This design comes from an exercise in tuning for small area on the open sky130 flow, not from production work. At most, simulation tests tie the RTL to the original design; equivalence was not proved. Not every run is shown, and edits may drop behaviour that the tests do not exercise. For run 2, only the layout was checked, not whether the RTL still works. Power figures rest on the tool's default switching activity, not on a simulated workload.

**Run 1: clock nets**

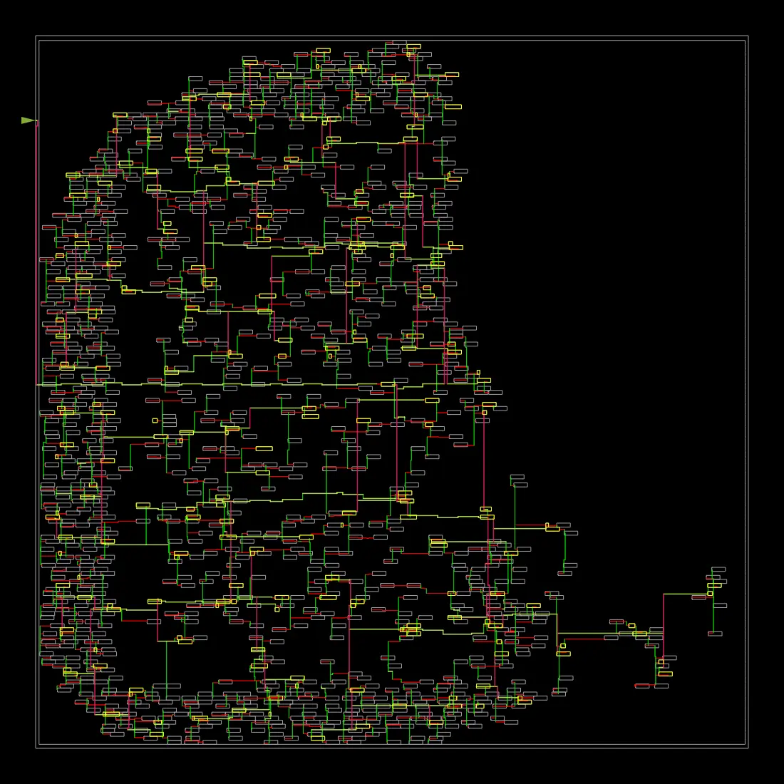
**Run 1: where the registers sit**

(1 px per um)
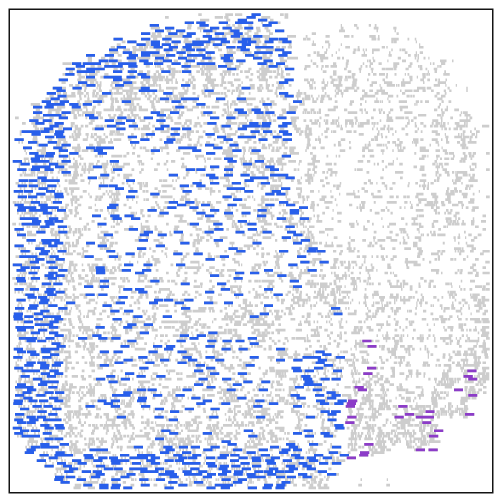
**Run 1: pin placement**

(1 px per um) Pins as bars across the die edge, other pins in grey.
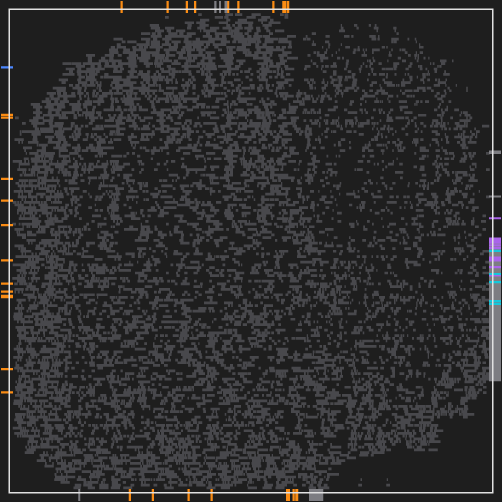
## flow/config.mk

```make
export PLATFORM = sky130hd
export DESIGN_NAME = cpu
export DESIGN_NICKNAME = cpu
export VERILOG_FILES = /design/flow/design.v
export SDC_FILE = /design/flow/constraint.sdc
export NUM_CORES = 4
export LEC_CHECK = 0
export CAP_MARGIN = 20
export CORE_MARGIN = 2
export CORE_UTILIZATION = 30
export SLEW_MARGIN = 20
```

## flow/constraint.sdc

```tcl
create_clock -name core_clock -period 20.0 [get_ports {clock}]
set_input_delay 4.0000 -clock core_clock [delete_from_list [all_inputs] [get_ports {clock}]]
set_output_delay 4.0000 -clock core_clock [all_outputs]
set_load 0.01 [all_outputs]
```

## flow/design.v

```verilog
module cpu(
    clock,                           
    reset,                           
    address_imem,                    
    q_imem,                          
    address_dmem,                    
    data,                            
    wren,                            
    q_dmem,                          
    ctrl_writeEnable,                
    ctrl_writeReg,                   
    data_writeReg                    
);
    input clock, reset;
    output[11:0] address_imem;
    input[31:0] q_imem;
    output[11:0] address_dmem;
    output[31:0] data;
    output wren;
    input[31:0] q_dmem;
    output ctrl_writeEnable;
    output[4:0] ctrl_writeReg;
    output[31:0] data_writeReg;
    wire[4:0] ctrl_readRegA, ctrl_readRegB;
    wire[31:0] data_readRegA, data_readRegB;
    regfile my_regfile(
        clock,
        ctrl_writeEnable,
        reset,
        ctrl_writeReg,
        ctrl_readRegA,
        ctrl_readRegB,
        data_writeReg,
        data_readRegA,
        data_readRegB
    );
    processor my_processor(
        clock,
        reset,
        address_imem,
        q_imem,
        address_dmem,
        data,
        wren,
        q_dmem,
        ctrl_writeEnable,
        ctrl_writeReg,
        ctrl_readRegA,
        ctrl_readRegB,
        data_writeReg,
        data_readRegA,
        data_readRegB
    );
endmodule
module processor(
    clock,                           
    reset,                           
    address_imem,                    
    q_imem,                          
    address_dmem,                    
    data,                            
    wren,                            
    q_dmem,                          
    ctrl_writeEnable,                
    ctrl_writeReg,                   
    ctrl_readRegA,                   
    ctrl_readRegB,                   
    data_writeReg,                   
    data_readRegA,                   
    data_readRegB                    
);
    input clock, reset;
    output[11:0] address_imem;
    input[31:0] q_imem;
    output[11:0] address_dmem;
    output[31:0] data;
    output wren;
    input[31:0] q_dmem;
    output ctrl_writeEnable;
    output[4:0] ctrl_writeReg, ctrl_readRegA, ctrl_readRegB;
    output[31:0] data_writeReg;
    input[31:0] data_readRegA, data_readRegB;
    wire[31:0] PC_input;
    wire[31:0] PC_output;
    wire[31:0] pc_alu_output;
    wire[31:0] pc_alu_branch_output;
    wire[31:0] pc_alu_final;
    wire[4:0] opcode, Rd, Rs, Rt, shamt, ALUop;
    wire[16:0] imm;
    wire[26:0] target;
    wire rstatus_isAdd, rstatus_isAddi, rstatus_isSub;
    wire[4:0] ALUop_ctrl;
    wire br_ctrl, jp_ctrl, ALUinB_ctrl, DMwe_ctrl, Rwe_ctrl, Rtar_ctrl, Rwd_ctrl, JP_ctrl, BNE_ctrl, BLT_ctrl, Jal_ctrl, Jr_ctrl, Bex_ctrl, Setx_crtl;
    wire[31:0] rstatus_sig;
    wire isNotEqual_alu, isLessThan_alu, overflow_alu, ovf_write;
    wire[31:0] alu_output;
    wire[31:0] imm_sx;
    assign pc_alu_final = ((BNE_ctrl & isNotEqual_alu) | (BLT_ctrl & isNotEqual_alu & ~isLessThan_alu)) ? pc_alu_branch_output:pc_alu_output;
    assign PC_input = Jr_ctrl ? data_readRegB:((JP_ctrl | (Bex_ctrl & isNotEqual_alu)) ? {{5{1'b0}}, target[26:0]}:pc_alu_final);
    onereg PC_reg(PC_input, PC_output, clock, reset, 1'b1);
    assign address_imem = PC_output[11:0];
    alu pc_alu(
        .data_operandA(PC_output),
        .data_operandB(32'h00000001),
        .ctrl_ALUopcode(5'b00000),
        .ctrl_shiftamt(5'b00000),
        .data_result(pc_alu_output)
    );
    alu pc_alu_branch(
        .data_operandA(pc_alu_output),
        .data_operandB(imm_sx),
        .ctrl_ALUopcode(5'b00000),
        .ctrl_shiftamt(5'b00000),
        .data_result(pc_alu_branch_output)
    );
    instruction_decoder instDecoder(
        .instruction(q_imem),
        .opcode(opcode),
        .Rd(Rd),
        .Rs(Rs),
        .Rt(Rt),
        .ALUop(ALUop),
        .shamt(shamt),
        .imm(imm),
        .target(target),
        .rstatus_isAdd(rstatus_isAdd),
        .rstatus_isAddi(rstatus_isAddi),
        .rstatus_isSub(rstatus_isSub)
    );
    control_signal ctrlSig(
        opcode, shamt, ALUop,
        br_ctrl,
        jp_ctrl,
        ALUinB_ctrl,
        ALUop_ctrl,
        DMwe_ctrl,
        Rwe_ctrl,
        Rtar_ctrl,
        Rwd_ctrl,
        JP_ctrl,
        BNE_ctrl,
        BLT_ctrl,
        Jal_ctrl,
        Jr_ctrl,
        Bex_ctrl,
        Setx_crtl
    );
    assign ovf_write = overflow_alu & (rstatus_isAdd | rstatus_isAddi | rstatus_isSub);
    assign rstatus_sig = ovf_write ?
        (rstatus_isAdd ?
            32'h00000001:(rstatus_isAddi ?
            32'h00000002:(rstatus_isSub ?
            32'h00000003:32'h00000000))):32'h00000000;
    assign ctrl_writeReg = Setx_crtl ? 5'b11110:(Jal_ctrl ? 5'b11111:(ovf_write ? 5'b11110:Rd));
    assign ctrl_readRegA = Bex_ctrl ? 5'b11110:Rs;
    assign ctrl_readRegB = Bex_ctrl ? 5'b00000:(Rtar_ctrl ? Rd:Rt);
    assign data_writeReg = Setx_crtl ? {{5{1'b0}}, target[26:0]}:(Jal_ctrl ? pc_alu_output:(ovf_write ? rstatus_sig:(Rwd_ctrl ? q_dmem:alu_output)));
    assign ctrl_writeEnable = Rwe_ctrl;
    signExtension immSX(imm, imm_sx);
    alu alu_circ(
        .data_operandA(data_readRegA),
        .data_operandB(ALUinB_ctrl ? imm_sx:data_readRegB),
        .ctrl_ALUopcode(ALUop_ctrl),
        .ctrl_shiftamt(shamt),
        .data_result(alu_output),
        .isNotEqual(isNotEqual_alu),
        .isLessThan(isLessThan_alu),
        .overflow(overflow_alu)
    );
    assign address_dmem = alu_output;
    assign data = data_readRegB;
    assign wren = DMwe_ctrl;
endmodule
module alu(data_operandA, data_operandB, ctrl_ALUopcode,
    ctrl_shiftamt, data_result, isNotEqual, isLessThan, overflow);
    input[31:0] data_operandA, data_operandB;
    input[4:0] ctrl_ALUopcode, ctrl_shiftamt;
    output[31:0] data_result;
    output isNotEqual, isLessThan, overflow;
    wire signed[31:0] inner_A, inner_B;
    reg signed[31:0] inner_result;
    reg inner_cout;
    reg overflow_result;
    assign inner_A = data_operandA;
    assign inner_B = data_operandB;
    assign data_result = inner_result;
    assign isNotEqual = inner_A != inner_B;
    assign isLessThan = inner_A < inner_B;
    assign overflow = overflow_result;
    always @(ctrl_ALUopcode or inner_A or inner_B or ctrl_shiftamt)
        begin
            overflow_result = 0;
            inner_cout = 0;
            inner_result = 0;
            case (ctrl_ALUopcode)
                0: begin
                    {inner_cout, inner_result} = inner_A+inner_B;   
                    overflow_result = inner_cout != inner_result[31];
                end
                1: begin
                    {inner_cout, inner_result} = inner_A-inner_B;     
                    overflow_result = inner_cout != inner_result[31];
                end
                2: inner_result = inner_A & inner_B;             
                3: inner_result = inner_A | inner_B;             
                4: inner_result = inner_A << ctrl_shiftamt;         
                5: inner_result = inner_A >>> ctrl_shiftamt;     
            endcase
        end
endmodule
module control_signal(
    opcode, shamt, ALUop,
    br_ctrl,
    jp_ctrl,
    ALUinB_ctrl,
    ALUop_ctrl,
    DMwe_ctrl,
    Rwe_ctrl,
    Rtar_ctrl,
    Rwd_ctrl,
    JP_ctrl,
    BNE_ctrl,
    BLT_ctrl,
    Jal_ctrl,
    Jr_ctrl,
    Bex_ctrl,
    Setx_crtl
);
    input[4:0] opcode, shamt, ALUop;
    output[4:0] ALUop_ctrl;
    output br_ctrl, jp_ctrl, ALUinB_ctrl, DMwe_ctrl, Rwe_ctrl, Rtar_ctrl, Rwd_ctrl, JP_ctrl, BNE_ctrl, BLT_ctrl, Jal_ctrl, Jr_ctrl, Bex_ctrl, Setx_crtl;
    wire is_Rtype, is_addi, is_sw, is_lw, is_j, is_bne, is_blt, is_jal, is_jr, is_bex, is_setx;
    wire[31:0] onehot_op;
    decode5to32 op_decoder(opcode, onehot_op);
    assign is_Rtype = onehot_op[0] ? 1'b1:1'b0;
    assign is_addi = onehot_op[5] ? 1'b1:1'b0;
    assign is_sw = onehot_op[7] ? 1'b1:1'b0;
    assign is_lw = onehot_op[8] ? 1'b1:1'b0;
    assign is_j = onehot_op[1] ? 1'b1:1'b0;
    assign is_bne = onehot_op[2] ? 1'b1:1'b0;
    assign is_blt = onehot_op[6] ? 1'b1:1'b0;
    assign is_jal = onehot_op[3] ? 1'b1:1'b0;
    assign is_jr = onehot_op[4] ? 1'b1:1'b0;
    assign is_bex = onehot_op[22] ? 1'b1:1'b0;
    assign is_setx = onehot_op[21] ? 1'b1:1'b0;
    assign ALUinB_ctrl = (is_addi | is_lw | is_sw) ? 1'b1:1'b0;
    assign ALUop_ctrl = is_Rtype ? ALUop:5'b00000;
    assign DMwe_ctrl = is_sw ? 1'b1:1'b0;
    assign Rwe_ctrl = (is_Rtype | is_addi | is_lw | is_jal | is_setx) ? 1'b1:1'b0;
    assign Rtar_ctrl = is_Rtype ? 1'b0:((is_sw | is_bne | is_blt | is_jr) ? 1'b1:1'b0);
    assign Rwd_ctrl = is_lw ? 1'b1:1'b0;
    assign JP_ctrl = (is_j | is_jal) ? 1'b1:1'b0;
    assign BNE_ctrl = is_bne ? 1'b1:1'b0;
    assign BLT_ctrl = is_blt ? 1'b1:1'b0;
    assign Jal_ctrl = is_jal ? 1'b1:1'b0;
    assign Jr_ctrl = is_jr ? 1'b1:1'b0;
    assign Bex_ctrl = is_bex ? 1'b1:1'b0;
    assign Setx_crtl = is_setx ? 1'b1:1'b0;
endmodule
module instruction_decoder(
    instruction,
    opcode,
    Rd,
    Rs,
    Rt,
    ALUop,
    shamt,
    imm,
    target,
    rstatus_isAdd,
    rstatus_isAddi,
    rstatus_isSub
);
    input[31:0] instruction;
    output[4:0] opcode, Rd, Rs, Rt, ALUop, shamt;
    output[16:0] imm;
    output[26:0] target;
    output rstatus_isAdd, rstatus_isAddi, rstatus_isSub;
    assign opcode[4:0] = instruction[31:27];
    assign Rd[4:0] = instruction[26:22];
    assign Rs[4:0] = instruction[21:17];
    assign Rt[4:0] = instruction[16:12];
    assign ALUop[4:0] = instruction[6:2];
    assign shamt[4:0] = instruction[11:7];
    assign imm[16:0] = instruction[16:0];
    assign target[26:0] = instruction[26:0];
    wire[31:0] onehot_op, onehot_aluop;
    decode5to32 decode_opcode(opcode, onehot_op);
    decode5to32 decode_aluop(ALUop, onehot_aluop);
    assign rstatus_isAdd = onehot_op[0] ? (onehot_aluop[0] ? 1'b1:1'b0):1'b0;
    assign rstatus_isAddi = onehot_op[5] ? 1'b1:1'b0;
    assign rstatus_isSub = onehot_op[0] ? (onehot_aluop[1] ? 1'b1:1'b0):1'b0;
endmodule
module decode5to32(input_data, output_onehot);
  input [4:0] input_data;
  output [31:0] output_onehot;
  assign output_onehot[0]   =  (~input_data[4]) & (~input_data[3]) & (~input_data[2]) & (~input_data[1]) & (~input_data[0]);
  assign output_onehot[1]   =  (~input_data[4]) & (~input_data[3]) & (~input_data[2]) & (~input_data[1]) & ( input_data[0]);
  assign output_onehot[2]   =  (~input_data[4]) & (~input_data[3]) & (~input_data[2]) & ( input_data[1]) & (~input_data[0]);
  assign output_onehot[3]   =  (~input_data[4]) & (~input_data[3]) & (~input_data[2]) & ( input_data[1]) & ( input_data[0]);
  assign output_onehot[4]   =  (~input_data[4]) & (~input_data[3]) & ( input_data[2]) & (~input_data[1]) & (~input_data[0]);
  assign output_onehot[5]   =  (~input_data[4]) & (~input_data[3]) & ( input_data[2]) & (~input_data[1]) & ( input_data[0]);
  assign output_onehot[6]   =  (~input_data[4]) & (~input_data[3]) & ( input_data[2]) & ( input_data[1]) & (~input_data[0]);
  assign output_onehot[7]   =  (~input_data[4]) & (~input_data[3]) & ( input_data[2]) & ( input_data[1]) & ( input_data[0]);
  assign output_onehot[8]   =  (~input_data[4]) & ( input_data[3]) & (~input_data[2]) & (~input_data[1]) & (~input_data[0]);
  assign output_onehot[9]   =  (~input_data[4]) & ( input_data[3]) & (~input_data[2]) & (~input_data[1]) & ( input_data[0]);
  assign output_onehot[10]  =  (~input_data[4]) & ( input_data[3]) & (~input_data[2]) & ( input_data[1]) & (~input_data[0]);
  assign output_onehot[11]  =  (~input_data[4]) & ( input_data[3]) & (~input_data[2]) & ( input_data[1]) & ( input_data[0]);
  assign output_onehot[12]  =  (~input_data[4]) & ( input_data[3]) & ( input_data[2]) & (~input_data[1]) & (~input_data[0]);
  assign output_onehot[13]  =  (~input_data[4]) & ( input_data[3]) & ( input_data[2]) & (~input_data[1]) & ( input_data[0]);
  assign output_onehot[14]  =  (~input_data[4]) & ( input_data[3]) & ( input_data[2]) & ( input_data[1]) & (~input_data[0]);
  assign output_onehot[15]  =  (~input_data[4]) & ( input_data[3]) & ( input_data[2]) & ( input_data[1]) & ( input_data[0]);
  assign output_onehot[16]  =  ( input_data[4]) & (~input_data[3]) & (~input_data[2]) & (~input_data[1]) & (~input_data[0]);
  assign output_onehot[17]  =  ( input_data[4]) & (~input_data[3]) & (~input_data[2]) & (~input_data[1]) & ( input_data[0]);
  assign output_onehot[18]  =  ( input_data[4]) & (~input_data[3]) & (~input_data[2]) & ( input_data[1]) & (~input_data[0]);
  assign output_onehot[19]  =  ( input_data[4]) & (~input_data[3]) & (~input_data[2]) & ( input_data[1]) & ( input_data[0]);
  assign output_onehot[20]  =  ( input_data[4]) & (~input_data[3]) & ( input_data[2]) & (~input_data[1]) & (~input_data[0]);
  assign output_onehot[21]  =  ( input_data[4]) & (~input_data[3]) & ( input_data[2]) & (~input_data[1]) & ( input_data[0]);
  assign output_onehot[22]  =  ( input_data[4]) & (~input_data[3]) & ( input_data[2]) & ( input_data[1]) & (~input_data[0]);
  assign output_onehot[23]  =  ( input_data[4]) & (~input_data[3]) & ( input_data[2]) & ( input_data[1]) & ( input_data[0]);
  assign output_onehot[24]  =  ( input_data[4]) & ( input_data[3]) & (~input_data[2]) & (~input_data[1]) & (~input_data[0]);
  assign output_onehot[25]  =  ( input_data[4]) & ( input_data[3]) & (~input_data[2]) & (~input_data[1]) & ( input_data[0]);
  assign output_onehot[26]  =  ( input_data[4]) & ( input_data[3]) & (~input_data[2]) & ( input_data[1]) & (~input_data[0]);
  assign output_onehot[27]  =  ( input_data[4]) & ( input_data[3]) & (~input_data[2]) & ( input_data[1]) & ( input_data[0]);
  assign output_onehot[28]  =  ( input_data[4]) & ( input_data[3]) & ( input_data[2]) & (~input_data[1]) & (~input_data[0]);
  assign output_onehot[29]  =  ( input_data[4]) & ( input_data[3]) & ( input_data[2]) & (~input_data[1]) & ( input_data[0]);
  assign output_onehot[30]  =  ( input_data[4]) & ( input_data[3]) & ( input_data[2]) & ( input_data[1]) & (~input_data[0]);
  assign output_onehot[31]  =  ( input_data[4]) & ( input_data[3]) & ( input_data[2]) & ( input_data[1]) & ( input_data[0]);
endmodule
module regfile(
	clock, ctrl_writeEnable, ctrl_reset, ctrl_writeReg,
	ctrl_readRegA, ctrl_readRegB, data_writeReg, data_readRegA,
	data_readRegB
);
	input clock, ctrl_writeEnable, ctrl_reset;
	input [4:0] ctrl_writeReg, ctrl_readRegA, ctrl_readRegB;
	input [31:0] data_writeReg;
	output [31:0] data_readRegA, data_readRegB;
	reg[31:0] registers[31:0];
	always @(posedge clock or posedge ctrl_reset)
	begin:a1
		if(ctrl_reset)
			begin:a2
				integer i;
				for(i = 0; i < 32; i = i + 1)
					begin
						registers[i] = 32'd0;
					end
			end
		else
			if(ctrl_writeEnable && ctrl_writeReg != 5'd0)
				registers[ctrl_writeReg] = data_writeReg;
	end
	assign data_readRegA = registers[ctrl_readRegA];
	assign data_readRegB = registers[ctrl_readRegB];
endmodule
module onereg(input_data, output_data, clk, clr, enable);
  input [31:0] input_data;
  input clk, clr, enable;
  output [31:0] output_data;
  genvar i;
  generate
    for (i = 0; i <= 31; i = i + 1) begin:dffe_build
      dffe_ref dffe_i(
        .q (output_data[i]), 
        .d (input_data[i]), 
        .clk (clk), 
        .en (enable), 
        .clr (clr)
      );
    end
  endgenerate
endmodule
module dffe_ref(q, d, clk, en, clr);
   input d, clk, en, clr;
   wire clr;
   output q;
   reg q;
   always @(posedge clk or posedge clr) begin
       if (clr) begin
           q <= 1'b0;
       end else if (en) begin
           q <= d;
       end
   end
endmodule
module signExtension(input_data, output_data);
    input[16:0] input_data;
    output[31:0] output_data;
    assign output_data = {{15{input_data[16]}}, input_data[16:0]};
endmodule
```

## flow/run.sh

```bash
#!/bin/bash
# synth_recipe.tcl (not shown) runs the flow's synth.tcl, then flattens the netlist and writes it again
# the make line also repeats each setting of config.mk as NAME=value (left out here)
make -C /OpenROAD-flow-scripts/flow DESIGN_CONFIG=/design/flow/config.mk WORK_HOME=/design/flow/orfs CLKGATE_MAP_FILE= SYNTH_SCRIPT=/design/flow/synth_recipe.tcl finish
```

==> impl_metrics.csv, run 1 <==
group,metric,value,unit
clocking,path_clk_slew,0.07,ns
synth,synth_cell_types,109,
global_route,antenna_found_initial,91,
synth,yosys_warnings,4,
worst_setup_path,cpLargestDelayFamily,"compound AO/OA/AOI/OAI gates",
clocking,cts_setup_buffers,0,
synth,synthSimpleGateAreaFrac,15.8,%
worst_setup_path,cp_slowest_cell,"nor4_1",
placed_design,portBuffers,160,
synth,synth_compound_area_share,27.2,%
synth,synthCells,7721,
global_route,grt_pass1_vias,72200,
power_and_ir_drop,p_total,8.26,mW
min_path,holdPathEnd,"my_regfile.registers[0][21]$_DFFE_PP0P_",
sta,fin_hold_ws,0.406,ns
placed_design,place_ws,1.25,ns
route,via_per_inst,7.22,
finish,nonClockBufferCount,709,
synth,synth_mux_area_share,9.35,%
worst_setup_path,crit_buf_inv,8,
worst_setup_path,arrival,15.56,ns
global_route,met1_usage,55.4,%
synth,syn_area,68500,um^2
worst_setup_path,reg2regPathDepth,21,
worst_setup_path,cp.depth,28,
finish,stdcell_area,81000,um^2
run_status,status,"no timing/DRC/antenna violations",
worst_setup_path,path_class,"input port to output pin",
finish,buffer_area_share,7.29,%
finish,clk_share,5.72,%
power_and_ir_drop,internal_power,4.77,mW
global_route,met2_usage,65.0,%
sta,fmax,51.1,MHz
sta,drv_slew,0,
synth,synth_xor_area_share,0.780,%
floorplan,taps,3009,
floorplan,coreArea,227000,um^2
finish,num-multi-input-gates,5739,
worst_setup_path,reg2reg_from,"my_regfile.registers[8][5]$_DFFE_PP0P_",
global_route,grt_max_degree,171,
finish,diodes,98,
clocking,clock_path_buffers,3,
finish,seq_share,32.6,%
power_and_ir_drop,maxPowerGroup,"combinational logic",
power_and_ir_drop,pwr-share-clk,31.7,%
power_and_ir_drop,ir_drop,0.0953,mV
synth,syn_avg_cell_area,8.88,um^2
synth,yosys.area.top_type_share,38.6,%
route,antenna_left,0,
sta,worstMarginPinSlew,1.33,ns
power_and_ir_drop,seq_power_share,34.1,%
min_path,holdPathStages,0,
## Picture notes: 'clock nets'
final setup skew: 0.0519 ns
Inserted Clock Buffers: 132
FFs & Latches: 1056
# clk buffers: 171

## Picture notes: 'where the registers sit'
legend:
  blue:
    name_in_the_netlist: `my_regfile.registers`
    flops: 1024
  purple:
    name_in_the_netlist: `my_processor.PC_reg.dffe_build.dffe_i.q`
    flops: 32
    where: lower right

## Picture notes: 'pin placement'
legend:
  cyan:
    port: `ctrl_writeReg`
    pins: 5
    direction: output
    edge: right
  orange:
    port: `data_writeReg`
    pins: 32
    direction: output
    edge: 12 left, 10 bottom, 10 top
  purple:
    port: `address_dmem`
    pins: 12
    direction: output
    edge: right
  blue:
    port: `clock`
    pins: 1
    direction: input
    edge: left
all pins by edge: 109 right, 24 bottom, 15 top, 13 left

**Run 1: signal wires on met3**

(1 px per um)
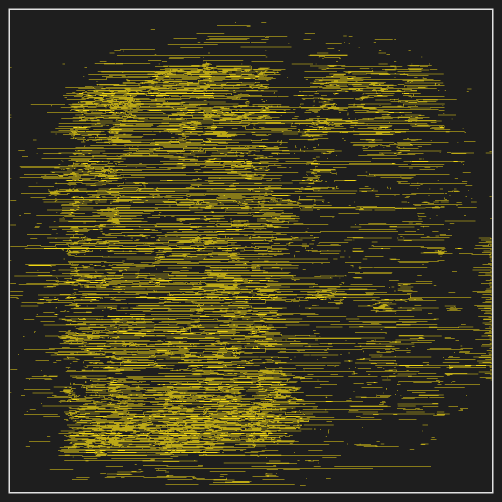

==> run 2: a larger rewrite; changed files in full <==
==> flow/design.v <==
module cpu(
    clock,                           
    reset,                           
    address_imem,                    
    q_imem,                          
    address_dmem,                    
    data,                            
    wren,                            
    q_dmem,                          
    ctrl_writeEnable,                
    ctrl_writeReg,                   
    data_writeReg                    
);
    input clock, reset;
    output[11:0] address_imem;
    input[31:0] q_imem;
    output[11:0] address_dmem;
    output[31:0] data;
    output wren;
    input[31:0] q_dmem;
    output ctrl_writeEnable;
    output[4:0] ctrl_writeReg;
    output[31:0] data_writeReg;
    wire[4:0] opcode = q_imem[31:27];
    wire[4:0] rd     = q_imem[26:22];
    wire[4:0] rs     = q_imem[21:17];
    wire[4:0] rt     = q_imem[16:12];
    wire[4:0] shamt  = q_imem[11:7];
    wire[4:0] aluop  = q_imem[6:2];
    wire[31:0] imm_sx = {{15{q_imem[16]}}, q_imem[16:0]};
    wire[31:0] target = {5'b00000, q_imem[26:0]};
    wire is_r    = opcode == 5'd0;
    wire is_j    = opcode == 5'd1;
    wire is_bne  = opcode == 5'd2;
    wire is_jal  = opcode == 5'd3;
    wire is_jr   = opcode == 5'd4;
    wire is_addi = opcode == 5'd5;
    wire is_blt  = opcode == 5'd6;
    wire is_sw   = opcode == 5'd7;
    wire is_lw   = opcode == 5'd8;
    wire is_setx = opcode == 5'd21;
    wire is_bex  = opcode == 5'd22;
    wire r_add = is_r & (aluop == 5'd0);
    wire r_sub = is_r & (aluop == 5'd1);
    wire we;
    wire[4:0] wreg;
    wire[31:0] wdata;
    wire b_rd = is_sw | is_bne | is_blt | is_jr;
    wire[31:0] selA, selB;
    genvar g;
    generate
        for (g = 0; g < 32; g = g + 1) begin : sel
            assign selA[g] = is_bex ? (g == 30) : (rs == g);
            assign selB[g] = ~is_bex & (b_rd ? (rd == g) : (rt == g));
        end
    endgenerate
    wire[31:0] regs[31:0];
    wire[31:0] valid;
    wire[991:0] q_all, d_all;
    wire[31:1] wsel;
    assign regs[0] = 32'd0;
    assign valid[0] = 1'b0;
    rf_write wr(we, wreg, wdata, q_all, wsel, d_all);
    generate
        for (g = 1; g < 32; g = g + 1) begin : rf
            reg[31:0] q;
            reg v;
            always @(posedge clock) begin
                q <= d_all[32*g-1 -: 32];
            end
            always @(posedge clock or posedge reset) begin
                if (reset)
                    v <= 1'b0;
                else if (wsel[g])
                    v <= 1'b1;
            end
            assign q_all[32*g-1 -: 32] = q;
            assign regs[g] = q;
            assign valid[g] = v;
        end
    endgenerate
    wire[31:0] vselA = selA & valid;
    wire[31:0] vselB = selB & valid;
    wire[31:0] rA, rB;
    wire[31:0] nA[10:0], nB[10:0];
    generate
        for (g = 0; g < 11; g = g + 1) begin : rp
            if (g < 10) begin : three
                aoi3 a(vselA[3*g+1], vselA[3*g+2], vselA[3*g+3], regs[3*g+1], regs[3*g+2], regs[3*g+3], nA[g]);
                aoi3 b(vselB[3*g+1], vselB[3*g+2], vselB[3*g+3], regs[3*g+1], regs[3*g+2], regs[3*g+3], nB[g]);
            end else begin : one
                assign nA[g] = ~({32{vselA[31]}} & regs[31]);
                assign nB[g] = ~({32{vselB[31]}} & regs[31]);
            end
        end
    endgenerate
    assign rA = ~(nA[0] & nA[1] & nA[2] & nA[3] & nA[4] & nA[5] & nA[6] & nA[7] & nA[8] & nA[9] & nA[10]);
    assign rB = ~(nB[0] & nB[1] & nB[2] & nB[3] & nB[4] & nB[5] & nB[6] & nB[7] & nB[8] & nB[9] & nB[10]);
    wire sub = r_sub | is_bne | is_blt | is_bex;
    wire[31:0] opB = (is_addi | is_lw | is_sw) ? imm_sx : rB;
    wire[31:0] opBx = opB ^ {32{sub}};
    wire[31:0] sum = rA + opBx + {31'd0, sub};
    wire ovf = (rA[31] == opBx[31]) & (sum[31] != rA[31]);
    wire ne = |sum;                  
    wire lt = sum[31] ^ ovf;         
    wire sll = ~aluop[0];
    wire[31:0] rA_rev;
    generate
        for (g = 0; g < 32; g = g + 1) begin : rev_in
            assign rA_rev[g] = rA[31 - g];
        end
    endgenerate
    wire[31:0] sh_in = sll ? rA_rev : rA;
    wire sh_fill = ~sll & rA[31];
    wire[31:0] sh = $signed({sh_fill, sh_in}) >>> shamt;
    wire[31:0] sh_rev;
    generate
        for (g = 0; g < 32; g = g + 1) begin : rev_out
            assign sh_rev[g] = sh[31 - g];
        end
    endgenerate
    reg[31:0] alu_out;
    always @* begin
        if (!is_r)
            alu_out = sum;
        else
            case (aluop)
                5'd0, 5'd1: alu_out = sum;
                5'd2: alu_out = rA & rB;
                5'd3: alu_out = rA | rB;
                5'd4: alu_out = sh_rev;
                5'd5: alu_out = sh;
                default: alu_out = 32'd0;
            endcase
    end
    wire ovf_write = ovf & (r_add | r_sub | is_addi);
    wire[31:0] rstatus = {30'd0, r_sub | is_addi, r_sub | r_add};
    reg[31:0] pc;
    wire[31:0] pc1 = pc + 32'd1;
    wire[31:0] pc_br = pc1 + imm_sx;
    wire taken = (is_bne & ne) | (is_blt & ne & ~lt);
    wire[31:0] pc_next = is_jr ? rB :
                         ((is_j | is_jal | (is_bex & ne)) ? target :
                         (taken ? pc_br : pc1));
    always @(posedge clock or posedge reset) begin
        if (reset)
            pc <= 32'd0;
        else
            pc <= pc_next;
    end
    assign we = is_r | is_addi | is_lw | is_jal | is_setx;
    assign wreg = (is_setx | ovf_write) ? 5'd30 : (is_jal ? 5'd31 : rd);
    assign wdata = is_setx ? target :
                   (is_jal ? pc1 :
                   (ovf_write ? rstatus :
                   (is_lw ? q_dmem : alu_out)));
    assign address_imem = pc[11:0];
    assign address_dmem = sum[11:0];
    assign data = rB;
    assign wren = is_sw;
    assign ctrl_writeEnable = we;
    assign ctrl_writeReg = wreg;
    assign data_writeReg = wdata;
endmodule
module aoi3(s1, s2, s3, d1, d2, d3, y);
    input s1, s2, s3;
    input[31:0] d1, d2, d3;
    output[31:0] y;
    assign y = ~(({32{s1}} & d1) | ({32{s2}} & d2) | ({32{s3}} & d3));
endmodule
module rf_write(we, wreg, wdata, q_all, wsel, d_all);
    input we;
    input[4:0] wreg;
    input[31:0] wdata;
    input[991:0] q_all;
    output[31:1] wsel;
    output[991:0] d_all;
    wire[31:0] wdata_n = ~wdata;
    genvar g, b;
    generate
        for (g = 1; g < 32; g = g + 1) begin : w
            assign wsel[g] = we && wreg == g;
            wire wsel_n = ~wsel[g];
            for (b = 0; b < 32; b = b + 1) begin : wb
                wbit m(wdata_n[b], wsel[g], wsel_n, q_all[32*g-32+b], d_all[32*g-32+b]);
            end
        end
    endgenerate
endmodule
module wbit(dn, s, sn, q, y);
    input dn, s, sn, q;
    output y;
    assign y = ~((dn | sn) & ~(q & sn));
endmodule
==> flow/config.mk <==
export PLATFORM = sky130hd
export DESIGN_NAME = cpu
export DESIGN_NICKNAME = cpu
export VERILOG_FILES = /design/flow/design.v
export SDC_FILE = /design/flow/constraint.sdc
export NUM_CORES = 4
export LEC_CHECK = 0
export CAP_MARGIN = 20
export CORE_MARGIN = 2
export CORE_UTILIZATION = 55
export SLEW_MARGIN = 20
export SYNTH_HIERARCHICAL = 1
**Run 2: signal wires on met3**

(2 px per um)
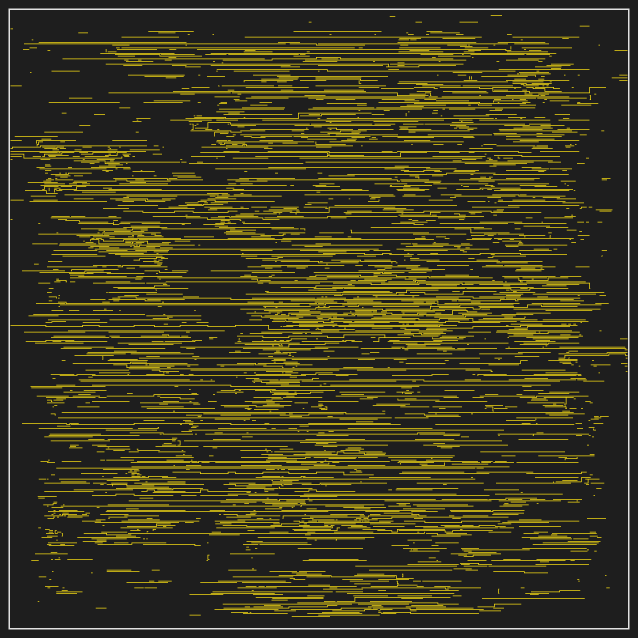
main direction: horizontal
longest straight run: 209 um
wire length on this layer: 37.5 mm
share of all routed wire: 16%

**Run 2: where the registers sit**

(1.5 px per um)
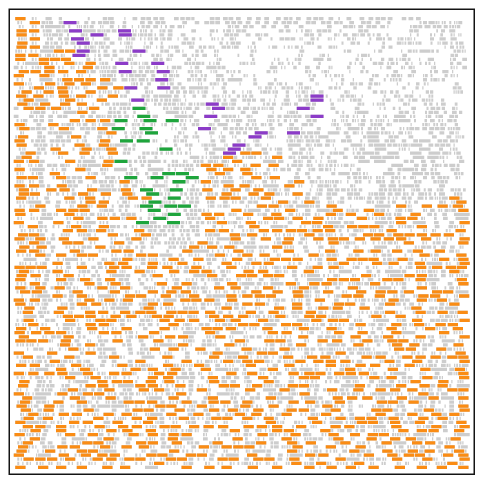
legend:
  purple:
    name_in_the_netlist: `pc`
    flops: 32
  green:
    name_in_the_netlist: `rf.v`
    flops: 31
  orange:
    name_in_the_netlist: `rf.q`
    flops: 992

**Run 2: pin placement**

(1.5 px per um) Pins as bars across the die edge, other pins in grey.
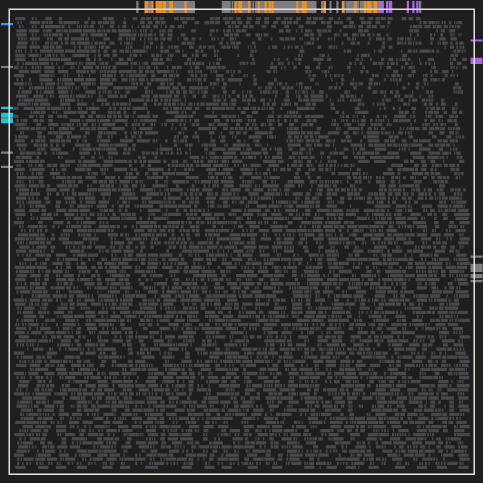
legend:
  blue:
    port: `clock`
    pins: 1
    direction: input
    edge: left
  cyan:
    port: `ctrl_writeReg`
    pins: 5
    direction: output
    edge: left
  orange:
    port: `data_writeReg`
    pins: 32
    direction: output
    edge: top
  purple:
    port: `address_dmem`
    pins: 12
    direction: output
    edge: 8 top, 4 right
all pins by edge: 139 top, 12 right, 10 left

==> impl_metrics.csv, run 2 <==
group,metric,value,unit
min_path,holdPathStages,2,
worst_setup_path,path_class,"input port to output pin",
finish,buffer_area_share,5.27,%
synth,synth_compound_area_share,30.1,%
run_status,status,"no timing/DRC/antenna violations",
worst_setup_path,reg2reg_from,"rf[10].v$_DFFE_PP0P_",
finish,nonClockBufferCount,351,
power_and_ir_drop,pwr-share-clk,38.6,%
synth,synthSimpleGateAreaFrac,15.7,%
worst_setup_path,crit_buf_inv,6,
global_route,met2_usage,67.5,%
sta,drv_slew,0,
clocking,path_clk_slew,0.06,ns
worst_setup_path,reg2regPathDepth,36,
global_route,grt_max_degree,65,
finish,seq_share,37.3,%
floorplan,taps,1243,
finish,stdcell_area,57500,um^2
finish,diodes,8,
power_and_ir_drop,p_total,5.48,mW
floorplan,coreArea,91900,um^2
synth,yosys.area.top_type_share,38.8,%
route,antenna_left,0,
global_route,met1_usage,60.3,%
sta,worstMarginPinSlew,1.40,ns
power_and_ir_drop,maxPowerGroup,"sequential cells",
placed_design,place_ws,1.33,ns
synth,synth_mux_area_share,3.23,%
worst_setup_path,cp.depth,39,
power_and_ir_drop,internal_power,3.86,mW
sta,fin_hold_ws,0.462,ns
synth,synth_xor_area_share,1.90,%
finish,num-multi-input-gates,4366,
power_and_ir_drop,seq_power_share,44.5,%
min_path,holdPathEnd,"rf[18].q[14]$_DFF_P_",
**Run 2: clock nets**

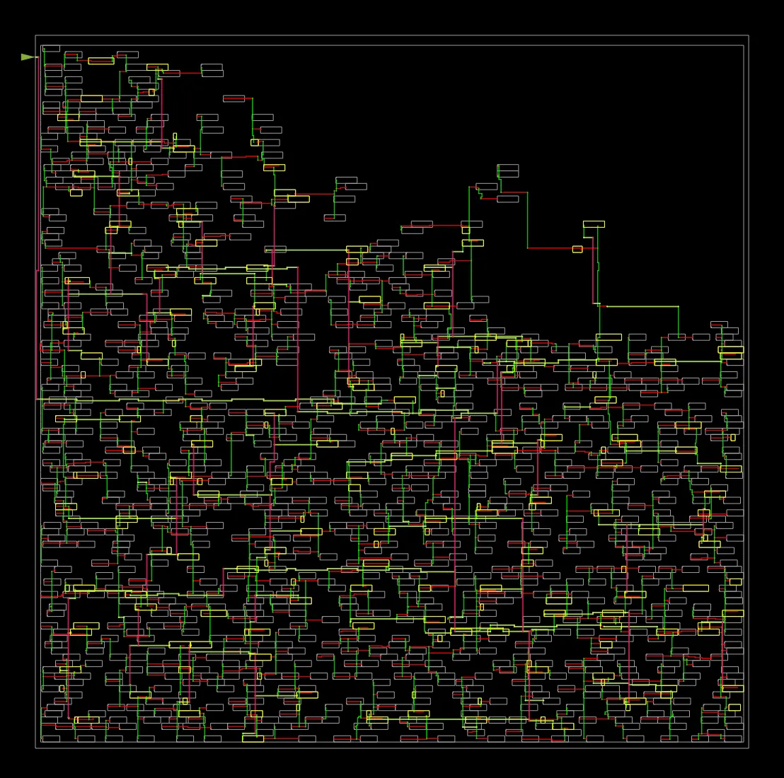

==> run 3, diff against run 2 <==
--- a/flow/design.v
+++ b/flow/design.v
@@ -101,3 +101,9 @@
     wire[31:0] opBx = opB ^ {32{sub}};
-    wire[31:0] sum = rA + opBx + {31'd0, sub};
+    wire[31:0] sum;
+    wire c16, c32a, c32b;
+    wire[15:0] sum_hi0, sum_hi1;
+    ripple16 add_lo(rA[15:0], opBx[15:0], sub, sum[15:0], c16);
+    ripple16 add_hi0(rA[31:16], opBx[31:16], 1'b0, sum_hi0, c32a);
+    ripple16 add_hi1(rA[31:16], opBx[31:16], 1'b1, sum_hi1, c32b);
+    assign sum[31:16] = c16 ? sum_hi1 : sum_hi0;
     wire ovf = (rA[31] == opBx[31]) & (sum[31] != rA[31]);
@@ -114,3 +120,4 @@
     wire sh_fill = ~sll & rA[31];
-    wire[31:0] sh = $signed({sh_fill, sh_in}) >>> shamt;
+    wire[63:0] sh_wide = {{32{sh_fill}}, sh_in} >> shamt;
+    wire[31:0] sh = sh_wide[31:0];
     wire[31:0] sh_rev;
@@ -138,4 +145,14 @@
     reg[31:0] pc;
-    wire[31:0] pc1 = pc + 32'd1;
-    wire[31:0] pc_br = pc1 + imm_sx;
+    wire[31:0] pc1, pc_br;
+    wire[32:0] inc_c, br_c;
+    assign inc_c[0] = 1'b1;
+    assign br_c[0] = 1'b0;
+    generate
+        for (g = 0; g < 32; g = g + 1) begin : pcadd
+            assign pc1[g] = pc[g] ^ inc_c[g];
+            assign inc_c[g+1] = pc[g] & inc_c[g];
+            assign pc_br[g] = pc1[g] ^ imm_sx[g] ^ br_c[g];
+            assign br_c[g+1] = (pc1[g] & imm_sx[g]) | (pc1[g] & br_c[g]) | (imm_sx[g] & br_c[g]);
+        end
+    endgenerate
     wire taken = (is_bne & ne) | (is_blt & ne & ~lt);
@@ -194 +211,17 @@
 endmodule
+module ripple16(a, b, ci, s, co);
+    input[15:0] a, b;
+    input ci;
+    output[15:0] s;
+    output co;
+    wire[16:0] c;
+    assign c[0] = ci;
+    genvar i;
+    generate
+        for (i = 0; i < 16; i = i + 1) begin : fa
+            assign s[i] = a[i] ^ b[i] ^ c[i];
+            assign c[i+1] = (a[i] & b[i]) | (a[i] & c[i]) | (b[i] & c[i]);
+        end
+    endgenerate
+    assign co = c[16];
+endmodule
==> flow/flow/run.sh (new file) <==
#!/bin/bash
set -e
cat >> config.mk <<'EOC'
export BUFFER_PORTS_ARGS = -buffer_cell sky130_fd_sc_hd__buf_1
export CTS_ARGS = -sink_clustering_enable -repair_clock_nets -dont_use_dummy_load -buf_list {sky130_fd_sc_hd__clkbuf_4 sky130_fd_sc_hd__clkbuf_8} -sink_clustering_size 16 -sink_clustering_max_diameter 80
EOC
bash standard.sh > standard.log 2>&1
==> flow/standard.sh (new file) <==
#!/bin/bash
# synth_recipe.tcl (not shown) runs the flow's synth.tcl, then flattens the netlist and writes it again
# the make line also repeats each setting of config.mk as NAME=value (left out here)
make -C /OpenROAD-flow-scripts/flow DESIGN_CONFIG=/design/flow/config.mk WORK_HOME=/design/flow/orfs CLKGATE_MAP_FILE= SYNTH_SCRIPT=/design/flow/synth_recipe.tcl "${@:-finish}"
--- a/flow/config.mk
+++ b/flow/config.mk
@@ -9,4 +9,6 @@
 export CORE_MARGIN = 2
-export CORE_UTILIZATION = 55
+export CORE_UTILIZATION = 45
 export SLEW_MARGIN = 20
 export SYNTH_HIERARCHICAL = 1
+export BUFFER_PORTS_ARGS = -buffer_cell sky130_fd_sc_hd__buf_1
+export CTS_ARGS = -sink_clustering_enable -repair_clock_nets -dont_use_dummy_load -buf_list {sky130_fd_sc_hd__clkbuf_4 sky130_fd_sc_hd__clkbuf_8} -sink_clustering_size 16 -sink_clustering_max_diameter 80
removed: flow/run.sh
**Run 3: clock nets**

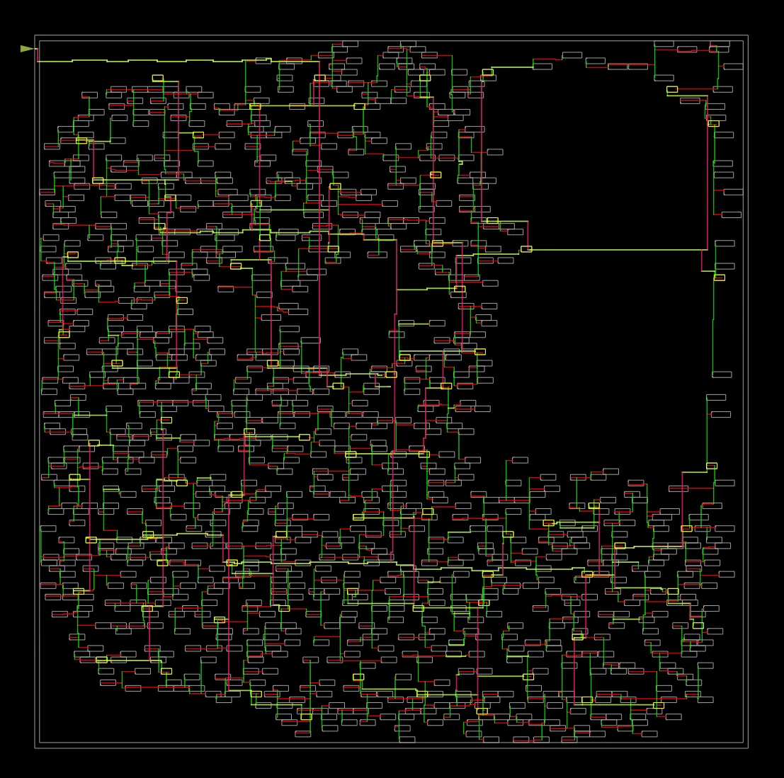
final setup skew: 0.109 ns
Inserted Clock Buffers: 80
Clock group: 1.07 mW
FFs & Latches: 1055
# clk buffers: 80

**Run 3: pin placement**

(1.5 px per um) Pins as bars across the die edge, other pins in grey.
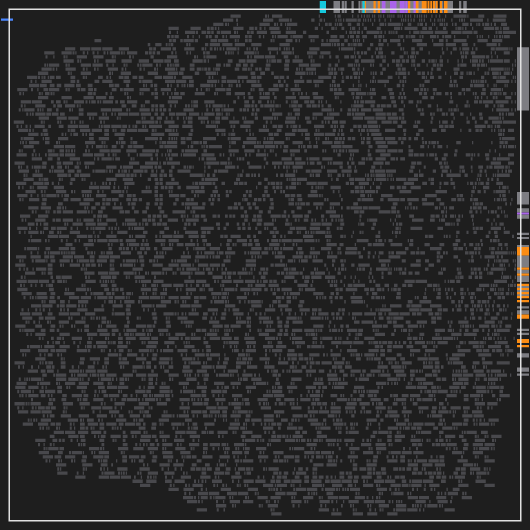
legend:
  cyan:
    port: `ctrl_writeReg`
    pins: 5
    direction: output
    edge: top
  blue:
    port: `clock`
    pins: 1
    direction: input
    edge: left
  orange:
    port: `data_writeReg`
    pins: 32
    direction: output
    edge: 16 top, 16 right
  purple:
    port: `address_dmem`
    pins: 12
    direction: output
    edge: 11 top, 1 right
all pins by edge: 85 right, 75 top, 1 left

==> impl_metrics.csv, run 3 <==
group,metric,value,unit
route,antenna_left,0,
floorplan,taps,1500,
worst_setup_path,path_class,"input port to output pin",
placed_design,dp_hpwl,167,mm
power_and_ir_drop,internal_power,2.80,mW
worst_setup_path,cpLargestDelayFamily,"adder cells",
sta,worstMarginPinSlew,1.47,ns
clocking,htree_levels,3,
worst_setup_path,reg2regPathDepth,38,
clocking,cts_tree,"built",
finish,drive_gt1_share,9.22,%
min_path,holdPathStages,2,
global_route,met1_usage,52.2,%
finish,stdcell_area,54400,um^2
worst_setup_path,startpoint_type,"input port",
global_route,track_usage,39.8,%
power_and_ir_drop,seq_power_share,57.6,%
power_and_ir_drop,maxPowerGroup,"sequential cells",
sta,drv_slew,0,
run_status,status,"finished with violations",
finish,largest_reg_flops,992,
power_and_ir_drop,switchingPower,1.23,mW
worst_setup_path,reg2reg_from,"pc[0]$_DFF_PP0_",
job,cap_viol_max_count,1,
route,drt-total-wl,238,mm
global_route,grt_max_degree,65,
min_path,holdPathEnd,"rf[31].q[3]$_DFF_P_",
power_and_ir_drop,pwr-share-clk,26.5,%
worst_setup_path,crit_buf_inv,9,
finish,syn_to_final_growth,7.17,%
placed_design,place_ws,0.251,ns
sta,fin_hold_ws,0.456,ns
floorplan,io_pins,161,
run_status,violations,"max-capacitance violations",
clocking,clock_path_buffers,3,
power_and_ir_drop,p_total,4.03,mW
finish,diodes,4,
finish,buffer_area_share,4.75,%
floorplan,dieArea,116000,um^2
global_route,met2_usage,60.7,%
finish,seq_share,39.4,%
clocking,path_clk_slew,0.10,ns
worst_setup_path,cp.depth,42,
floorplan,coreArea,112000,um^2
finish,largest_class,"multi-input gates",
worst_setup_path,cp_slowest_cell,"a2111o_1",
finish,num-multi-input-gates,4196,
finish,nonClockBufferCount,421,
floorplan,row_count,123,
**Run 3: where the registers sit**

(1.5 px per um)
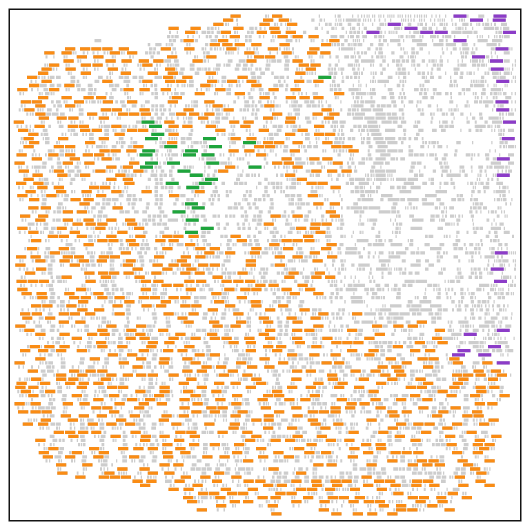
legend:
  orange:
    name_in_the_netlist: `rf.q`
    flops: 992
    where: spread over the die
  green:
    name_in_the_netlist: `rf.v`
    flops: 31
  purple:
    name_in_the_netlist: `pc`
    flops: 32
    where: a vertical strip on the right

**Run 3: nets reached from selected ports**

(1.5 px per um)
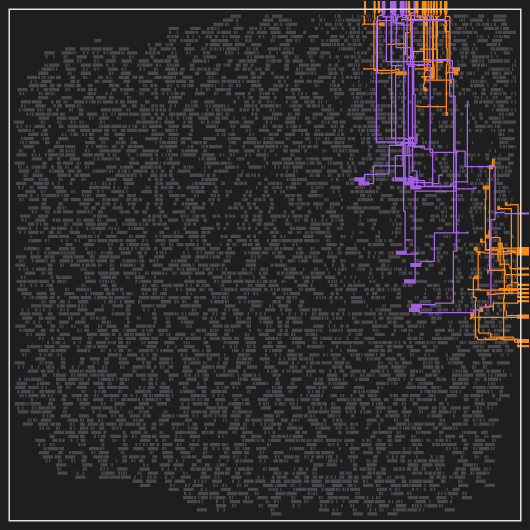

==> run 4, diff against run 3 <==
--- a/flow/design.v
+++ b/flow/design.v
@@ -128,16 +128,2 @@
     endgenerate
-    reg[31:0] alu_out;
-    always @* begin
-        if (!is_r)
-            alu_out = sum;
-        else
-            case (aluop)
-                5'd0, 5'd1: alu_out = sum;
-                5'd2: alu_out = rA & rB;
-                5'd3: alu_out = rA | rB;
-                5'd4: alu_out = sh_rev;
-                5'd5: alu_out = sh;
-                default: alu_out = 32'd0;
-            endcase
-    end
     wire ovf_write = ovf & (r_add | r_sub | is_addi);
@@ -169,6 +155,16 @@
     assign wreg = (is_setx | ovf_write) ? 5'd30 : (is_jal ? 5'd31 : rd);
-    assign wdata = is_setx ? target :
-                   (is_jal ? pc1 :
-                   (ovf_write ? rstatus :
-                   (is_lw ? q_dmem : alu_out)));
+    wire s_and = is_r & (aluop == 5'd2);
+    wire s_or  = is_r & (aluop == 5'd3);
+    wire s_sll = is_r & (aluop == 5'd4);
+    wire s_sra = is_r & (aluop == 5'd5);
+    wire s_sum = (r_add | r_sub | is_addi) & ~ovf_write;
+    assign wdata = ({32{is_setx}} & target) |
+                   ({32{is_jal}} & pc1) |
+                   ({32{ovf_write}} & rstatus) |
+                   ({32{is_lw}} & q_dmem) |
+                   ({32{s_sum}} & sum) |
+                   ({32{s_and}} & (rA & rB)) |
+                   ({32{s_or}} & (rA | rB)) |
+                   ({32{s_sll}} & sh_rev) |
+                   ({32{s_sra}} & sh);
     assign address_imem = pc[11:0];
--- a/flow/config.mk
+++ b/flow/config.mk
@@ -7,6 +7,6 @@
 export LEC_CHECK = 0
-export CAP_MARGIN = 20
+export CAP_MARGIN = 40
 export CORE_MARGIN = 2
 export CORE_UTILIZATION = 45
-export SLEW_MARGIN = 20
+export SLEW_MARGIN = 30
 export SYNTH_HIERARCHICAL = 1
**Run 4: nets reached from selected ports**

(1.5 px per um)
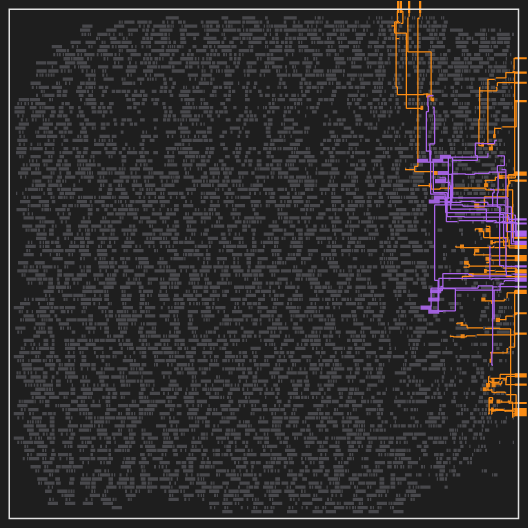
legend:
  orange:
    port: `data_writeReg`
    direction: output
    edge: 28 right, 4 top
    end_cells: 32
    buffers: 33
    wire: 1590 um
  purple:
    port: `address_dmem`
    direction: output
    edge: right
    end_cells: 12
    buffers: 12
    wire: 1520 um

**Run 4: signal wires on met3**

(1.5 px per um)
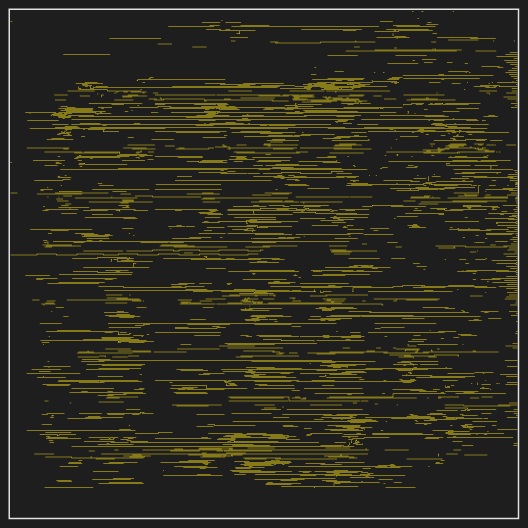
wire length on this layer: 25.1 mm
main direction: horizontal
nets with wire on the layer: 983
longest straight run: 197 um

==> impl_metrics.csv, run 4 <==
group,metric,value,unit
run_status,status,"no timing/DRC/antenna violations",
placed_design,place_ws,0.488,ns
global_route,track_usage,38.3,%
finish,drive_gt1_share,9.87,%
sta,worstMarginPinSlew,1.05,ns
floorplan,dieArea,115000,um^2
finish,largest_class,"multi-input gates",
global_route,grt_max_degree,65,
job,cap_viol_max_count,0,
min_path,holdPathEnd,"rf[9].q[13]$_DFF_P_",
finish,syn_to_final_growth,7.29,%
finish,buffer_area_share,4.74,%
power_and_ir_drop,maxPowerGroup,"sequential cells",
floorplan,coreArea,111000,um^2
clocking,clock_path_buffers,3,
finish,largest_reg_flops,992,
worst_setup_path,reg2reg_from,"pc[0]$_DFF_PP0_",
placed_design,dp_hpwl,165,mm
finish,seq_cell_count,1055,
finish,stdcell_area,54000,um^2
clocking,path_clk_slew,0.10,ns
power_and_ir_drop,p_total,3.83,mW
route,drt-total-wl,227,mm
finish,seq_share,39.7,%
finish,nonClockBufferCount,415,
min_path,holdPathStages,2,
power_and_ir_drop,internal_power,2.73,mW
sta,drv_slew,0,
power_and_ir_drop,switchingPower,1.10,mW
worst_setup_path,path_class,"input port to output pin",
sta,fin_hold_ws,0.467,ns
clocking,htree_levels,3,
power_and_ir_drop,seq_power_share,58.5,%
floorplan,row_count,122,
power_and_ir_drop,pwr-share-clk,27.7,%
finish,diodes,5,
**Run 4: clock nets**

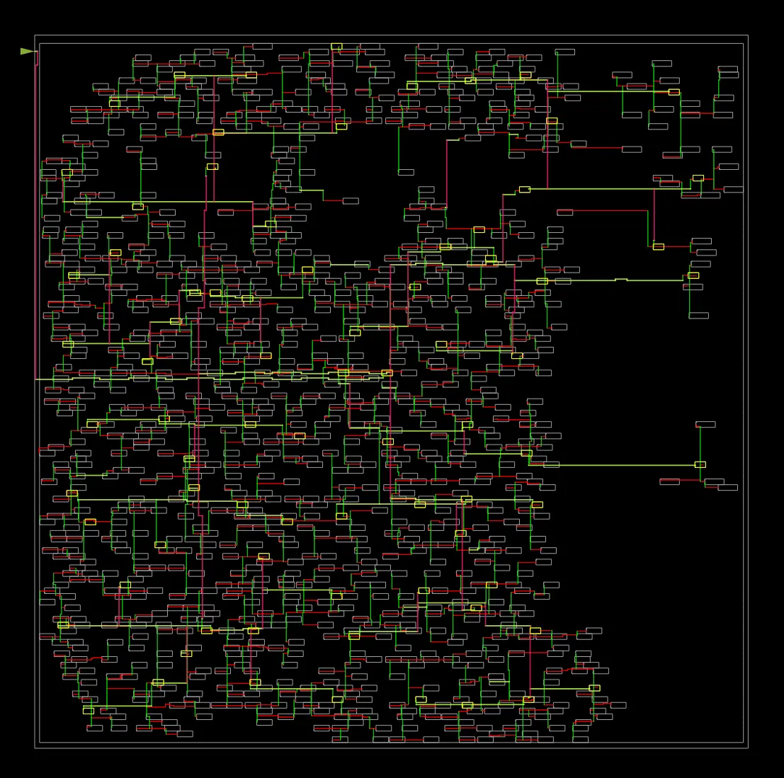
# clk buffers: 79
Clock group: 1.06 mW
Num Clock Sinks: 1055
Inserted Clock Buffers: 79

**Run 4: where the registers sit**

(1.5 px per um)
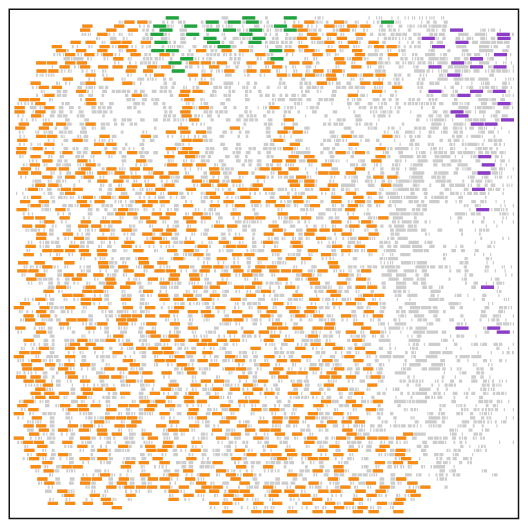

==> run 5, diff against run 4 <==
--- a/flow/flow/run.sh
+++ b/flow/flow/run.sh
@@ -1,3 +1,18 @@
 #!/bin/bash
+# The standard layout, with these changes:
+# - synthesis maps logic with ABC using abc_area_relaxed.script: ORFS's speed
+#   script with a relaxed delay target in &nf and no buffering or upsizing
+#   (the layout's own repair fixes timing). Everything else in synthesis is
+#   synth_recipe.tcl / ORFS synth.tcl unchanged, so the registers are the same.
+# - ports are buffered with buf_1;
+# - clock tree synthesis uses clkbuf_4/8, clusters of 16 sinks, no dummy loads;
 set -e
+HERE=$(pwd)
+FLOWDIR=$HERE/flow
+# synth.tcl with the ABC script replaced
+sed 's#source \$::env(SCRIPTS_DIR)/synth_preamble.tcl#source $::env(SCRIPTS_DIR)/synth_preamble.tcl\nset abc_args [lreplace $abc_args 1 1 '"$FLOWDIR"'/abc_area_relaxed.script]\nputs "abc args: $abc_args"#' \
+    "$FLOW_HOME/scripts/synth.tcl" > "$HERE/my_synth.tcl"
+grep -q abc_area_relaxed "$HERE/my_synth.tcl"
+sed 's#source \$::env(SCRIPTS_DIR)/synth.tcl#source '"$HERE"'/my_synth.tcl#' synth_recipe.tcl > my_synth_recipe.tcl
+grep -q my_synth.tcl my_synth_recipe.tcl
 cat >> config.mk <<'EOC'
@@ -6,2 +21,4 @@
 EOC
-bash standard.sh > standard.log 2>&1
+sed "s#SYNTH_SCRIPT=[^ ]*synth_recipe.tcl#SYNTH_SCRIPT=$HERE/my_synth_recipe.tcl#" standard.sh > my_standard.sh
+grep -q my_synth_recipe.tcl my_standard.sh
+bash my_standard.sh > standard.log 2>&1
==> flow/flow/abc_area_relaxed.script (new file) <==
&get -n
&st
&dch
&nf -R 1000
&st
&syn2
&if -g -K 6
&synch2
&nf -R 1000
&st
&syn2
&if -g -K 6
&synch2
&nf -R 1000
&st
&syn2
&if -g -K 6
&synch2
&nf -R 1000
&st
&syn2
&if -g -K 6
&synch2
&nf -R 1000
&st
&syn2
&if -g -K 6
&synch2
&nf -R 1000
&put
topo
dnsize -c
--- a/flow/config.mk
+++ b/flow/config.mk
@@ -10,2 +10,3 @@
 export CORE_UTILIZATION = 45
+export SETUP_SLACK_MARGIN = 0.2
 export SLEW_MARGIN = 30
**Run 5: where the registers sit**

(1.5 px per um)
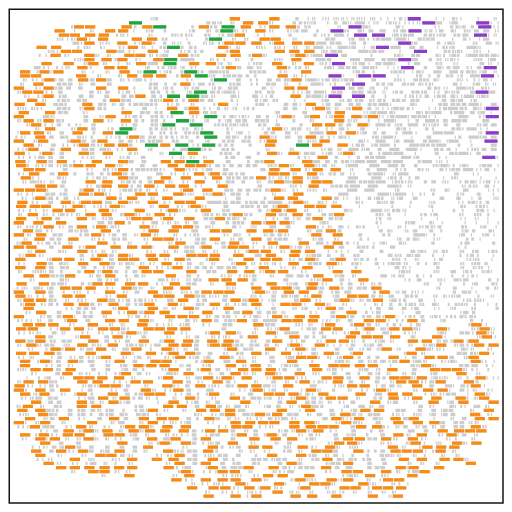
legend:
  orange:
    name_in_the_netlist: `rf.q`
    flops: 992
    where: spread over the die
  green:
    name_in_the_netlist: `rf.v`
    flops: 31
  purple:
    name_in_the_netlist: `pc`
    flops: 32
    where: upper right

**Run 5: pin placement**

(1.5 px per um) Pins as bars across the die edge, other pins in grey.
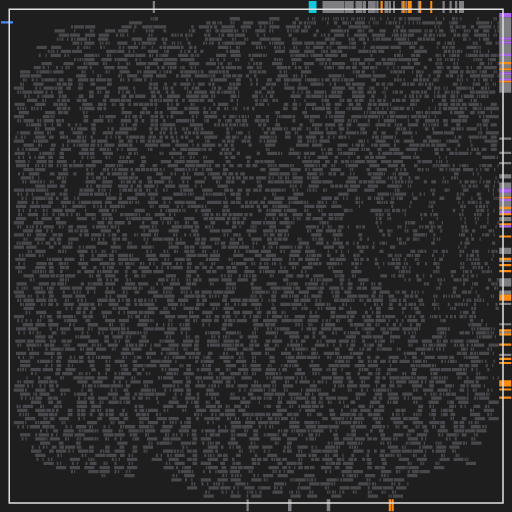
legend:
  cyan:
    port: `ctrl_writeReg`
    pins: 5
    direction: output
    edge: top
  orange:
    port: `data_writeReg`
    pins: 32
    direction: output
    edge: 24 right, 6 top, 2 bottom
  purple:
    port: `address_dmem`
    pins: 12
    direction: output
    edge: right
  blue:
    port: `clock`
    pins: 1
    direction: input
    edge: left
all pins by edge: 95 right, 58 top, 7 bottom, 1 left

==> impl_metrics.csv, run 5 <==
group,metric,value,unit
finish,seq_share,40.7,%
finish,syn_to_final_growth,11.4,%
clocking,cts.sinks,1055,
placed_design,dp_hpwl,159,mm
global_route,track_usage,41.4,%
route,drt-total-wl,230,mm
power_and_ir_drop,seq_power_share,59.4,%
worst_setup_path,path_class,"input port to output pin",
worst_setup_path,reg2reg_from,"pc[0]$_DFF_PP0_",
power_and_ir_drop,pg_clk,1.05,mW
finish,stdcell_area,52700,um^2
finish,nClkBuffers,78,
floorplan,dieArea,108000,um^2
min_path,holdPathStages,2,
placed_design,place_ws,0.377,ns
finish,diodes,9,
finish,largest_class,"multi-input gates",
power_and_ir_drop,p_total,3.76,mW
finish,seq_cell_count,1055,
min_path,holdPathEnd,"rf[24].q[24]$_DFF_P_",
job,cap_viol_max_count,0,
power_and_ir_drop,switchingPower,1.07,mW
floorplan,coreArea,104000,um^2
finish,largest_reg_flops,992,
clocking,clock_path_buffers,3,
clocking,path_clk_slew,0.10,ns
run_status,status,"no timing/DRC/antenna violations",
sta,drv_slew,0,
floorplan,row_count,118,
global_route,grt_max_degree,66,
power_and_ir_drop,internal_power,2.68,mW
finish,nonClockBufferCount,369,
sta,worstMarginPinSlew,1.10,ns
sta,fin_hold_ws,0.483,ns
**Run 5: signal wires on met3**

(1.5 px per um)
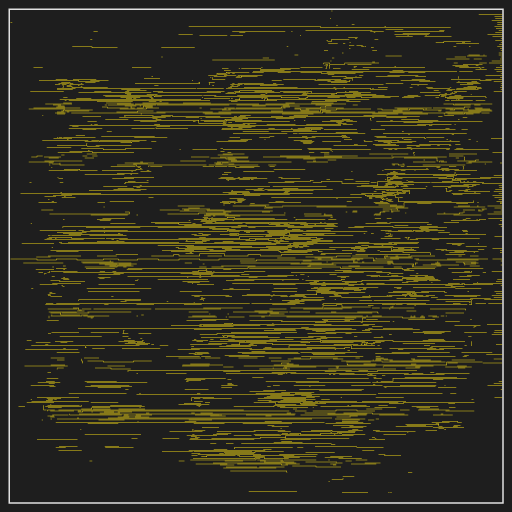
nets with wire on the layer: 1012
share of all routed wire: 13%
wire length on this layer: 30.7 mm

**Run 5: clock nets**

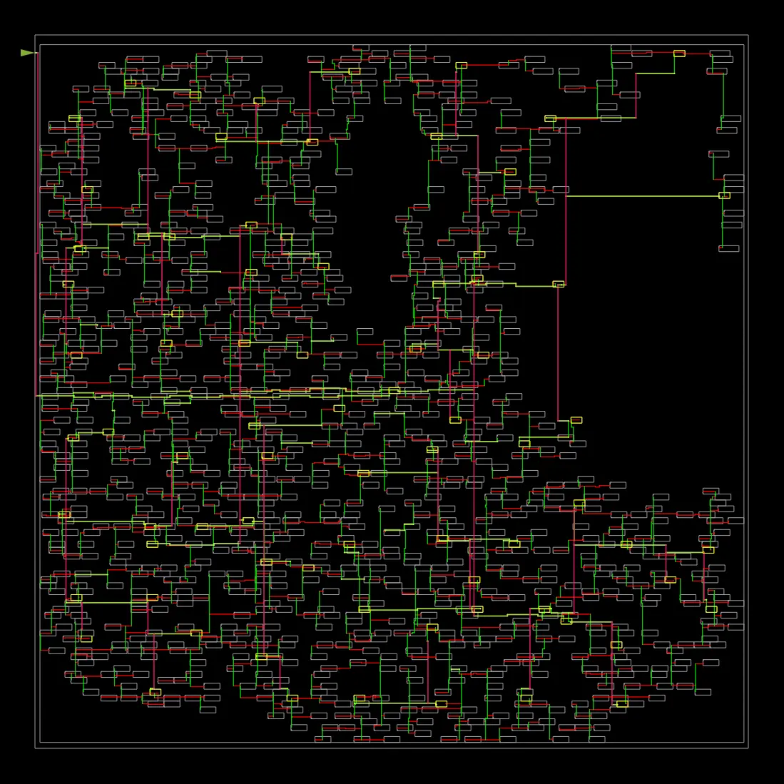

==> run 6, diff against run 5 <==
--- a/flow/config.mk
+++ b/flow/config.mk
@@ -9,3 +9,3 @@
 export CORE_MARGIN = 2
-export CORE_UTILIZATION = 45
+export CORE_UTILIZATION = 55
 export SETUP_SLACK_MARGIN = 0.2
**Run 6: clock nets**

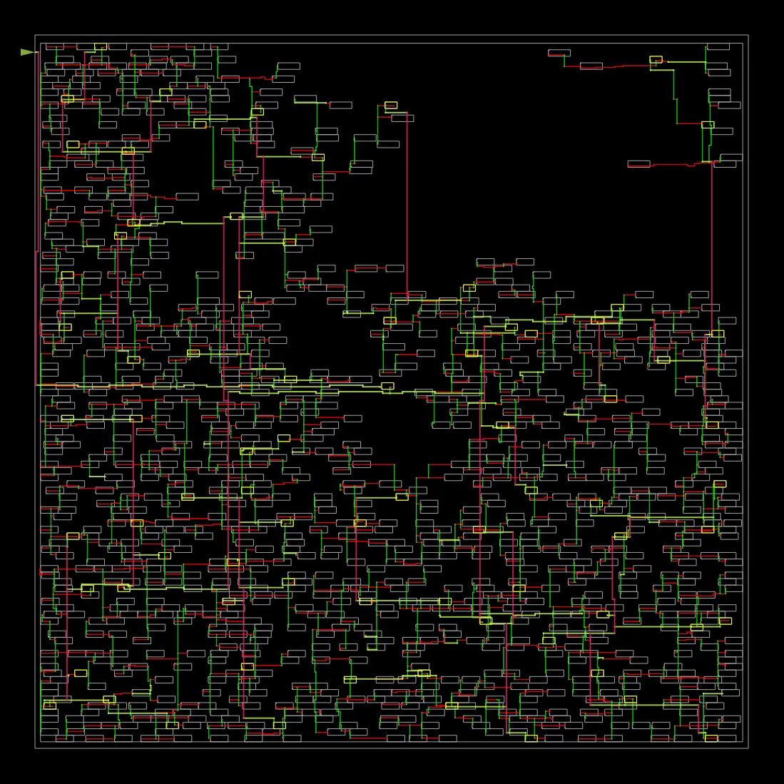
final setup skew: 0.109 ns
Clock group: 1.04 mW
# clk buffers: 78
Inserted Clock Buffers: 78

**Run 6: pin placement**

(1.5 px per um) Pins as bars across the die edge, other pins in grey.
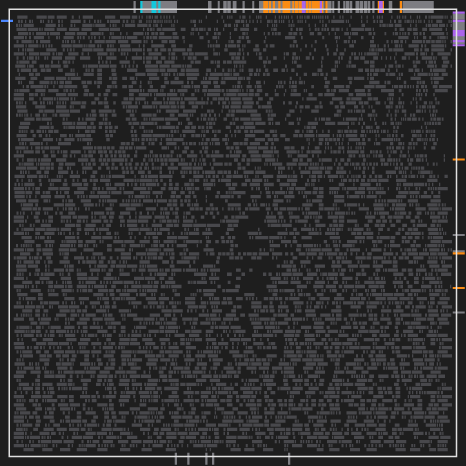
legend:
  cyan:
    port: `ctrl_writeReg`
    pins: 5
    direction: output
    edge: top
  purple:
    port: `address_dmem`
    pins: 12
    direction: output
    edge: 7 right, 5 top
  blue:
    port: `clock`
    pins: 1
    direction: input
    edge: left
  orange:
    port: `data_writeReg`
    pins: 32
    direction: output
    edge: 29 top, 3 right

**Run 6: where the registers sit**

(1.5 px per um)
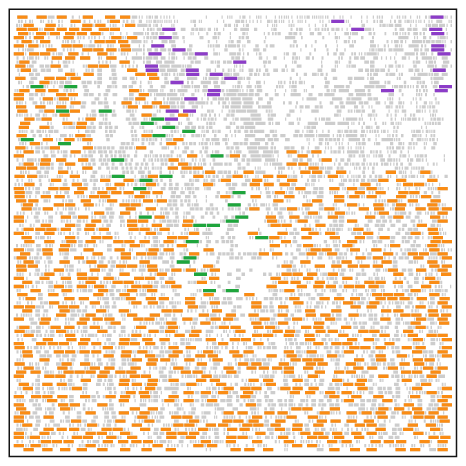
legend:
  purple:
    name_in_the_netlist: `pc`
    flops: 32
    where: a horizontal strip, top
  green:
    name_in_the_netlist: `rf.v`
    flops: 31
  orange:
    name_in_the_netlist: `rf.q`
    flops: 992
    where: spread over the die

==> impl_metrics.csv, run 6 <==
group,metric,value,unit
run_status,status,"no timing/DRC/antenna violations",
floorplan,row_count,107,
worst_setup_path,path_class,"input port to output pin",
finish,syn_to_final_growth,10.6,%
finish,seq_cell_count,1055,
min_path,holdPathEnd,"rf[30].q[20]$_DFF_P_",
power_and_ir_drop,p_total,3.73,mW
sta,fin_hold_ws,0.483,ns
floorplan,dieArea,88300,um^2
sta,worstMarginPinSlew,1.07,ns
worst_setup_path,slowest_delay,0.42,ns
sta,period_minus_slack,19.36,ns
clocking,path_clk_slew,0.09,ns
finish,largest_reg_flops,992,
placed_design,dp_hpwl,152,mm
global_route,grt_pass1_wl,315,mm
floorplan,coreArea,85100,um^2
global_route,track_usage,47.8,%
power_and_ir_drop,seq_power_share,59.7,%
clocking,cts.sinks,1055,
finish,largest_class,"multi-input gates",
sta,slew_headroom,28.6,%
power_and_ir_drop,pg_comb,468,uW
finish,seq_share,41.0,%
clocking,clock_path_buffers,3,
sta,drv_slew,0,
finish,diodes,8,
power_and_ir_drop,p_per_area,71.4,nW/um^2
power_and_ir_drop,switchingPower,1.06,mW
placed_design,place_ws,0.429,ns
finish,stdcell_area,52300,um^2
route,drt-total-wl,220,mm

==> layout pictures side by side <==
Nets reached from selected ports.
image #1
(2 px per um)
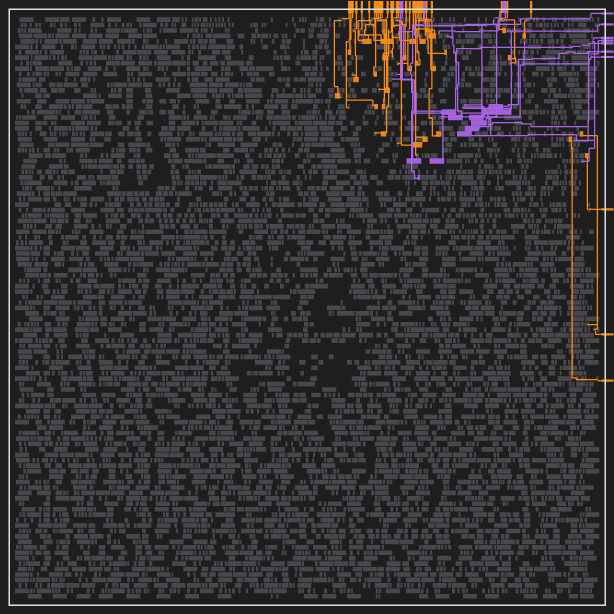
image #2
(1.5 px per um)
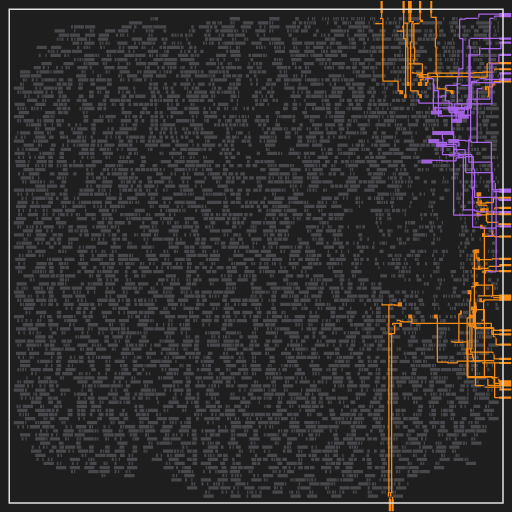
image #3
(2 px per um)
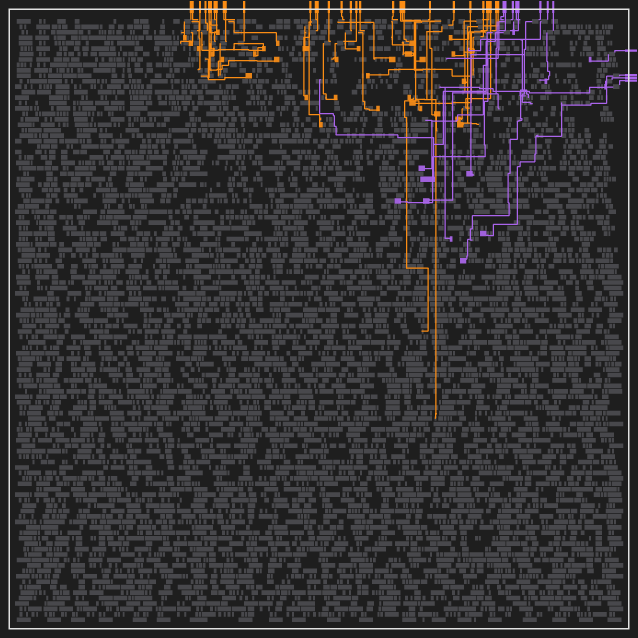
image #4
(1 px per um)
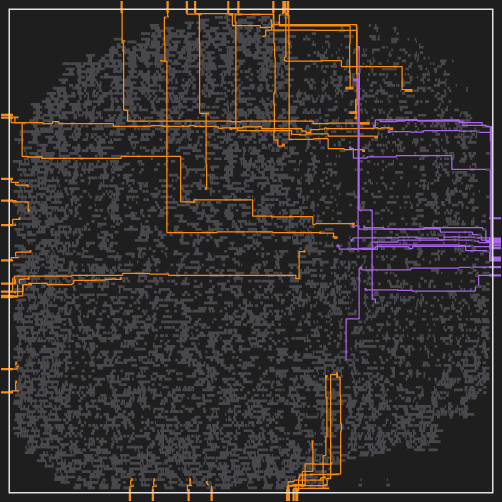
run 6 -> image #1
run 1 -> image #4
run 2 -> image #3
run 5 -> image #2

==> static timing again, ports no longer ideal <==
In the flow no input, the clock included, has a driving cell. The finished layouts below were timed again as built, in two steps. Step 1: set_driving_cell puts a clkbuf_16 on clock and a buf_2 on each other input, an assumption about the parent block. Step 2 moves the port delays by t, midway between the first and last clock arrival at a register: inputs arrive t later, outputs are due t later. That takes back most of the time a late clock gives input paths. Three values: no drivers, after step 1, after step 2; two values: the first two.
| run | t (ns) | setup slack, ns | hold WS [ns] | clock arrival spread, ns | slew at the worst register clock pin (ns) |
|---|---|---|---|---|---|
| run 1 | 0.928 | 0.439 / 0.405 / 0.405 | 0.406 / 0.406 / 0.406 | 0.052 / 0.052 | 0.07 / 0.07 |
| run 2 | 0.776 | 0.795 / 0.759 / 0.759 | 0.462 / 0.462 / 0.462 | 0.057 / 0.057 | 0.08 / 0.08 |
| run 3 | 0.831 | 0.300 / 0.278 / 0.278 | 0.456 / 0.456 / 0.456 | 0.110 / 0.109 | 0.11 / 0.11 |
| run 4 | 0.820 | 0.312 / 0.288 / 0.288 | 0.467 / 0.467 / 0.467 | 0.093 / 0.093 | 0.12 / 0.12 |
| run 5 | 0.797 | 0.483 / 0.455 / 0.455 | 0.483 / 0.483 / 0.483 | 0.097 / 0.097 | 0.12 / 0.12 |
| run 6 | 0.809 | 0.641 / 0.604 / 0.604 | 0.483 / 0.483 / 0.483 | 0.109 / 0.109 | 0.11 / 0.11 |
For run 6, which loses most, drivers alone change the setup slack by -0.037 ns; drivers and shift together by -0.037 ns.
